What follows belongs to an exercise in optimizing a design on an open flow for small area and a short achievable clock period; a production flow would make more cautious choices.
RTL that was checked went through simulation tests only; none was proved equivalent to the original.
Not every run is shown, and edits may drop behaviour that the tests do not exercise.
The RTL of runs 1 and 2 was laid out without a check of its function.

run_1/wires.png
Drawn at 1 px/µm. Only two layers are drawn.
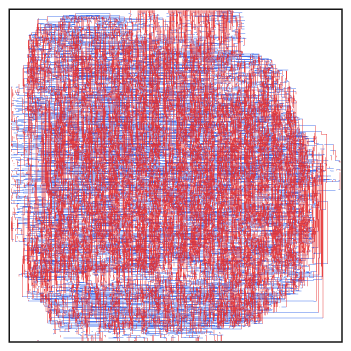
run_1/ir_drop.png
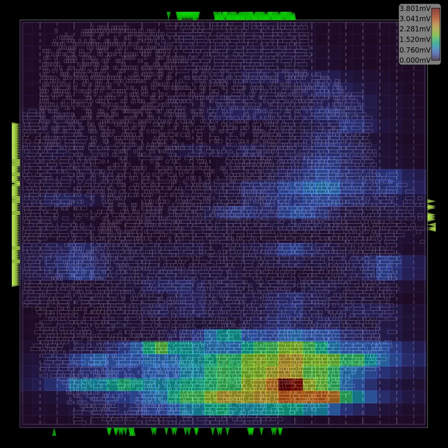
run_1/placement_by_type.png
Drawn at 1.5 px/µm.
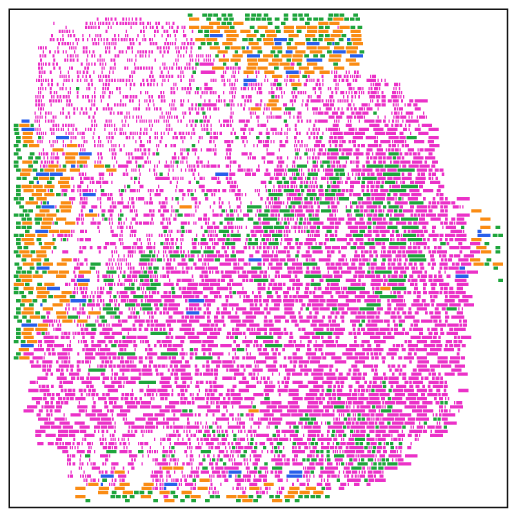
run_1/layer_met2.png
Drawn at 1 px/µm.
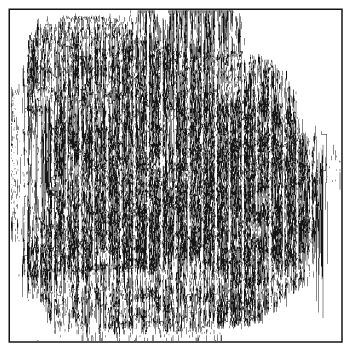
==> flow/design.v, too long to show whole: its modules and the start of the top module <==
// module ALU32Bit: 1294 lines
// module FA: 4 lines
// module HA: 4 lines
// module ALUTop: 35 lines
module ALUTop(Clk, ALUControl, A, B, Hi_in, Lo_in, ALUResult, Zero, Hi_out, Lo_out);
  // ...
==> flow/flow/run.sh <==
#!/bin/bash
set -euo pipefail
export SETUP_SLACK_MARGIN=${SETUP_MARGIN:-8}
bash standard.sh > standard.log 2>&1
==> flow/standard.sh <==
#!/bin/bash
# synth_recipe.tcl (not shown) runs the flow's synth.tcl, then flattens the netlist and writes it again
# the make line also repeats each setting of config.mk as NAME=value (left out here)
make -C /OpenROAD-flow-scripts/flow DESIGN_CONFIG=/design/flow/config.mk WORK_HOME=/design/flow/orfs CLKGATE_MAP_FILE= SYNTH_SCRIPT=/design/flow/synth_recipe.tcl "${@:-finish}"
==> flow/config.mk <==
export PLATFORM = sky130hd
export DESIGN_NAME = ALUTop
export DESIGN_NICKNAME = ALUTop
export VERILOG_FILES = /design/flow/design.v
export SDC_FILE = /design/flow/constraint.sdc
export NUM_CORES = 4
export LEC_CHECK = 0
export ABC_AREA = 1
export CAP_MARGIN = 20
export CORE_MARGIN = 2
export CORE_UTILIZATION = 40
export SLEW_MARGIN = 20
export SYNTH_HIERARCHICAL = 1
export SYNTH_MINIMUM_KEEP_SIZE = 0
==> flow/constraint.sdc <==
create_clock -name core_clock -period 14.0 [get_ports {Clk}]
set_input_delay 2.8000 -clock core_clock [delete_from_list [all_inputs] [get_ports {Clk}]]
set_output_delay 2.8000 -clock core_clock [all_outputs]
set_load 0.01 [all_outputs]
==> flow_metrics.tcl, run 1 <==
set metrics [dict create \
    status "no timing/DRC/antenna violations" \
    cp_max_fo 9 \
    ant_nets 0 \
    yosys.area.top_type "fa_1" \
    cts-root-buf "clkbuf_16" \
    synth.most_common_cell "nand2_1" \
    holdBufCountCts 0 \
    finalCritPeriodShare 0.4950 \
    met1Wirelength_mm 83.00 \
    grt_max_degree 68 \
    cts_max_level 1 \
    area_delta_synth_final_pct 30.11 \
    cp.arrival_ns 7.43 \
    num_rows 120 \
    die_h_um 331.2 \
    yosys_warnings 8 \
    cp.required_ns 14.50 \
    rsz0062_at_grt "yes" \
    maxCapViolCount 0 \
    port_buffers 231 \
    slew_headroom 0.1481 \
    yosysTopAreaCellShare 0.2543 \
    clkTransAtPathRegs_ns 0.06 \
    ios 232 \
]
About wires.png:
Key: blue = metal 1 [wire length 83.0 mm]; red = metal 2 [wire length 95.5 mm]

About ir_drop.png:

About placement_by_type.png:
Key: magenta = combinational and other logic [cells 5030]; orange = flops [cells 235]; blue = clock drivers and dummy loads [cells 51]; green = other buffers and delay cells [cells 664]

About layer_met2.png:
The longest straight run is 147 µm. 5665 nets have wire on it. The layer holds 40% of the routed length.

[run 1: timing repair]
item                                    4_1_cts  5_1_grt
cloned                                       38        1
buffers inserted                            206       65
endpoints found under the setup margin       77       64
gates resized for setup                     890      244
pin swaps                                   178      130
[run 1: cells by family (layout without fill, tap and decap cells)]
kind of cell    after synthesis  in the layout  share of synthesized area
buf+inv                     899           1151                    0.08170
compound gates             1217           1217                     0.1710
fa+ha+maj                   750            750                     0.3145
xor+xnor                    617            617                     0.1262
simple gates               1994           1994                     0.1967
flops                       235            235                     0.1099
other cells                   1             20                 0.00008758
[run 1: layout by cell type, fill, tap and decap left out, drive strengths merged, types with 2 or more instances in the layout]
cell	instances
ha	206
a31oi	21
a21o	4
nand2	1133
and2	2
conb	16
clkinvlp	9
nor4	21
fa	544
a211oi	47
xnor2	61
diode	4
a22oi	8
a211o	2
nand4	41
or2	22
o21a	16
a22o	6
xor2	556
nand3	437
inv	413
o211ai	39
clkdlybuf4s50	231
bufbuf	24
nand3b	5
buf	408
o31ai	2
nor2	279
o21ai	236
o221ai	9
a21oi	262
a21boi	12
o2111ai	18
clkbuf	36
nor3	53
a221oi	23
o22ai	504
bufinv	4
dfxtp	235
clkinv	26
[run 1: layout make-up]
class	count	area, µm²	share of cell area
diodes	4	10.01	0.0001797
clock buffers	35	768.2	0.01379
clock inverters	16	242.7	0.004357
inverters	436	1734	0.03113
multi-input cells	4594	38780	0.6961
flip-flops and latches	235	4798	0.08613
well taps	1403	1755	0.03151
repair buffers	664	7621	0.1368
[run 1: layer usage]
metal  track usage  vias to the layer above
met3        0.1734                     1263
met5       0.01609                        -
met2        0.5895                     4337
met1        0.5223                    22960
met4        0.2899                       26
li1              -                    19620
[run 1: critical path: cells and delay by family, from the launching register on]
| family | cells | cell delay (ns) |
|---|---|---|
| flip-flops | 1 | 0.31 |
| adder cells (fa/ha/maj) | 7 | 3.20 |
| buffers and inverters | 4 | 1.10 |
| AND/OR/NAND/NOR | 2 | 0.38 |
| AO/OA/AOI/OAI | 8 | 1.78 |
## Run 2: what changed since run 1
==> flow/flow/run.sh (replaced) <==
#!/bin/bash
set -euo pipefail
export SETUP_SLACK_MARGIN=${SETUP_MARGIN:-10}
bash standard.sh > standard.log 2>&1
--- a/flow/config.mk
+++ b/flow/config.mk
@@ -8,7 +8,7 @@
 export ABC_AREA = 1
 export CAP_MARGIN = 20
 export CORE_MARGIN = 2
-export CORE_UTILIZATION = 40
+export CORE_UTILIZATION = 60
 export SLEW_MARGIN = 20
 export SYNTH_HIERARCHICAL = 1
 export SYNTH_MINIMUM_KEEP_SIZE = 0
==> run 2 against run 1 <==
  * The run now fails in global routing (5_1_grt)
  * Synthesized cell count did not move
  * Area after synthesis did not move
==> flow_metrics.tcl, run 2 <==
set metrics [dict create \
    status "stopped before the end" \
    stop_stage "global routing (5_1_grt)" \
    firstError "[ERROR GRT-0232] Routing congestion too high. Check the congestion heatmap in the GUI." \
    synth_compound_area_frac 0.1710 \
    synth_edf_count 0 \
    die_h_um 271.1 \
    synth_seq_cells 235 \
    cts_max_level 1 \
    yosysTopAreaCellShare 0.2543 \
    yosys.area.top_type "fa_1" \
    synth-simple-area-share 0.1967 \
    ys_types 59 \
    dp_cells 6562 \
    numCtsBuffers 28 \
    clock_path_buffers 3 \
    ios 232 \
    syn-instance-count 5713 \
    ys.flop_type "dfxtp_1" \
    cts-root-buf "clkbuf_16" \
    place_area_um2 46620 \
    synth_xor_area_frac 0.1262 \
    start_util 0.6083 \
    yosys_warnings 8 \
    synthesis.area_um2 42820 \
    syn_avg_cell_area_um2 7.495 \
    cts.sinks 235 \
    pre_cts_ws_ns 5.649 \
    synthTopCellsByArea "fa_1, xor2_1, dfxtp_1" \
    holdBufCountCts 0 \
    seq_area_frac_synth 0.1099 \
    synthAdderAreaFrac 0.3145 \
    die_w_um 271.1 \
    grtUsageTotal 0.7694 \
    dp_hpwl_mm 155.1 \
    synth.most_common_cell "nand2_1" \
    port_buffers 231 \
    grt_max_degree 68 \
    yosys-top-cells-count "nand2_1, xor2_1, fa_1" \
    synth-async-reset-ratio 0 \
    num_rows 97 \
    synth_top_family_by_area "adder cells" \
    grt_overflow_total 14 \
    synth_mux_area_frac 0 \
    gp_congestion 1.144 \
]
[run 2: repair_timing]
item	4_1_cts
gates cloned	37
resized for setup	992
endpoints found under the setup margin	192
setup buffers	192
pin swaps	135
[run 2: logic make-up after synthesis]
| kind of cell | count (synthesis) |
|---|---|
| compound gates | 1217 |
| buf+inv | 899 |
| simple gates | 1994 |
| xor+xnor | 617 |
| flops | 235 |
| other cells | 1 |
| fa+ha+maj | 750 |
[run 2: routing by layer]
metal / GRT overflow / track usage
met1: 3 / 0.8086
met3: 6 / 0.6724
met4: 4 / 0.6544
met5: 0 / 0.5616
met2: 1 / 0.8722
## Run 3: what changed since run 2
--- a/flow/design.v
+++ b/flow/design.v
@@ -1245,8 +1245,21 @@
     FA ufs590 (.a(hc463), .b(fs526), .c(fc525), .s(fs590), .co(fc590));
     assign px = {fs590, fc588, fs588, fs587, fc585, fc584, fc583, fc582, fc581, fc580, fc579, fc578, fc577, fc576, fc575, fc574, fc573, fc572, fc571, fc570, fc569, fc568, fc567, fc566, fc565, fc564, fc563, fc562, fc561, fc560, fc559, fc558, fc557, fc556, fc555, fc554, fc553, fc552, fc551, fc550, fc549, fc548, fc547, fc546, fc545, fc544, fc543, fc542, fc541, fc540, fc539, fc538, fc537, fc536, fc535, fc534, fc533, fc532, fc531, fc530, fc529, fc528, hc527, hs464};
     assign py = {fc589, fs589, fc587, fc586, fs586, fs585, fs584, fs583, fs582, fs581, fs580, fs579, fs578, fs577, fs576, fs575, fs574, fs573, fs572, fs571, fs570, fs569, fs568, fs567, fs566, fs565, fs564, fs563, fs562, fs561, fs560, fs559, fs558, fs557, fs556, fs555, fs554, fs553, fs552, fs551, fs550, fs549, fs548, fs547, fs546, fs545, fs544, fs543, fs542, fs541, fs540, fs539, fs538, fs537, fs536, fs535, fs534, fs533, fs532, fs531, fs530, fs529, fs528, hs527};
-    wire [63:0] prod = px + py;
-    wire [63:0] mres = prod ^ {64{op_msub}};
+    wire [63:0] hp = px ^ py;
+    wire [63:0] gk [0:6];
+    wire [63:0] pk [0:6];
+    assign gk[0] = px & py;
+    assign pk[0] = hp;
+    genvar k;
+    generate
+        for (k = 0; k < 6; k = k + 1) begin : ks
+            assign gk[k+1] = gk[k] | (pk[k] & {gk[k][63-(1<<k):0], {(1<<k){1'b0}}});
+            assign pk[k+1] = pk[k] & {pk[k][63-(1<<k):0], {(1<<k){1'b1}}};
+        end
+    endgenerate
+    wire [63:0] cy = {gk[6][62:0], 1'b0};
+    wire [63:0] prod = hp ^ cy;
+    wire [63:0] mres = (hp ^ {64{op_msub}}) ^ cy;
     wire [31:0] zc = {px[30:0] | py[30:0], 1'b0};
     wire zsum = &(~(px[31:0] ^ py[31:0] ^ zc));
     assign Hi_out = op_hilo ? mres[63:32] : (op_mthi ? A : Hi_in);
==> flow/flow/run.sh (replaced) <==
#!/bin/bash
set -euo pipefail
export SETUP_SLACK_MARGIN=8
bash standard.sh > standard.log 2>&1
--- a/flow/config.mk
+++ b/flow/config.mk
@@ -8,7 +8,7 @@
 export ABC_AREA = 1
 export CAP_MARGIN = 20
 export CORE_MARGIN = 2
-export CORE_UTILIZATION = 60
+export CORE_UTILIZATION = 40
 export SLEW_MARGIN = 20
 export SYNTH_HIERARCHICAL = 1
 export SYNTH_MINIMUM_KEEP_SIZE = 0
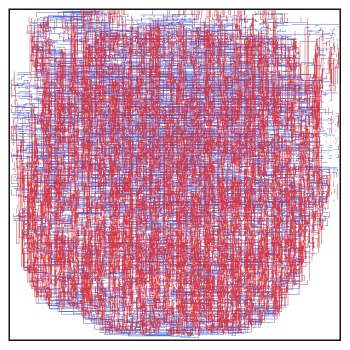
run_3/wires.png
Drawn at 1 px/µm. Only two layers are drawn.
Key: blue = metal 1 [wire length 92.7 mm]; red = metal 2 [wire length 99.3 mm]

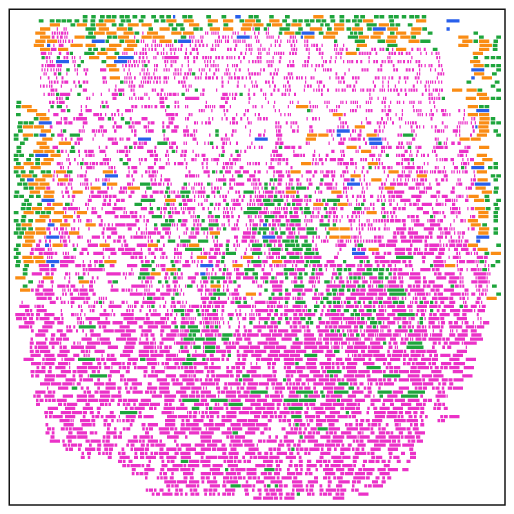
run_3/placement_by_type.png
Drawn at 1.5 px/µm.
sequential fraction of total cell area: 0.08680
Finished Cell Area: 54880 µm²
row count: 119

==> run 3 against run 2 <==
  * Now fails the layout checks on max-capacitance violations, max-slew violations
  * Area after synthesis decreased by 1.0%
  * Synthesized cell count decreased by 2.4%
==> flow_metrics.tcl, run 3 <==
set metrics [dict create \
    synthTopCellsByArea "fa_1, xor2_1, dfxtp_1" \
    ys.flop_type "dfxtp_1" \
    top_usage_layer "met2" \
    hold_depth 2 \
    port_buffers 231 \
    dieArea_um2 108600 \
    gr-usage-met1 0.5792 \
    start_util 0.4027 \
    clock_latency_ns 0.62 \
    cts_max_level 1 \
    pre_cts_ws_ns 5.316 \
    cp.required_ns 14.44 \
    cp_max_fo 7 \
    crit_cells 29 \
    final_cell_mix "nand2_1, xor2_1, fa_1" \
    grt_max_degree 65 \
    use_met3 0.2290 \
    slew_headroom -0.04460 \
    die_w_um 329.5 \
    clock_path_buffers 3 \
    syn-instance-count 5578 \
    syn_avg_cell_area_um2 7.600 \
    synth_seq_cells 235 \
    rsz0062_at_grt "yes" \
    yosys.area.top_type "fa_1" \
    cp.arrival_ns 7.40 \
    gp_congestion 1.098 \
    dp_cells 6893 \
    synthesis.area_um2 42390 \
    critical_path_buf_inv_count 7 \
    numCtsBuffers 26 \
    holdBufCountCts 0 \
    clkTransAtPathRegs_ns 0.07 \
    cts-root-buf "clkbuf_16" \
    grt_overflow_total 0 \
    grtUsageTotal 0.4619 \
    cts.sinks 235 \
    synth_edf_count 0 \
    crit_family "adder cells" \
    yosysTopAreaCellShare 0.2569 \
    final_max_slew_viol_count 3 \
    synth-async-reset-ratio 0 \
    setup_slack_ns 7.041 \
    seq_area_frac_synth 0.1110 \
    synth.most_common_cell "nand2_1" \
    finalCritPeriodShare 0.4971 \
    ys_types 64 \
    maxCapViolCount 1 \
    layout_commonest_cell "nand2_1" \
    violations "max-capacitance violations, max-slew violations" \
    status "complete, but fails checks" \
    yosys_warnings 8 \
    ant_nets 0 \
]
==> run 3: changes by cell type after synthesis, sizes merged, moves of 8 or more <==
| cell | change |
|---|---|
| a211oi | -34 |
| nor2 | -21 |
| xnor2 | +8 |
| nand4 | -16 |
| nand3 | -64 |
| clkbuf | -12 |
| o21ai | +35 |
| buf | +12 |
| o21bai | +9 |
| a21oi | -30 |
| o211ai | +33 |
| or2 | -18 |
| nand2 | -39 |
==> run 3: timing repair <==
action,CTS,global route
gates resized for setup,750,348
setup endpoints to repair,78,67
buffers inserted,193,75
cloned,30,3
pin swaps,134,131
==> run 3: through the flow <==
step	hold WS (ns)	cell area, µm²
global route	0.7063	54830
CTS	0.6812	52550
finish	0.6972	54880
detailed placement	0.6830	46040
global placement	0.6640	46040
floorplan	0.4956	42840
==> run 3: worst reg2reg max path: cells and delay by family, from the launching register on <==
| family | cells | cell delay [ns] |
|---|---|---|
| buffers and inverters | 7 | 0.88 |
| xor gates and xnor gates | 2 | 0.39 |
| and+or+nand+nor | 4 | 0.55 |
| AOI/OAI and AO/OA | 9 | 1.33 |
| DFF | 1 | 0.34 |
| adders and majority gates | 7 | 3.30 |
==> run 3: logic make-up after synthesis <==
logic type / count (synthesis) / synth area share
other: 1 / 0.00008846
and+or+nand+nor: 1831 / 0.1811
xor gates and xnor gates: 630 / 0.1305
AOI/OAI and AO/OA: 1243 / 0.1773
buffers and inverters: 888 / 0.08235
adders and majority gates: 750 / 0.3177
DFF: 235 / 0.1110
==> run 3: final cells by class <==
cell class | instances | area (µm²) | area share
sequential | 235 | 4763 | 0.08680
clock inverter | 18 | 188.9 | 0.003443
inverter | 425 | 1737 | 0.03165
antenna | 20 | 50.05 | 0.0009120
timing repair buffer | 672 | 7487 | 0.1364
timing repair inverter | 1 | 7.507 | 0.0001368
tap | 1391 | 1740 | 0.03171
clock buffer | 30 | 716.9 | 0.01306
multi-input combinational | 4470 | 38190 | 0.6959
run_3/layer_met2.png
Drawn at 1 px/µm.
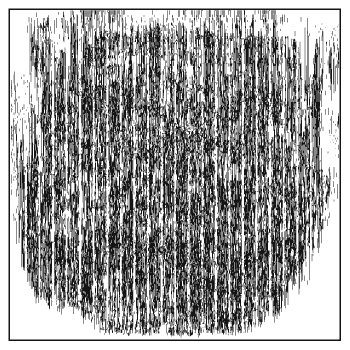

## Run 4: what changed since run 3
--- a/flow/design.v
+++ b/flow/design.v
@@ -1,10 +1,12 @@
 `timescale 1ns / 1ps
-module ALU32Bit(ALUControl, op_ar, op_neg, op_hl, op_msub, A, B, ALUResult, Zero, Hi_in, Lo_in, Hi_out, Lo_out);
+module ALU32Bit(ALUControl, op_ar, op_neg, op_hl, op_msub, bone, btwo, bneg, bhi, A, B, ALUResult, Zero, Hi_in, Lo_in, Hi_out, Lo_out);
     input [5:0] ALUControl;
     input op_ar;                        
     input op_neg;                       
     input op_hl;                        
     input op_msub;                      
+    input [15:0] bone, btwo, bneg;
+    input bhi;                          
     input [31:0] A;
     input [31:0] B;
     input [31:0] Hi_in;
@@ -24,30 +26,17 @@
                    (ALUControl == 6'h1F) | (ALUControl == 6'h20);
     wire op_hilo = op_mult | op_madd | op_msub;
     wire op_low  = op_mul | op_add | op_sub;  
-    wire [33:0] bx = {1'b0, B, 1'b0};      
     wire [33:0] ax = {1'b0, A, 1'b0};      
-    wire [15:0] neg, one, two;
     wire [32:0] pp0, pp1, pp2, pp3, pp4, pp5, pp6, pp7;
     wire [32:0] pp8, pp9, pp10, pp11, pp12, pp13, pp14, pp15;
-    wire [31:0] pp16 = A & {32{B[31] & ~op_ar}};
+    wire [31:0] pp16 = A & {32{bhi}};
+    wire [15:0] neg = bneg;
     wire [32:0] ppr [0:15];
     genvar j, i;
     generate
-        for (j = 0; j < 16; j = j + 1) begin : benc
-            wire b0 = bx[2*j];
-            wire b1 = bx[2*j+1];
-            wire b2 = bx[2*j+2];
-            if (j == 0) begin : r0
-                assign neg[j] = b2 & ~op_ar;
-                assign one[j] = (b1 ^ b0) | op_ar;
-                assign two[j] = ((b2 & ~b1 & ~b0) | (~b2 & b1 & b0)) & ~op_ar;
-            end else begin : rj
-                assign neg[j] = b2 & ~op_ar;
-                assign one[j] = (b1 ^ b0) & ~op_ar;
-                assign two[j] = ((b2 & ~b1 & ~b0) | (~b2 & b1 & b0)) & ~op_ar;
-            end
-            for (i = 0; i < 33; i = i + 1) begin : bsel
-                assign ppr[j][i] = ((one[j] & ax[i+1]) | (two[j] & ax[i])) ^ neg[j];
+        for (j = 0; j < 16; j = j + 1) begin : bsel
+            for (i = 0; i < 33; i = i + 1) begin : bb
+                assign ppr[j][i] = ((bone[j] & ax[i+1]) | (btwo[j] & ax[i])) ^ bneg[j];
             end
         end
     endgenerate
@@ -1245,25 +1234,11 @@
     FA ufs590 (.a(hc463), .b(fs526), .c(fc525), .s(fs590), .co(fc590));
     assign px = {fs590, fc588, fs588, fs587, fc585, fc584, fc583, fc582, fc581, fc580, fc579, fc578, fc577, fc576, fc575, fc574, fc573, fc572, fc571, fc570, fc569, fc568, fc567, fc566, fc565, fc564, fc563, fc562, fc561, fc560, fc559, fc558, fc557, fc556, fc555, fc554, fc553, fc552, fc551, fc550, fc549, fc548, fc547, fc546, fc545, fc544, fc543, fc542, fc541, fc540, fc539, fc538, fc537, fc536, fc535, fc534, fc533, fc532, fc531, fc530, fc529, fc528, hc527, hs464};
     assign py = {fc589, fs589, fc587, fc586, fs586, fs585, fs584, fs583, fs582, fs581, fs580, fs579, fs578, fs577, fs576, fs575, fs574, fs573, fs572, fs571, fs570, fs569, fs568, fs567, fs566, fs565, fs564, fs563, fs562, fs561, fs560, fs559, fs558, fs557, fs556, fs555, fs554, fs553, fs552, fs551, fs550, fs549, fs548, fs547, fs546, fs545, fs544, fs543, fs542, fs541, fs540, fs539, fs538, fs537, fs536, fs535, fs534, fs533, fs532, fs531, fs530, fs529, fs528, hs527};
-    wire [63:0] hp = px ^ py;
-    wire [63:0] gk [0:6];
-    wire [63:0] pk [0:6];
-    assign gk[0] = px & py;
-    assign pk[0] = hp;
-    genvar k;
-    generate
-        for (k = 0; k < 6; k = k + 1) begin : ks
-            assign gk[k+1] = gk[k] | (pk[k] & {gk[k][63-(1<<k):0], {(1<<k){1'b0}}});
-            assign pk[k+1] = pk[k] & {pk[k][63-(1<<k):0], {(1<<k){1'b1}}};
-        end
-    endgenerate
-    wire [63:0] cy = {gk[6][62:0], 1'b0};
-    wire [63:0] prod = hp ^ cy;
-    wire [63:0] mres = (hp ^ {64{op_msub}}) ^ cy;
-    wire [31:0] zc = {px[30:0] | py[30:0], 1'b0};
-    wire zsum = &(~(px[31:0] ^ py[31:0] ^ zc));
-    assign Hi_out = op_hilo ? mres[63:32] : (op_mthi ? A : Hi_in);
-    assign Lo_out = op_hilo ? mres[31:0]  : (op_mtlo ? A : Lo_in);
+    wire ltu;
+    reg [31:0] r;                       
+    ALUOut fin(.px(px), .py(py), .op_msub(op_msub), .op_hilo(op_hilo), .op_low(op_low),
+               .op_slt(op_slt), .hi_o(op_mthi ? A : Hi_in), .lo_o(op_mtlo ? A : Lo_in), .r(r),
+               .ALUResult(ALUResult), .Zero(Zero), .Hi_out(Hi_out), .Lo_out(Lo_out), .ltu(ltu));
     wire op_sll = (ALUControl == 6'h12) | (ALUControl == 6'h14);
     wire op_sra = (ALUControl == 6'h1C);
     wire op_rot = (ALUControl == 6'h1A) | (ALUControl == 6'h1B);
@@ -1277,8 +1252,6 @@
     wire [31:0] shres = sh_small ? fun[31:0] : ((op_rot & (A == 32'd32)) ? B : 32'b0);
     wire eq = (A == B);
     wire a_nz = |A;
-    wire ltu = prod[32];
-    reg [31:0] r;
     always @(*) begin
         case (ALUControl)
             6'h0A, 6'h0B : r = A & B;
@@ -1303,6 +1276,42 @@
             default : r = 32'b0;
         endcase
     end
+endmodule
+module ALUOut(px, py, op_msub, op_hilo, op_low, op_slt, hi_o, lo_o, r, ALUResult, Zero, Hi_out, Lo_out, ltu);
+    input [63:0] px, py;
+    input op_msub, op_hilo, op_low, op_slt;
+    input [31:0] hi_o, lo_o, r;
+    output [31:0] ALUResult;
+    output Zero;
+    output [31:0] Hi_out, Lo_out;
+    output ltu;
+    wire [63:0] hp = px ^ py;
+    wire [63:0] gk [0:6];
+    wire [63:0] pk [0:6];
+    assign gk[0] = px & py;
+    assign pk[0] = hp;
+    genvar k, i;
+    generate
+        for (k = 0; k < 6; k = k + 1) begin : sk
+            for (i = 0; i < 64; i = i + 1) begin : b
+                if ((i >> k) & 1) begin : c
+                    assign gk[k+1][i] = gk[k][i] | (pk[k][i] & gk[k][((i >> k) << k) - 1]);
+                    assign pk[k+1][i] = pk[k][i] & pk[k][((i >> k) << k) - 1];
+                end else begin : p
+                    assign gk[k+1][i] = gk[k][i];
+                    assign pk[k+1][i] = pk[k][i];
+                end
+            end
+        end
+    endgenerate
+    wire [63:0] cy = {gk[6][62:0], 1'b0};
+    wire [63:0] prod = hp ^ cy;
+    wire [63:0] mres = (hp ^ {64{op_msub}}) ^ cy;
+    wire [31:0] zc = {px[30:0] | py[30:0], 1'b0};
+    wire zsum = &(~(px[31:0] ^ py[31:0] ^ zc));
+    assign Hi_out = op_hilo ? mres[63:32] : hi_o;
+    assign Lo_out = op_hilo ? mres[31:0]  : lo_o;
+    assign ltu = prod[32];
     assign ALUResult = op_low ? prod[31:0] : (op_slt ? {31'b0, ltu} : r);
     assign Zero = op_low ? zsum : (op_slt ? ~ltu : ~|r);
 endmodule
@@ -1327,19 +1336,44 @@
     reg neg_q;      
     reg hl_q;       
     reg msub_q;     
+    reg [15:0] bone_q, btwo_q, bneg_q;
+    reg bhi_q;
+    wire ar_d = (ALUControl[5:2] == 4'b0000) | (ALUControl == 6'h25) | (ALUControl == 6'h04) |
+                (ALUControl == 6'h16) | (ALUControl == 6'h17) | (ALUControl == 6'h1F) | (ALUControl == 6'h20);
+    wire [33:0] bx = {1'b0, B, 1'b0};     
+    wire [15:0] bone_d, btwo_d, bneg_d;
+    genvar j;
+    generate
+        for (j = 0; j < 16; j = j + 1) begin : benc
+            wire b0 = bx[2*j];
+            wire b1 = bx[2*j+1];
+            wire b2 = bx[2*j+2];
+            if (j == 0) begin : r0
+                assign bone_d[j] = (b1 ^ b0) | ar_d;
+            end else begin : rj
+                assign bone_d[j] = (b1 ^ b0) & ~ar_d;
+            end
+            assign btwo_d[j] = ((b2 & ~b1 & ~b0) | (~b2 & b1 & b0)) & ~ar_d;
+            assign bneg_d[j] = b2 & ~ar_d;
+        end
+    endgenerate
     reg [31:0] a_q, b_q, hi_q, lo_q;
     wire [31:0] res_d, hi_d, lo_d;
     wire zero_d;
-    ALU32Bit alu(.ALUControl(ctl_q), .op_ar(ar_q), .op_neg(neg_q), .op_hl(hl_q), .op_msub(msub_q), .A(a_q), .B(b_q), .ALUResult(res_d), .Zero(zero_d),
+    ALU32Bit alu(.ALUControl(ctl_q), .op_ar(ar_q), .op_neg(neg_q), .op_hl(hl_q), .op_msub(msub_q),
+                 .bone(bone_q), .btwo(btwo_q), .bneg(bneg_q), .bhi(bhi_q), .A(a_q), .B(b_q), .ALUResult(res_d), .Zero(zero_d),
                  .Hi_in(hi_q), .Lo_in(lo_q), .Hi_out(hi_d), .Lo_out(lo_d));
     always @(posedge Clk) begin
         ctl_q <= ALUControl;
-        ar_q <= (ALUControl[5:2] == 4'b0000) | (ALUControl == 6'h25) | (ALUControl == 6'h04) |
-                (ALUControl == 6'h16) | (ALUControl == 6'h17) | (ALUControl == 6'h1F) | (ALUControl == 6'h20);
+        ar_q <= ar_d;
         neg_q <= (ALUControl == 6'h04) | (ALUControl == 6'h16) | (ALUControl == 6'h17) |
                  (ALUControl == 6'h1F) | (ALUControl == 6'h20);
         hl_q <= (ALUControl == 6'h08) | (ALUControl == 6'h09);
         msub_q <= (ALUControl == 6'h09);
+        bone_q <= bone_d;
+        btwo_q <= btwo_d;
+        bneg_q <= bneg_d;
+        bhi_q <= B[31] & ~ar_d;
         a_q <= A;
         b_q <= B;
         hi_q <= Hi_in;
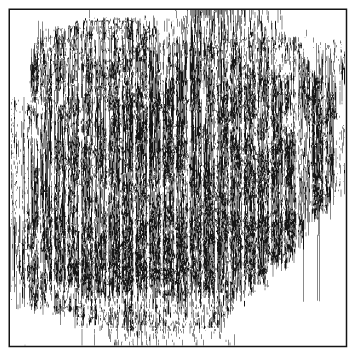
run_4/layer_met2.png
Drawn at 1 px/µm.
The wires run mostly vertical. The longest straight run is 98.6 µm.

==> run 4 against run 3 <==
  * Worst setup slack gained 1.0 ns
  * Now clean on timing, DRC and antenna
  * Area after synthesis grew 3.9%
  * Largest cell class unchanged
  * First-iteration DRC count shrank 22%
  * Non-clock buffer count shrank 208
==> flow_metrics.tcl, run 4 <==
set metrics [dict create \
    cts.sinks 283 \
    clock_latency_ns 0.65 \
    slew_headroom 0.2368 \
    cp_max_fo 33 \
    syn-instance-count 5651 \
    dp_cells 6981 \
    maxCapViolCount 0 \
    hold_depth 4 \
    yosys_warnings 9 \
    grtUsageTotal 0.3882 \
    crit_cells 20 \
    rsz0062_at_grt "yes" \
    numCtsBuffers 36 \
    finalCritPeriodShare 0.4253 \
    ant_nets 0 \
    final_max_slew_viol_count 0 \
    grt_max_degree 65 \
    start_util 0.4039 \
    grt_overflow_total 0 \
    cts_max_level 2 \
    status "no timing/DRC/antenna violations" \
    crit_family "adder cells" \
    holdBufCountCts 0 \
    ios 232 \
    num_rows 121 \
    hold_ws_ns 0.6906 \
    cp.arrival_ns 6.47 \
    syn_avg_cell_area_um2 7.791 \
    die_w_um 335.8 \
    dp_hpwl_mm 157.4 \
    synthesis.area_um2 44030 \
    cts-root-buf "clkbuf_16" \
    cp.required_ns 14.51 \
    die_h_um 335.8 \
]
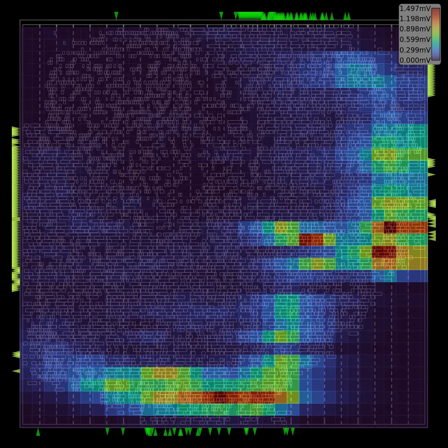
run_4/ir_drop.png

==> run 4: cell type report <==
class / count / area, µm² / area share
Multi-Input combinational cell: 4509 / 35980 / 0.6954
Sequential cell: 283 / 5824 / 0.1126
Timing Repair Buffer: 464 / 5205 / 0.1006
Tap cell: 1414 / 1769 / 0.03419
Inverter: 420 / 1749 / 0.03381
Clock buffer: 44 / 992.2 / 0.01918
Clock inverter: 20 / 203.9 / 0.003942
Timing Repair inverter: 2 / 10.01 / 0.0001935
Antenna cell: 3 / 7.507 / 0.0001451
==> run 4: per-layer routing <==
metal / up-vias / part of all wire / track usage
met5: - / 0.0016 / 0
met4: 18 / 0.083 / 0.2508
li1: 18870 / - / -
met3: 1084 / 0.15 / 0.1663
met1: 22100 / 0.36 / 0.4739
met2: 3631 / 0.41 / 0.5573
==> run 4: metrics by stage <==
step	setup slack (ns)	cell area [µm²]	util
final	8.046	51740	0.4747
after global routing	7.900	51730	0.4746
after CTS	7.999	50110	0.4597
after detailed placement	6.654	47230	0.4333
after global placement	6.724	47230	0.4333
after floorplan	8.003	44090	-
==> run 4: worst register-to-register path, cell delays in order (launching register included) <==
cell and delay (ns):
dfxtp_2 0.32, buf_6 0.43, inv_1 0.31, xor2_2 0.61
fa_1 0.56, fa_1 0.54, fa_1 0.45, fa_1 0.54
inv_1 0.05, ha_2 0.32, nand2_1 0.10, nand2_1 0.10
a21oi_2 0.20, nand2_4 0.14, a21oi_4 0.26, nand2_8 0.09
clkinv_4 0.05, fa_2 0.46, and3_4 0.20, nor2_2 0.08
nand2_1 0.05
==> run 4: timing repair <==
item,CTS,global route
gates resized for setup,276,245
cloned,13,11
setup buffers,39,48
setup endpoints to repair,66,40
pin swaps,10,70
hold endpoints to repair,0,0
--- run 5: outline of the changes from run 4 ---
flow/design.v: 1386 -> 1387 lines; modules unchanged: 2
  ALU32Bit: edited, 1278 -> 1281 lines
  ALUOut: edited, 38 -> 36 lines
  ALUTop: edited, 60 -> 60 lines
==> module ALUTop as of run 5 <==
module ALUTop(Clk, ALUControl, A, B, Hi_in, Lo_in, ALUResult, Zero, Hi_out, Lo_out);
    input Clk;
    input [5:0] ALUControl;
    input [31:0] A, B, Hi_in, Lo_in;
    output reg [31:0] ALUResult;
    output reg Zero;
    output reg [31:0] Hi_out, Lo_out;
    reg [5:0] ctl_q;
    reg ar_q;       
    reg neg_q;      
    reg hl_q;       
    reg [15:0] bone_q, btwo_q, bneg_q;
    reg bhi_q, bn16_q;
    wire ar_d = (ALUControl[5:2] == 4'b0000) | (ALUControl == 6'h25) | (ALUControl == 6'h04) |
                (ALUControl == 6'h16) | (ALUControl == 6'h17) | (ALUControl == 6'h1F) | (ALUControl == 6'h20);
    wire msub_d = (ALUControl == 6'h09);
    wire [33:0] bx = {1'b0, B, 1'b0};     
    wire [15:0] bone_d, btwo_d, bneg_d;
    genvar j;
    generate
        for (j = 0; j < 16; j = j + 1) begin : benc
            wire b0 = bx[2*j];
            wire b1 = bx[2*j+1];
            wire b2 = bx[2*j+2];
            if (j == 0) begin : r0
                assign bone_d[j] = (b1 ^ b0) | ar_d;
            end else begin : rj
                assign bone_d[j] = (b1 ^ b0) & ~ar_d;
            end
            assign btwo_d[j] = ((b2 & ~b1 & ~b0) | (~b2 & b1 & b0)) & ~ar_d;
            assign bneg_d[j] = (b2 & ~ar_d) ^ msub_d;
        end
    endgenerate
    reg [31:0] a_q, b_q, hi_q, lo_q;
    wire [31:0] res_d, hi_d, lo_d;
    wire zero_d;
    ALU32Bit alu(.ALUControl(ctl_q), .op_ar(ar_q), .op_neg(neg_q), .op_hl(hl_q),
                 .bone(bone_q), .btwo(btwo_q), .bneg(bneg_q), .bhi(bhi_q), .bn16(bn16_q), .A(a_q), .B(b_q), .ALUResult(res_d), .Zero(zero_d),
                 .Hi_in(hi_q), .Lo_in(lo_q), .Hi_out(hi_d), .Lo_out(lo_d));
    always @(posedge Clk) begin
        ctl_q <= ALUControl;
        ar_q <= ar_d;
        neg_q <= (ALUControl == 6'h04) | (ALUControl == 6'h16) | (ALUControl == 6'h17) |
                 (ALUControl == 6'h1F) | (ALUControl == 6'h20);
        hl_q <= (ALUControl == 6'h08) | (ALUControl == 6'h09);
        bone_q <= bone_d;
        btwo_q <= btwo_d;
        bneg_q <= bneg_d;
        bhi_q <= B[31] & ~ar_d;
        bn16_q <= B[31] & msub_d;
        a_q <= A;
        b_q <= B;
        hi_q <= Hi_in;
        lo_q <= Lo_in;
        ALUResult <= res_d;
        Zero <= zero_d;
        Hi_out <= hi_d;
        Lo_out <= lo_d;
    end
endmodule
==> module ALUOut as of run 5 <==
module ALUOut(hp, hg, op_hilo, op_low, op_slt, hi_o, lo_o, r, ALUResult, Zero, Hi_out, Lo_out, ltu);
    input [63:0] hp, hg;                  
    input op_hilo, op_low, op_slt;
    input [31:0] hi_o, lo_o, r;
    output [31:0] ALUResult;
    output Zero;
    output [31:0] Hi_out, Lo_out;
    output ltu;
    wire [63:0] gk [0:6];
    wire [63:0] pk [0:6];
    assign gk[0] = hg;
    assign pk[0] = hp;
    genvar k, i;
    generate
        for (k = 0; k < 6; k = k + 1) begin : sk
            for (i = 0; i < 64; i = i + 1) begin : b
                if ((i >> k) & 1) begin : c
                    assign gk[k+1][i] = gk[k][i] | (pk[k][i] & gk[k][((i >> k) << k) - 1]);
                    assign pk[k+1][i] = pk[k][i] & pk[k][((i >> k) << k) - 1];
                end else begin : p
                    assign gk[k+1][i] = gk[k][i];
                    assign pk[k+1][i] = pk[k][i];
                end
            end
        end
    endgenerate
    wire [63:0] cy = {gk[6][62:0], 1'b0};
    wire [63:0] prod = hp ^ cy;
    wire [31:0] zc = {hp[30:0] | hg[30:0], 1'b0};
    wire zsum = &(~(hp[31:0] ^ zc));
    assign Hi_out = op_hilo ? prod[63:32] : hi_o;
    assign Lo_out = op_hilo ? prod[31:0]  : lo_o;
    assign ltu = prod[32];
    assign ALUResult = op_low ? prod[31:0] : (op_slt ? {31'b0, ltu} : r);
    assign Zero = op_low ? zsum : (op_slt ? ~ltu : ~|r);
endmodule
==> run 5 against run 4 <==
  * Critical endpoint is now ALUResult[27]
  * Sequential share of layout area grew 0.32 points
  * Still clean on timing, DRC and antenna
  * Synthesized cell count fell by 2.4%
  * Critical path depth decreased by 1
  * Highest routed layer unchanged
==> flow_metrics.tcl, run 5 <==
set metrics [dict create \
    seq_area_um2 5796 \
    clock_latency_ns 0.65 \
    num_rows 120 \
    holdBufCountCts 0 \
    yosys.area.top_type "fa_1" \
    post-route-min-period_ns 5.930 \
    maxCapViolCount 0 \
    grt_max_degree 71 \
    synth-async-reset-ratio 0 \
    layout_commonest_cell "nand2_1" \
    multi_input_area_um2 34910 \
    gp_congestion 1.085 \
    grtUsageTotal 0.3871 \
    cp_max_fo 18 \
    slew_headroom 0.2490 \
    seq_area_frac_synth 0.1324 \
    dp_hpwl_mm 153.9 \
    ant_nets 0 \
    cts_max_level 2 \
    status "no timing/DRC/antenna violations" \
    fin_area_um2 50070 \
    ios 232 \
    start_util 0.4023 \
    grt_overflow_total 0 \
    synthTopCellsByArea "fa_1, dfxtp_1, xor2_1" \
    synthesis.area_um2 42940 \
    synth_seq_cells 284 \
    syn_avg_cell_area_um2 7.785 \
    yosysTopAreaCellShare 0.2536 \
    dp_cells 6840 \
    dieArea_um2 110000 \
    ys.flop_type "dfxtp_1" \
    cp.arrival_ns 6.41 \
    worst_slew_pin_slew_ns 1.123 \
    port_buffers 231 \
    cts-root-buf "clkbuf_16" \
    final_max_slew_viol_count 0 \
    clock_path_buffers 3 \
    cp.required_ns 14.48 \
    fillCellCount 10420 \
    die_h_um 331.6 \
    cts.sinks 284 \
    synth.most_common_cell "nand2_1" \
    yosys-top-cells-count "nand2_1, xor2_1, fa_1" \
    area_delta_synth_final_pct 16.59 \
    place_area_um2 46100 \
    hold_depth 4 \
    clkTransAtPathRegs_ns 0.06 \
    ys_types 63 \
    synth_edf_count 0 \
    numCtsBuffers 40 \
]
[run 5: cell count changes in the layout (fill, tap and decap cells not counted), sizes merged, moves of 8 or more]
cell and change:
a21oi -37, buf -32, clkinv +16, ha -23, inv -53, nand2 +38
nand3 -11, nand4 +39, nor2 -8, nor3 +19, o211ai +22, o21ai +19
xnor2 -99, xor2 -19
[run 5: final cells by class]
class	instances	share of cell area
sequential	284	0.1158
tap	1403	0.03506
clock inverter	26	0.006398
multi-input combinational	4429	0.6974
clock buffer	44	0.02069
inverter	374	0.03101
timing repair buffer	426	0.09347
antenna	5	0.0002499
[run 5: metal layers]
metal | share of wire | GRT usage | vias up
li1 | - | - | 18550
met1 | 0.37 | 0.4799 | 21760
met2 | 0.41 | 0.5666 | 3450
met3 | 0.15 | 0.1646 | 865
met4 | 0.070 | 0.2075 | 16
met5 | 0.00099 | 0.008250 | -
[run 5: stage by stage]
step	utilization	setup WS, ns
after global routing	0.4689	7.941
after floorplan	-	8.274
after CTS	0.4540	8.001
after detailed placement	0.4319	6.808
after global placement	0.4319	6.764
final	0.4690	8.070
[run 5: cell families after synthesis]
kind of cell / after synthesis / synth area share
compound gates: 987 / 0.1423
xor+xnor: 596 / 0.1221
fa+ha+maj: 726 / 0.3066
buf+inv: 822 / 0.07841
flops: 284 / 0.1324
other cells: 1 / 0.00008733
simple gates: 2100 / 0.2180
[run 5: critical path, cell delays in order, from the launching register on]
cell and delay, ns:
dfxtp_4 0.40, buf_12 0.17, clkinv_16 0.11, bufbuf_16 0.32, nand2_1 0.08, a32o_1 0.38
fa_1 0.52, fa_1 0.54, fa_1 0.40, fa_1 0.54, fa_1 0.43, ha_1 0.41
nand2_1 0.13, nor2_2 0.15, nand2_1 0.14, inv_1 0.24, nand3_1 0.15, nand3_1 0.09
nand2_1 0.15, o21ai_0 0.41
[run 5: timing repair]
action	CTS	global route
endpoints found under the setup margin	50	38
setup buffers	18	37
gates cloned	7	13
pin swaps	4	29
resized for setup	187	230
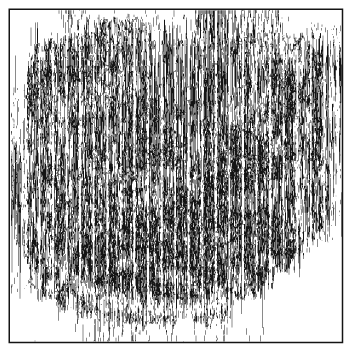
run_5/layer_met2.png
Drawn at 1 px/µm.
The longest straight run is 116 µm. The layer carries 92.4 mm of wire. 5266 nets have wire on it.

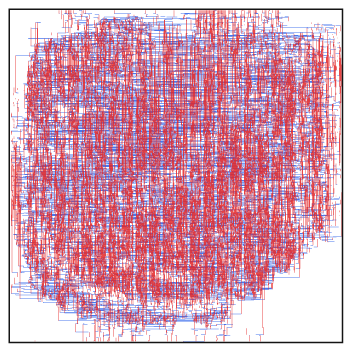
run_5/wires.png
Drawn at 1 px/µm. Only two layers are drawn.
Key: red = metal 2 [wire length 92.4 mm]; blue = metal 1 [wire length 82.0 mm]

==> run 6: too many edits to list; what changed since run 5 <==
flow/design.v: 1387 -> 1417 lines; modules unchanged: 4
  ALU32Bit: edited, 1281 -> 1311 lines
==> flow/flow/run.sh (replaced) <==
#!/bin/bash
set -euo pipefail
export SETUP_SLACK_MARGIN=8.5
bash standard.sh > standard.log 2>&1
--- a/flow/config.mk
+++ b/flow/config.mk
@@ -7,8 +7,8 @@
 export LEC_CHECK = 0
 export ABC_AREA = 1
-export CAP_MARGIN = 20
+export CAP_MARGIN = 35
 export CORE_MARGIN = 2
 export CORE_UTILIZATION = 40
-export SLEW_MARGIN = 20
+export SLEW_MARGIN = 35
 export SYNTH_HIERARCHICAL = 1
 export SYNTH_MINIMUM_KEEP_SIZE = 0
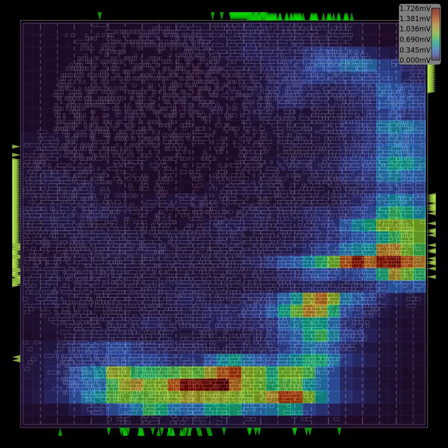
run_6/ir_drop.png

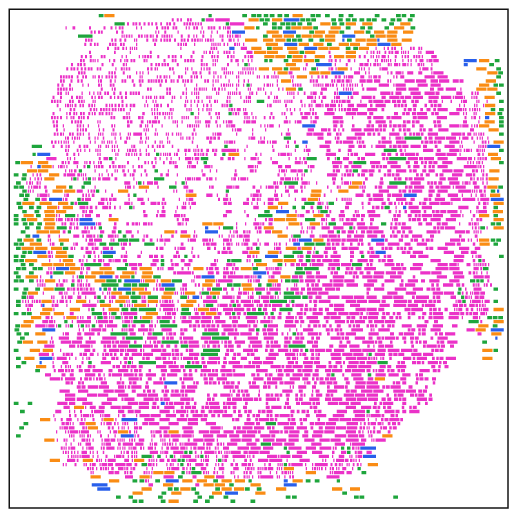
run_6/placement_by_type.png
Drawn at 1.5 px/µm.
Key: green = other buffers and delay cells [cells 467]; magenta = combinational and other logic [cells 4779]; blue = clock drivers and dummy loads [cells 68]; orange = flops [cells 284]

==> run 6 against run 5 <==
  * Still clean
  * Critical path depth rose by 4
  * Cell area rose by 4.0%
  * Final cell count rose by 0.27%
  * Sequential share of layout area fell by 0.42 points
  * Worst setup slack improved by 0.11 ns
  * Die area barely moved
  * Global-route usage rose by 0.42 points
  * Hold slack improved by 0.041 ns
  * Critical path type unchanged
  * Critical endpoint is now Hi_out[19]
==> flow_metrics.tcl, run 6 <==
set metrics [dict create \
    holdBufCountCts 0 \
    syn_avg_cell_area_um2 7.810 \
    slew_headroom 0.3513 \
    synth_edf_count 0 \
    cts_max_level 2 \
    maxCapViolCount 0 \
    cp.arrival_ns 6.32 \
    synth_seq_cells 284 \
    grt_overflow_total 0 \
    yosys_warnings 9 \
    cts.sinks 284 \
    area_delta_synth_final_pct 21.30 \
    syn-instance-count 5496 \
    layout_commonest_cell "nand2_1" \
    ys_types 59 \
    wl_per_cell_um 31.89 \
    cp.required_ns 14.50 \
    post-route-min-period_ns 5.817 \
    grtUsageTotal 0.3913 \
    synth-async-reset-ratio 0 \
    port_buffers 231 \
    rsz0062_at_grt "yes" \
    synthesis.area_um2 42920 \
    final_cell_mix "nand2_1, xor2_1, nand3_1" \
    cts-root-buf "clkbuf_16" \
    detailroute.via_count 45380 \
    synthTopCellsByArea "fa_1, dfxtp_1, xor2_1" \
    seq_area_frac_synth 0.1325 \
    ios 232 \
    numCtsBuffers 38 \
    worst_slew_pin_slew_ns 0.9730 \
    dp_cells 6808 \
    die_h_um 331.6 \
    start_util 0.4021 \
    finalSetupTns_ns 0 \
    finalCritPeriodShare 0.4155 \
    final_max_slew_viol_count 0 \
    yosys-top-cells-count "nand2_1, xor2_1, fa_1" \
    yosysTopAreaCellShare 0.2533 \
    max_freq_ghz 0.1719 \
    status "no timing/DRC/antenna violations" \
    r2r_setup_slack_ns 8.18 \
    die_w_um 331.6 \
    clock_latency_ns 0.64 \
    num_rows 120 \
    dp_hpwl_mm 152.8 \
    clock_path_buffers 3 \
    fillCellCount 10240 \
    dieArea_um2 109900 \
    cp_max_fo 4 \
    ys.flop_type "dfxtp_1" \
    synth.most_common_cell "nand2_1" \
    gp_congestion 1.114 \
    grt_max_degree 79 \
    hold_depth 4 \
]
[run 6: through the flow]
| step | utilization | hold slack [ns] | setup WS [ns] | instance area, µm² |
|---|---|---|---|---|
| floorplan | - | 0.5203 | 8.479 | 42970 |
| global placement | 0.4316 | 0.6150 | 7.190 | 46070 |
| detailed placement | 0.4318 | 0.6154 | 7.104 | 46100 |
| CTS | 0.4758 | 0.6266 | 8.330 | 50800 |
| global route | 0.4876 | 0.6601 | 8.075 | 52050 |
| finish | 0.4877 | 0.6185 | 8.183 | 52070 |
[run 6: cells by family after synthesis]
family,synth area share
xor gates and xnor gates,0.1218
and+or+nand+nor,0.2178
buffers and inverters,0.07599
DFF,0.1325
adders and majority gates,0.3110
AOI/OAI and AO/OA,0.1410
[run 6: critical path, cell delays in order, from the launching register on]
cell and delay, ns:
dfxtp_4 0.35, buf_12 0.11, clkinvlp_4 0.15, buf_12 0.19, o22ai_2 0.12, xor2_1 0.22, fa_2 0.52, fa_2 0.59
fa_1 0.43, fa_2 0.36, fa_1 0.52, fa_1 0.47, ha_4 0.32, nand2_4 0.08, nor2_4 0.15, nand2_4 0.12
nor3_4 0.31, nand2_4 0.14, nor3_2 0.21, nand2_1 0.09, nand2_1 0.06, nand2_1 0.05, nand3_1 0.06, nand2_1 0.06
[run 6: timing repair]
action,4_1_cts,5_1_grt
hold endpoints to repair,0,0
buffers inserted,66,26
setup endpoints to repair,66,57
gates cloned,28,4
pin swaps,86,67
gates resized for setup,464,207
[run 6: layout make-up]
cell class | instances | area (µm²) | share of cell area
multi-input cells | 4415 | 35990 | 0.6912
flip-flops and latches | 284 | 5807 | 0.1115
repair buffers | 467 | 5554 | 0.1067
well taps | 1403 | 1755 | 0.03371
inverters | 363 | 1549 | 0.02975
clock buffers | 45 | 1028 | 0.01975
clock inverters | 23 | 344.1 | 0.006608
diodes | 9 | 22.52 | 0.0004325
repair inverters | 1 | 16.27 | 0.0003124
[run 6: per-layer routing]
layer,up-vias,routed length [µm],track usage
li1,18620,-,-
met3,1007,33150,0.1525
met1,21920,79700,0.4829
met5,-,320,0.007382
met4,22,17550,0.2445
met2,3806,92810,0.5703
## Run 7: what changed since run 6
==> flow/flow/run.sh (replaced) <==
#!/bin/bash
set -euo pipefail
export SETUP_SLACK_MARGIN=8
export BUFFER_PORTS_ARGS="-buffer_cell sky130_fd_sc_hd__buf_1"
bash standard.sh > standard.log 2>&1
--- a/flow/config.mk
+++ b/flow/config.mk
@@ -6,9 +6,9 @@
 export NUM_CORES = 4
 export LEC_CHECK = 0
 export ABC_AREA = 1
-export CAP_MARGIN = 35
+export CAP_MARGIN = 30
 export CORE_MARGIN = 2
 export CORE_UTILIZATION = 40
-export SLEW_MARGIN = 35
+export SLEW_MARGIN = 30
 export SYNTH_HIERARCHICAL = 1
 export SYNTH_MINIMUM_KEEP_SIZE = 0
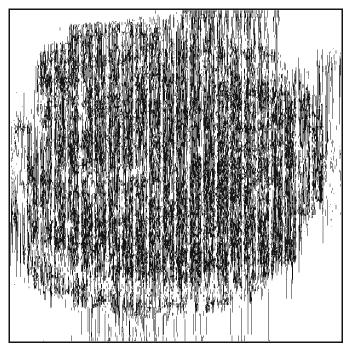
run_7/layer_met2.png
Drawn at 1 px/µm.
The wires run mostly vertical. The layer carries 87.3 mm of wire.

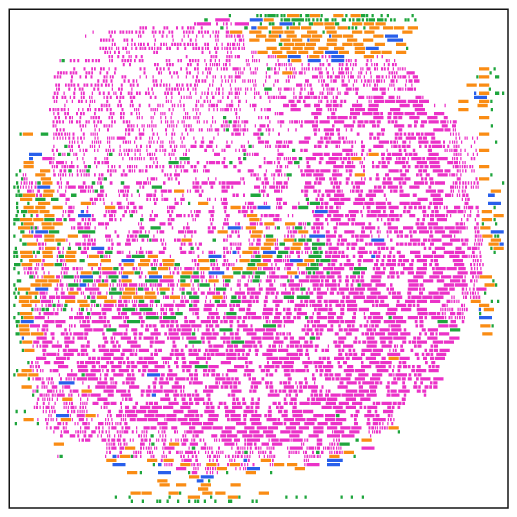
run_7/placement_by_type.png
Drawn at 1.5 px/µm.
Key: blue = clock drivers and dummy loads [cells 65]; orange = flops [cells 284]; green = other buffers and delay cells [cells 400]; magenta = combinational and other logic [cells 4777]

==> run 7 against run 6 <==
  * Worst setup slack got worse by 0.22 ns
  * First-iteration DRC count fell by 5.0%
  * Critical path depth fell by 5
  * Maximum frequency fell by 3.6%
  * Hold slack got worse by 0.038 ns
  * Routed wire length fell by 4.5%
  * Largest cell class unchanged
  * Register-to-register slack got worse by 0.22 ns
  * Non-clock buffer count fell by 67
  * Die area did not move
  * Core utilization fell by 3.5 points
==> flow_metrics.tcl, run 7 <==
set metrics [dict create \
    status "no timing/DRC/antenna violations" \
    synth.most_common_cell "nand2_1" \
    cts_max_level 2 \
    worst_slew_pin_slew_ns 1.095 \
    final_max_slew_viol_count 0 \
    ys_types 59 \
    finalCritPeriodShare 0.4309 \
    wl_per_cell_um 30.75 \
    synth_edf_count 0 \
    postCtsResizedCells 133 \
    pre_cts_ws_ns 6.990 \
    ios 232 \
    cp.required_ns 14.41 \
    post-route-util 0.4525 \
    r2r_setup_slack_ns 7.97 \
    post_cts_buffers 7 \
    synth-async-reset-ratio 0 \
    final_cell_mix "nand2_1, xor2_1, nand3_1" \
    cts-root-buf "clkbuf_16" \
    die_h_um 331.6 \
    gp_congestion 1.033 \
    cts.sinks 284 \
    num_rows 120 \
    die_w_um 331.6 \
]
-- run 7: cell types whose count changed in the layout (fill, tap and decap cells not counted), moves of 16 or more --
cell             delta
o22ai_1            +25
clkdlybuf4s50_1   -231
nand2_1            +36
fa_2               -31
fa_1               +31
buf_4              -46
buf_1             +231
o22ai_2            -16
bufbuf_16          -20
nand2_2            -22
a21oi_1            +20
-- run 7: worst max-delay path, stage by stage (launching register included) --
cell and delay (ns):
dfxtp_2 0.41, inv_2 0.09, buf_4 0.51, o22ai_1 0.21
xor2_1 0.19, fa_1 0.61, fa_1 0.44, fa_1 0.41
fa_1 0.51, fa_1 0.43, ha_1 0.44, nand2_2 0.10
nor2_2 0.12, nand2_1 0.16, inv_1 0.23, nand2_1 0.11
nand3_1 0.09, nand2_1 0.18, o21ai_0 0.52
-- run 7: through the flow --
step	hold WS [ns]	std cells
final	0.5803	6940
after detailed placement	0.5646	6810
after global placement	0.5652	6809
after global routing	0.6143	6931
after CTS	0.5787	6884
after floorplan	0.5203	5496
-- run 7: kinds of logic (layout without fill, tap and decap cells) --
family | count (synthesis) | count (layout) | share of synthesized area
and+or+nand+nor | 2102 | 2105 | 0.2178
AOI/OAI and AO/OA | 971 | 971 | 0.1410
buffers and inverters | 802 | 829 | 0.07599
adders and majority gates | 741 | 741 | 0.3110
xor gates and xnor gates | 596 | 596 | 0.1218
DFF | 284 | 284 | 0.1325
other | 0 | 11 | 0
-- run 7: area by class of cell --
cell class / instances / area [µm²] / area share
Sequential cell: 284 / 5806 / 0.1202
Timing Repair Buffer: 400 / 3092 / 0.06400
Tap cell: 1403 / 1755 / 0.03634
Timing Repair inverter: 1 / 8.758 / 0.0001813
Antenna cell: 11 / 27.53 / 0.0005698
Clock inverter: 20 / 265.3 / 0.005491
Multi-Input combinational cell: 4413 / 34910 / 0.7227
Inverter: 363 / 1445 / 0.02992
Clock buffer: 45 / 996.0 / 0.02062
-- run 7: routing by layer --
layer	vias to the layer above	GRT usage	wire, µm
met4	24	0.2311	17050
met3	1001	0.1516	33010
li1	18460	-	-
met1	21580	0.4487	75710
met2	3775	0.5228	87350
met5	-	0	285
run_7/wires.png
Drawn at 1 px/µm. Only two layers are drawn.
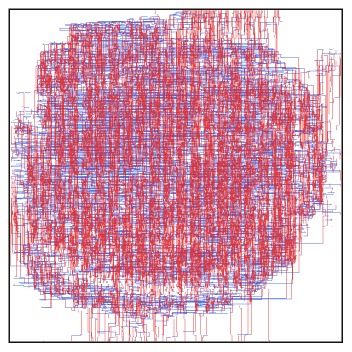

## Run 8: what changed since run 7
--- a/flow/design.v
+++ b/flow/design.v
@@ -1,12 +1,6 @@
 `timescale 1ns / 1ps
-module ALU32Bit(ALUControl, op_ar, op_neg, op_hl, bone, btwo, bneg, bhi, bn16, A, B, ALUResult, Zero, Hi_in, Lo_in, Hi_out, Lo_out);
+module ALU32Bit(ALUControl, A, B, ALUResult, Zero, Hi_in, Lo_in, Hi_out, Lo_out);
     input [5:0] ALUControl;
-    input op_ar;                        
-    input op_neg;                       
-    input op_hl;                        
-    input [15:0] bone, btwo, bneg;
-    input bhi;                          
-    input bn16;                         
     input [31:0] A;
     input [31:0] B;
     input [31:0] Hi_in;
@@ -15,6 +9,10 @@
     output Zero;
     output [31:0] Hi_out;
     output [31:0] Lo_out;
+    wire op_ar, op_neg, op_hl, bhi, bn16;
+    wire [15:0] bone, btwo, bneg;
+    BoothEnc benc(.ALUControl(ALUControl), .B(B), .op_ar(op_ar), .op_neg(op_neg), .op_hl(op_hl),
+                  .bone(bone), .btwo(btwo), .bneg(bneg), .bhi(bhi), .bn16(bn16));
     wire op_mul  = (ALUControl == 6'h05);
     wire op_mult = (ALUControl == 6'h06) | (ALUControl == 6'h07);
     wire op_mthi = (ALUControl == 6'h21);
@@ -1310,6 +1308,36 @@
         endcase
     end
 endmodule
+module BoothEnc(ALUControl, B, op_ar, op_neg, op_hl, bone, btwo, bneg, bhi, bn16);
+    input [5:0] ALUControl;
+    input [31:0] B;
+    output op_ar, op_neg, op_hl, bhi, bn16;
+    output [15:0] bone, btwo, bneg;
+    assign op_ar = (ALUControl[5:2] == 4'b0000) | (ALUControl == 6'h25) | (ALUControl == 6'h04) |
+                 (ALUControl == 6'h16) | (ALUControl == 6'h17) | (ALUControl == 6'h1F) | (ALUControl == 6'h20);
+    assign op_neg = (ALUControl == 6'h04) | (ALUControl == 6'h16) | (ALUControl == 6'h17) |
+                  (ALUControl == 6'h1F) | (ALUControl == 6'h20);
+    assign op_hl = (ALUControl == 6'h08) | (ALUControl == 6'h09);
+    wire op_msub = (ALUControl == 6'h09);
+    wire [33:0] bx = {1'b0, B, 1'b0};     
+    genvar jj;
+    generate
+        for (jj = 0; jj < 16; jj = jj + 1) begin : benc
+            wire b0 = bx[2*jj];
+            wire b1 = bx[2*jj+1];
+            wire b2 = bx[2*jj+2];
+            if (jj == 0) begin : r0
+                assign bone[jj] = (b1 ^ b0) | op_ar;
+            end else begin : rj
+                assign bone[jj] = (b1 ^ b0) & ~op_ar;
+            end
+            assign btwo[jj] = ((b2 & ~b1 & ~b0) | (~b2 & b1 & b0)) & ~op_ar;
+            assign bneg[jj] = (b2 & ~op_ar) ^ op_msub;
+        end
+    endgenerate
+    assign bhi = B[31] & ~op_ar;         
+    assign bn16 = B[31] & op_msub;       
+endmodule
 module ALUOut(hp, hg, op_hilo, op_low, op_slt, hi_o, lo_o, r, ALUResult, Zero, Hi_out, Lo_out, ltu);
     input [63:0] hp, hg;                  
     input op_hilo, op_low, op_slt;
@@ -1363,48 +1391,13 @@
     output reg Zero;
     output reg [31:0] Hi_out, Lo_out;
     reg [5:0] ctl_q;
-    reg ar_q;       
-    reg neg_q;      
-    reg hl_q;       
-    reg [15:0] bone_q, btwo_q, bneg_q;
-    reg bhi_q, bn16_q;
-    wire ar_d = (ALUControl[5:2] == 4'b0000) | (ALUControl == 6'h25) | (ALUControl == 6'h04) |
-                (ALUControl == 6'h16) | (ALUControl == 6'h17) | (ALUControl == 6'h1F) | (ALUControl == 6'h20);
-    wire msub_d = (ALUControl == 6'h09);
-    wire [33:0] bx = {1'b0, B, 1'b0};     
-    wire [15:0] bone_d, btwo_d, bneg_d;
-    genvar j;
-    generate
-        for (j = 0; j < 16; j = j + 1) begin : benc
-            wire b0 = bx[2*j];
-            wire b1 = bx[2*j+1];
-            wire b2 = bx[2*j+2];
-            if (j == 0) begin : r0
-                assign bone_d[j] = (b1 ^ b0) | ar_d;
-            end else begin : rj
-                assign bone_d[j] = (b1 ^ b0) & ~ar_d;
-            end
-            assign btwo_d[j] = ((b2 & ~b1 & ~b0) | (~b2 & b1 & b0)) & ~ar_d;
-            assign bneg_d[j] = (b2 & ~ar_d) ^ msub_d;
-        end
-    endgenerate
     reg [31:0] a_q, b_q, hi_q, lo_q;
     wire [31:0] res_d, hi_d, lo_d;
     wire zero_d;
-    ALU32Bit alu(.ALUControl(ctl_q), .op_ar(ar_q), .op_neg(neg_q), .op_hl(hl_q),
-                 .bone(bone_q), .btwo(btwo_q), .bneg(bneg_q), .bhi(bhi_q), .bn16(bn16_q), .A(a_q), .B(b_q), .ALUResult(res_d), .Zero(zero_d),
+    ALU32Bit alu(.ALUControl(ctl_q), .A(a_q), .B(b_q), .ALUResult(res_d), .Zero(zero_d),
                  .Hi_in(hi_q), .Lo_in(lo_q), .Hi_out(hi_d), .Lo_out(lo_d));
     always @(posedge Clk) begin
         ctl_q <= ALUControl;
-        ar_q <= ar_d;
-        neg_q <= (ALUControl == 6'h04) | (ALUControl == 6'h16) | (ALUControl == 6'h17) |
-                 (ALUControl == 6'h1F) | (ALUControl == 6'h20);
-        hl_q <= (ALUControl == 6'h08) | (ALUControl == 6'h09);
-        bone_q <= bone_d;
-        btwo_q <= btwo_d;
-        bneg_q <= bneg_d;
-        bhi_q <= B[31] & ~ar_d;
-        bn16_q <= B[31] & msub_d;
         a_q <= A;
         b_q <= B;
         hi_q <= Hi_in;
==> flow/flow/run.sh (replaced) <==
#!/bin/bash
set -euo pipefail
export SETUP_SLACK_MARGIN=7.5
bash standard.sh > standard.log 2>&1
--- a/flow/config.mk
+++ b/flow/config.mk
@@ -6,9 +6,9 @@
 export NUM_CORES = 4
 export LEC_CHECK = 0
 export ABC_AREA = 1
-export CAP_MARGIN = 30
+export CAP_MARGIN = 35
 export CORE_MARGIN = 2
 export CORE_UTILIZATION = 40
-export SLEW_MARGIN = 30
+export SLEW_MARGIN = 35
 export SYNTH_HIERARCHICAL = 1
 export SYNTH_MINIMUM_KEEP_SIZE = 0
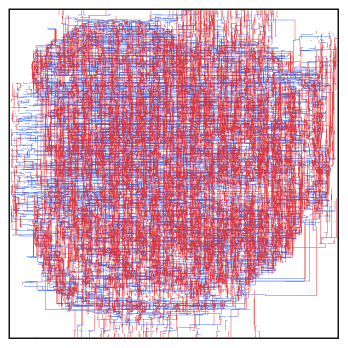
run_8/wires.png
Drawn at 1 px/µm. Only two layers are drawn.
Key: blue = metal 1 [wire length 75.8 mm]; red = metal 2 [wire length 85.3 mm]

==> run 8 against run 7 <==
  * Still clean
  * Die area shrank 2.4%
  * Cell area rose by 3.9%
  * Highest routed layer unchanged
  * Via count is 0.77% lower
  * Flip-flop and latch count down 53
  * Maximum frequency down 12%
  * Sequential share of layout area decreased by 2.8 points
  * Clock skew fell by 0.0062 ns
  * Critical path depth grew 13
  * Area after synthesis decreased by 2.5%
  * Core utilization rose by 3.2 points
==> flow_metrics.tcl, run 8 <==
set metrics [dict create \
    ios 232 \
    die_h_um 327.5 \
    ys_types 59 \
    cp.arrival_ns 7.30 \
    grt_overflow_total 0 \
    clkTransAtPathRegs_ns 0.06 \
    yosys_warnings 9 \
    synthesis.area_um2 41860 \
    grtUsageTotal 0.3812 \
    area_delta_synth_final_pct 19.88 \
    synth_compound_area_frac 0.1446 \
    layout_commonest_cell "nand2_1" \
    cts-root-buf "clkbuf_16" \
    detailroute.via_count 44490 \
    ys.flop_type "dfxtp_1" \
    finalSetupTns_ns 0 \
    synth_edf_count 0 \
    status "no timing/DRC/antenna violations" \
    numCtsBuffers 27 \
    synth-simple-area-share 0.2233 \
    grt_max_degree 65 \
    yosys-top-cells-count "nand2_1, xor2_1, fa_1" \
    cp_slowest_cell "fa_2" \
    holdBufCountCts 0 \
    setup_slack_ns 7.173 \
    final_cell_mix "nand2_1, xor2_1, nand3_1" \
    clock_latency_ns 0.64 \
    cp_max_fo 9 \
    maxCapViolCount 0 \
    hold_depth 4 \
    fillCellCount 10160 \
    start_util 0.4039 \
    synth_xor_area_frac 0.1249 \
    synthTopCellsByArea "fa_1, xor2_1, dfxtp_1" \
    synth_seq_cells 231 \
    wl_per_cell_um 30.39 \
    ant_nets 0 \
    pre_cts_ws_ns 5.447 \
    critical_path_buf_inv_count 5 \
    syn-instance-count 5443 \
    cpPeakStageDelay_ns 0.57 \
    cts_max_level 1 \
    synth-async-reset-ratio 0 \
    dieArea_um2 107300 \
    final_max_slew_viol_count 0 \
    synth_mux_area_frac 0 \
    yosysTopAreaCellShare 0.2597 \
    cts.sinks 231 \
    clock_path_buffers 3 \
    seq_area_frac_synth 0.1105 \
    dp_hpwl_mm 144.1 \
    post-route-min-period_ns 6.827 \
    synth.most_common_cell "nand2_1" \
    finalCritPeriodShare 0.4876 \
    die_w_um 327.5 \
    crit_cells 31 \
    gp_congestion 1.026 \
    rsz0062_at_grt "yes" \
]
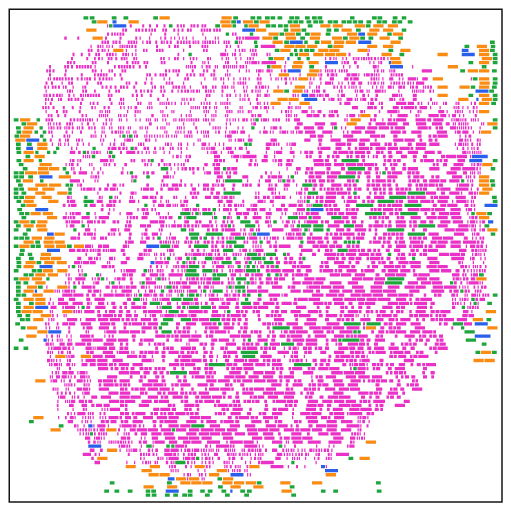
run_8/placement_by_type.png
Drawn at 1.5 px/µm.
Key: blue = clock drivers and dummy loads [cells 47]; orange = flops [cells 231]; green = other buffers and delay cells [cells 482]; magenta = combinational and other logic [cells 4785]

-- run 8: metrics by stage --
step / area, µm² / instances / hold WS, ns / util
after floorplan: 41890 / 5443 / 0.5203 / -
after global placement: 45120 / 6747 / 0.5475 / 0.4353
after detailed placement: 45150 / 6748 / 0.5502 / 0.4356
after CTS: 49570 / 6913 / 0.5704 / 0.4783
after global routing: 50170 / 6926 / 0.6078 / 0.4840
final: 50190 / 6934 / 0.5615 / 0.4842
-- run 8: area by class of cell --
cell class | instances | area [µm²] | share of cell area
multi-input combinational | 4416 | 35750 | 0.7124
timing repair buffer | 482 | 5632 | 0.1122
sequential | 231 | 4648 | 0.09262
tap | 1380 | 1727 | 0.03441
inverter | 363 | 1465 | 0.02919
clock buffer | 37 | 773.2 | 0.01541
clock inverter | 10 | 127.6 | 0.002543
timing repair inverter | 6 | 40.04 | 0.0007978
antenna | 9 | 22.52 | 0.0004488
-- run 8: repair_timing --
item	in CTS	in global routing
resized for setup	416	92
setup endpoints to repair	74	53
setup buffers	79	9
cloned	39	3
pin swaps	75	56
-- run 8: metal layers --
| metal | track usage | part of all wire |
|---|---|---|
| met2 | 0.5422 | 0.40 |
| met5 | 0 | 0.00037 |
| met1 | 0.4757 | 0.36 |
| met3 | 0.1542 | 0.15 |
| met4 | 0.2458 | 0.085 |
-- run 8: logic make-up (layout without fill, tap and decap cells) --
kind of cell               Yosys count  in the layout
buffers and inverters              802            898
DFF                                231            231
adders and majority gates          741            741
and+or+nand+nor                   2102           2108
AOI/OAI and AO/OA                  971            971
other                                0              9
xor gates and xnor gates           596            596
-- run 8: worst reg2reg max path, delay by kind of cell, from the launching register on --
family / cells / cell delay, ns
fa+ha+maj: 7 / 3.19
simple gates: 16 / 1.86
buf+inv: 5 / 0.67
compound gates: 2 / 0.41
flops: 1 / 0.37
xor+xnor: 1 / 0.22
run_8/ir_drop.png
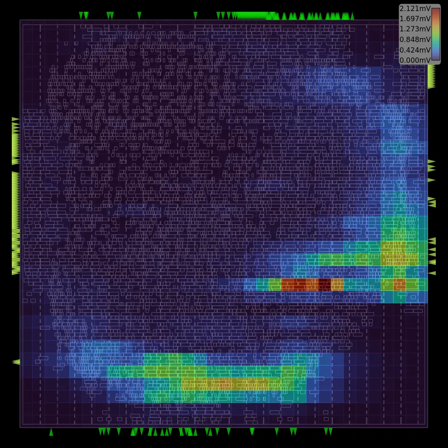

## Run 9: what changed since run 8
==> flow/flow/run.sh (replaced) <==
#!/bin/bash
set -euo pipefail
export SETUP_SLACK_MARGIN=7.5
export BUFFER_PORTS_ARGS="-buffer_cell sky130_fd_sc_hd__buf_1"
bash standard.sh > standard.log 2>&1
--- a/flow/config.mk
+++ b/flow/config.mk
@@ -6,9 +6,9 @@
 export NUM_CORES = 4
 export LEC_CHECK = 0
 export ABC_AREA = 1
-export CAP_MARGIN = 35
+export CAP_MARGIN = 30
 export CORE_MARGIN = 2
 export CORE_UTILIZATION = 40
-export SLEW_MARGIN = 35
+export SLEW_MARGIN = 30
 export SYNTH_HIERARCHICAL = 1
 export SYNTH_MINIMUM_KEEP_SIZE = 0
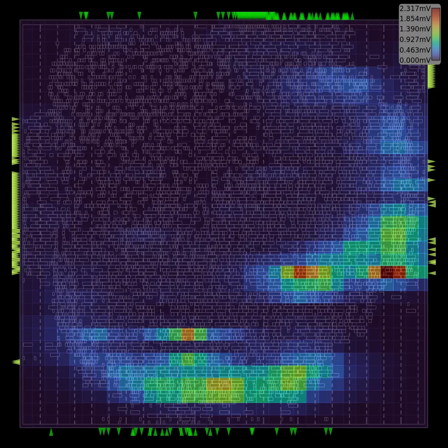
run_9/ir_drop.png

==> run 9 against run 8 <==
  * Global-route usage shrank 1.1 points
  * Cell area decreased by 2.3%
  * Register-to-register slack better by 0.14 ns
  * Maximum frequency grew 2.1%
  * Core utilization is 1.1 points lower
  * Non-clock buffer count up 4
  * Die area unchanged
  * Worst setup slack improved by 0.14 ns
  * Final cell count about the same
  * Critical endpoint is now Hi_out[21]
  * Highest routed layer unchanged
==> flow_metrics.tcl, run 9 <==
set metrics [dict create \
    numCtsBuffers 30 \
    ys.flop_type "dfxtp_1" \
    ys_types 59 \
    synthTopCellsByArea "fa_1, xor2_1, dfxtp_1" \
    synth_seq_cells 231 \
    grt_max_degree 65 \
    cp.arrival_ns 7.21 \
    dr_wl_met2_mm 84.69 \
    pre_cts_ws_ns 5.542 \
    die_w_um 327.5 \
    synth.most_common_cell "nand2_1" \
    ant_nets 0 \
    final_max_slew_viol_count 0 \
    synth_edf_count 0 \
    die_h_um 327.5 \
    finalCritPeriodShare 0.4777 \
    met1Wirelength_mm 74.95 \
    grt_overflow_total 0 \
    dp_cells 6741 \
    status "no timing/DRC/antenna violations" \
    final_cells 6939 \
    dp_hpwl_mm 143.3 \
    area_delta_synth_final_pct 17.15 \
    ios 232 \
]
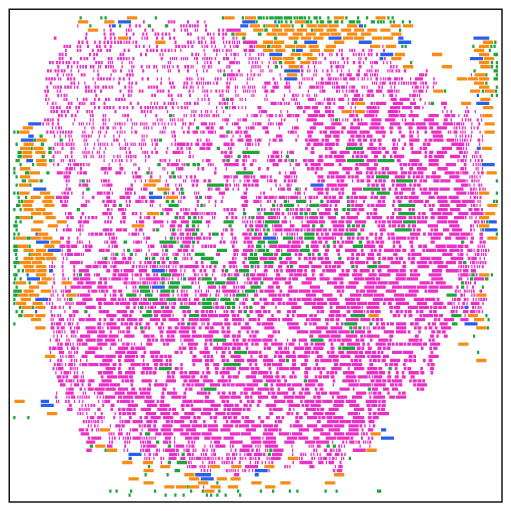
run_9/placement_by_type.png
Drawn at 1.5 px/µm.
Core Util, Final: 0.4732
sequential fraction of total cell area: 0.09496
row count: 118
core area: 103600 µm²
Finished Cell Area: 49040 µm²

-- run 9: cells by family after synthesis --
| family | synth area share |
|---|---|
| AOI/OAI and AO/OA | 0.1446 |
| DFF | 0.1105 |
| buffers and inverters | 0.07792 |
| xor gates and xnor gates | 0.1249 |
| and+or+nand+nor | 0.2233 |
| adders and majority gates | 0.3188 |
-- run 9: worst reg2reg max path: cells and delay by family (launching register included) --
family	cells	cell delay [ns]
XOR/XNOR	1	0.24
adder cells (fa/ha/maj)	7	3.16
AND/OR/NAND/NOR	15	1.45
AO/OA/AOI/OAI	2	0.45
flip-flops	1	0.37
buffers and inverters	6	0.94
-- run 9: metrics by stage --
step / hold WS, ns / utilization
detailed placement: 0.5564 / 0.4209
finish: 0.5603 / 0.4732
global route: 0.6132 / 0.4731
CTS: 0.5697 / 0.4555
global placement: 0.5484 / 0.4209
floorplan: 0.5203 / -
-- run 9: layout make-up --
cell class,instances,area [µm²],share of cell area
multi-input cells,4417,36040,0.7348
repair buffers,486,4035,0.08228
flip-flops and latches,231,4657,0.09496
well taps,1380,1727,0.03521
diodes,2,5.005,0.0001021
clock inverters,20,259.0,0.005281
clock buffers,36,814.5,0.01661
inverters,363,1479,0.03016
repair inverters,4,27.53,0.0005613
-- run 9: routing by layer --
metal | vias up | track usage
met5 | - | 0
met4 | 22 | 0.2316
met3 | 922 | 0.1364
met2 | 3442 | 0.5347
met1 | 21030 | 0.4673
li1 | 18490 | -
-- run 9: timing repair --
item / 4_1_cts / 5_1_grt
setup buffers: 61 / 44
pin swaps: 68 / 105
gates resized for setup: 335 / 246
gates cloned: 21 / 14
endpoints found under the setup margin: 74 / 61
endpoints found under the hold margin: 0 / 0

afterwards: timing with drivers on the ports:
Ports are ideal in the flow. The routed layouts listed here were re-timed in OpenROAD.
Step 1, drivers: a clkbuf_16 drives Clk and a buf_2 each remaining input, both assumed.
Step 2 times the ports against the registers' clock, not the clock port: input delays grow and output delays shrink by t, the midpoint of the rising clock arrivals with the driver on.
Slacks: ideal / step 1 / step 2; pairs: ideal / step 1.
run	t, ns	setup WS [ns]	worst setup path after step 2
run 1	0.730	7.070 / 7.070 / 7.070	register to register
run 3	0.666	7.041 / 7.041 / 7.041	register to register
run 4	0.698	8.046 / 8.046 / 8.046	register to register
run 5	0.711	8.070 / 8.070 / 8.070	register to register
run 6	0.697	8.183 / 8.183 / 8.183	register to register
run 7	0.668	7.967 / 7.967 / 7.967	register to register
run 8	0.685	7.173 / 7.173 / 7.173	register to register
run 9	0.708	7.312 / 7.312 / 7.312	register to register
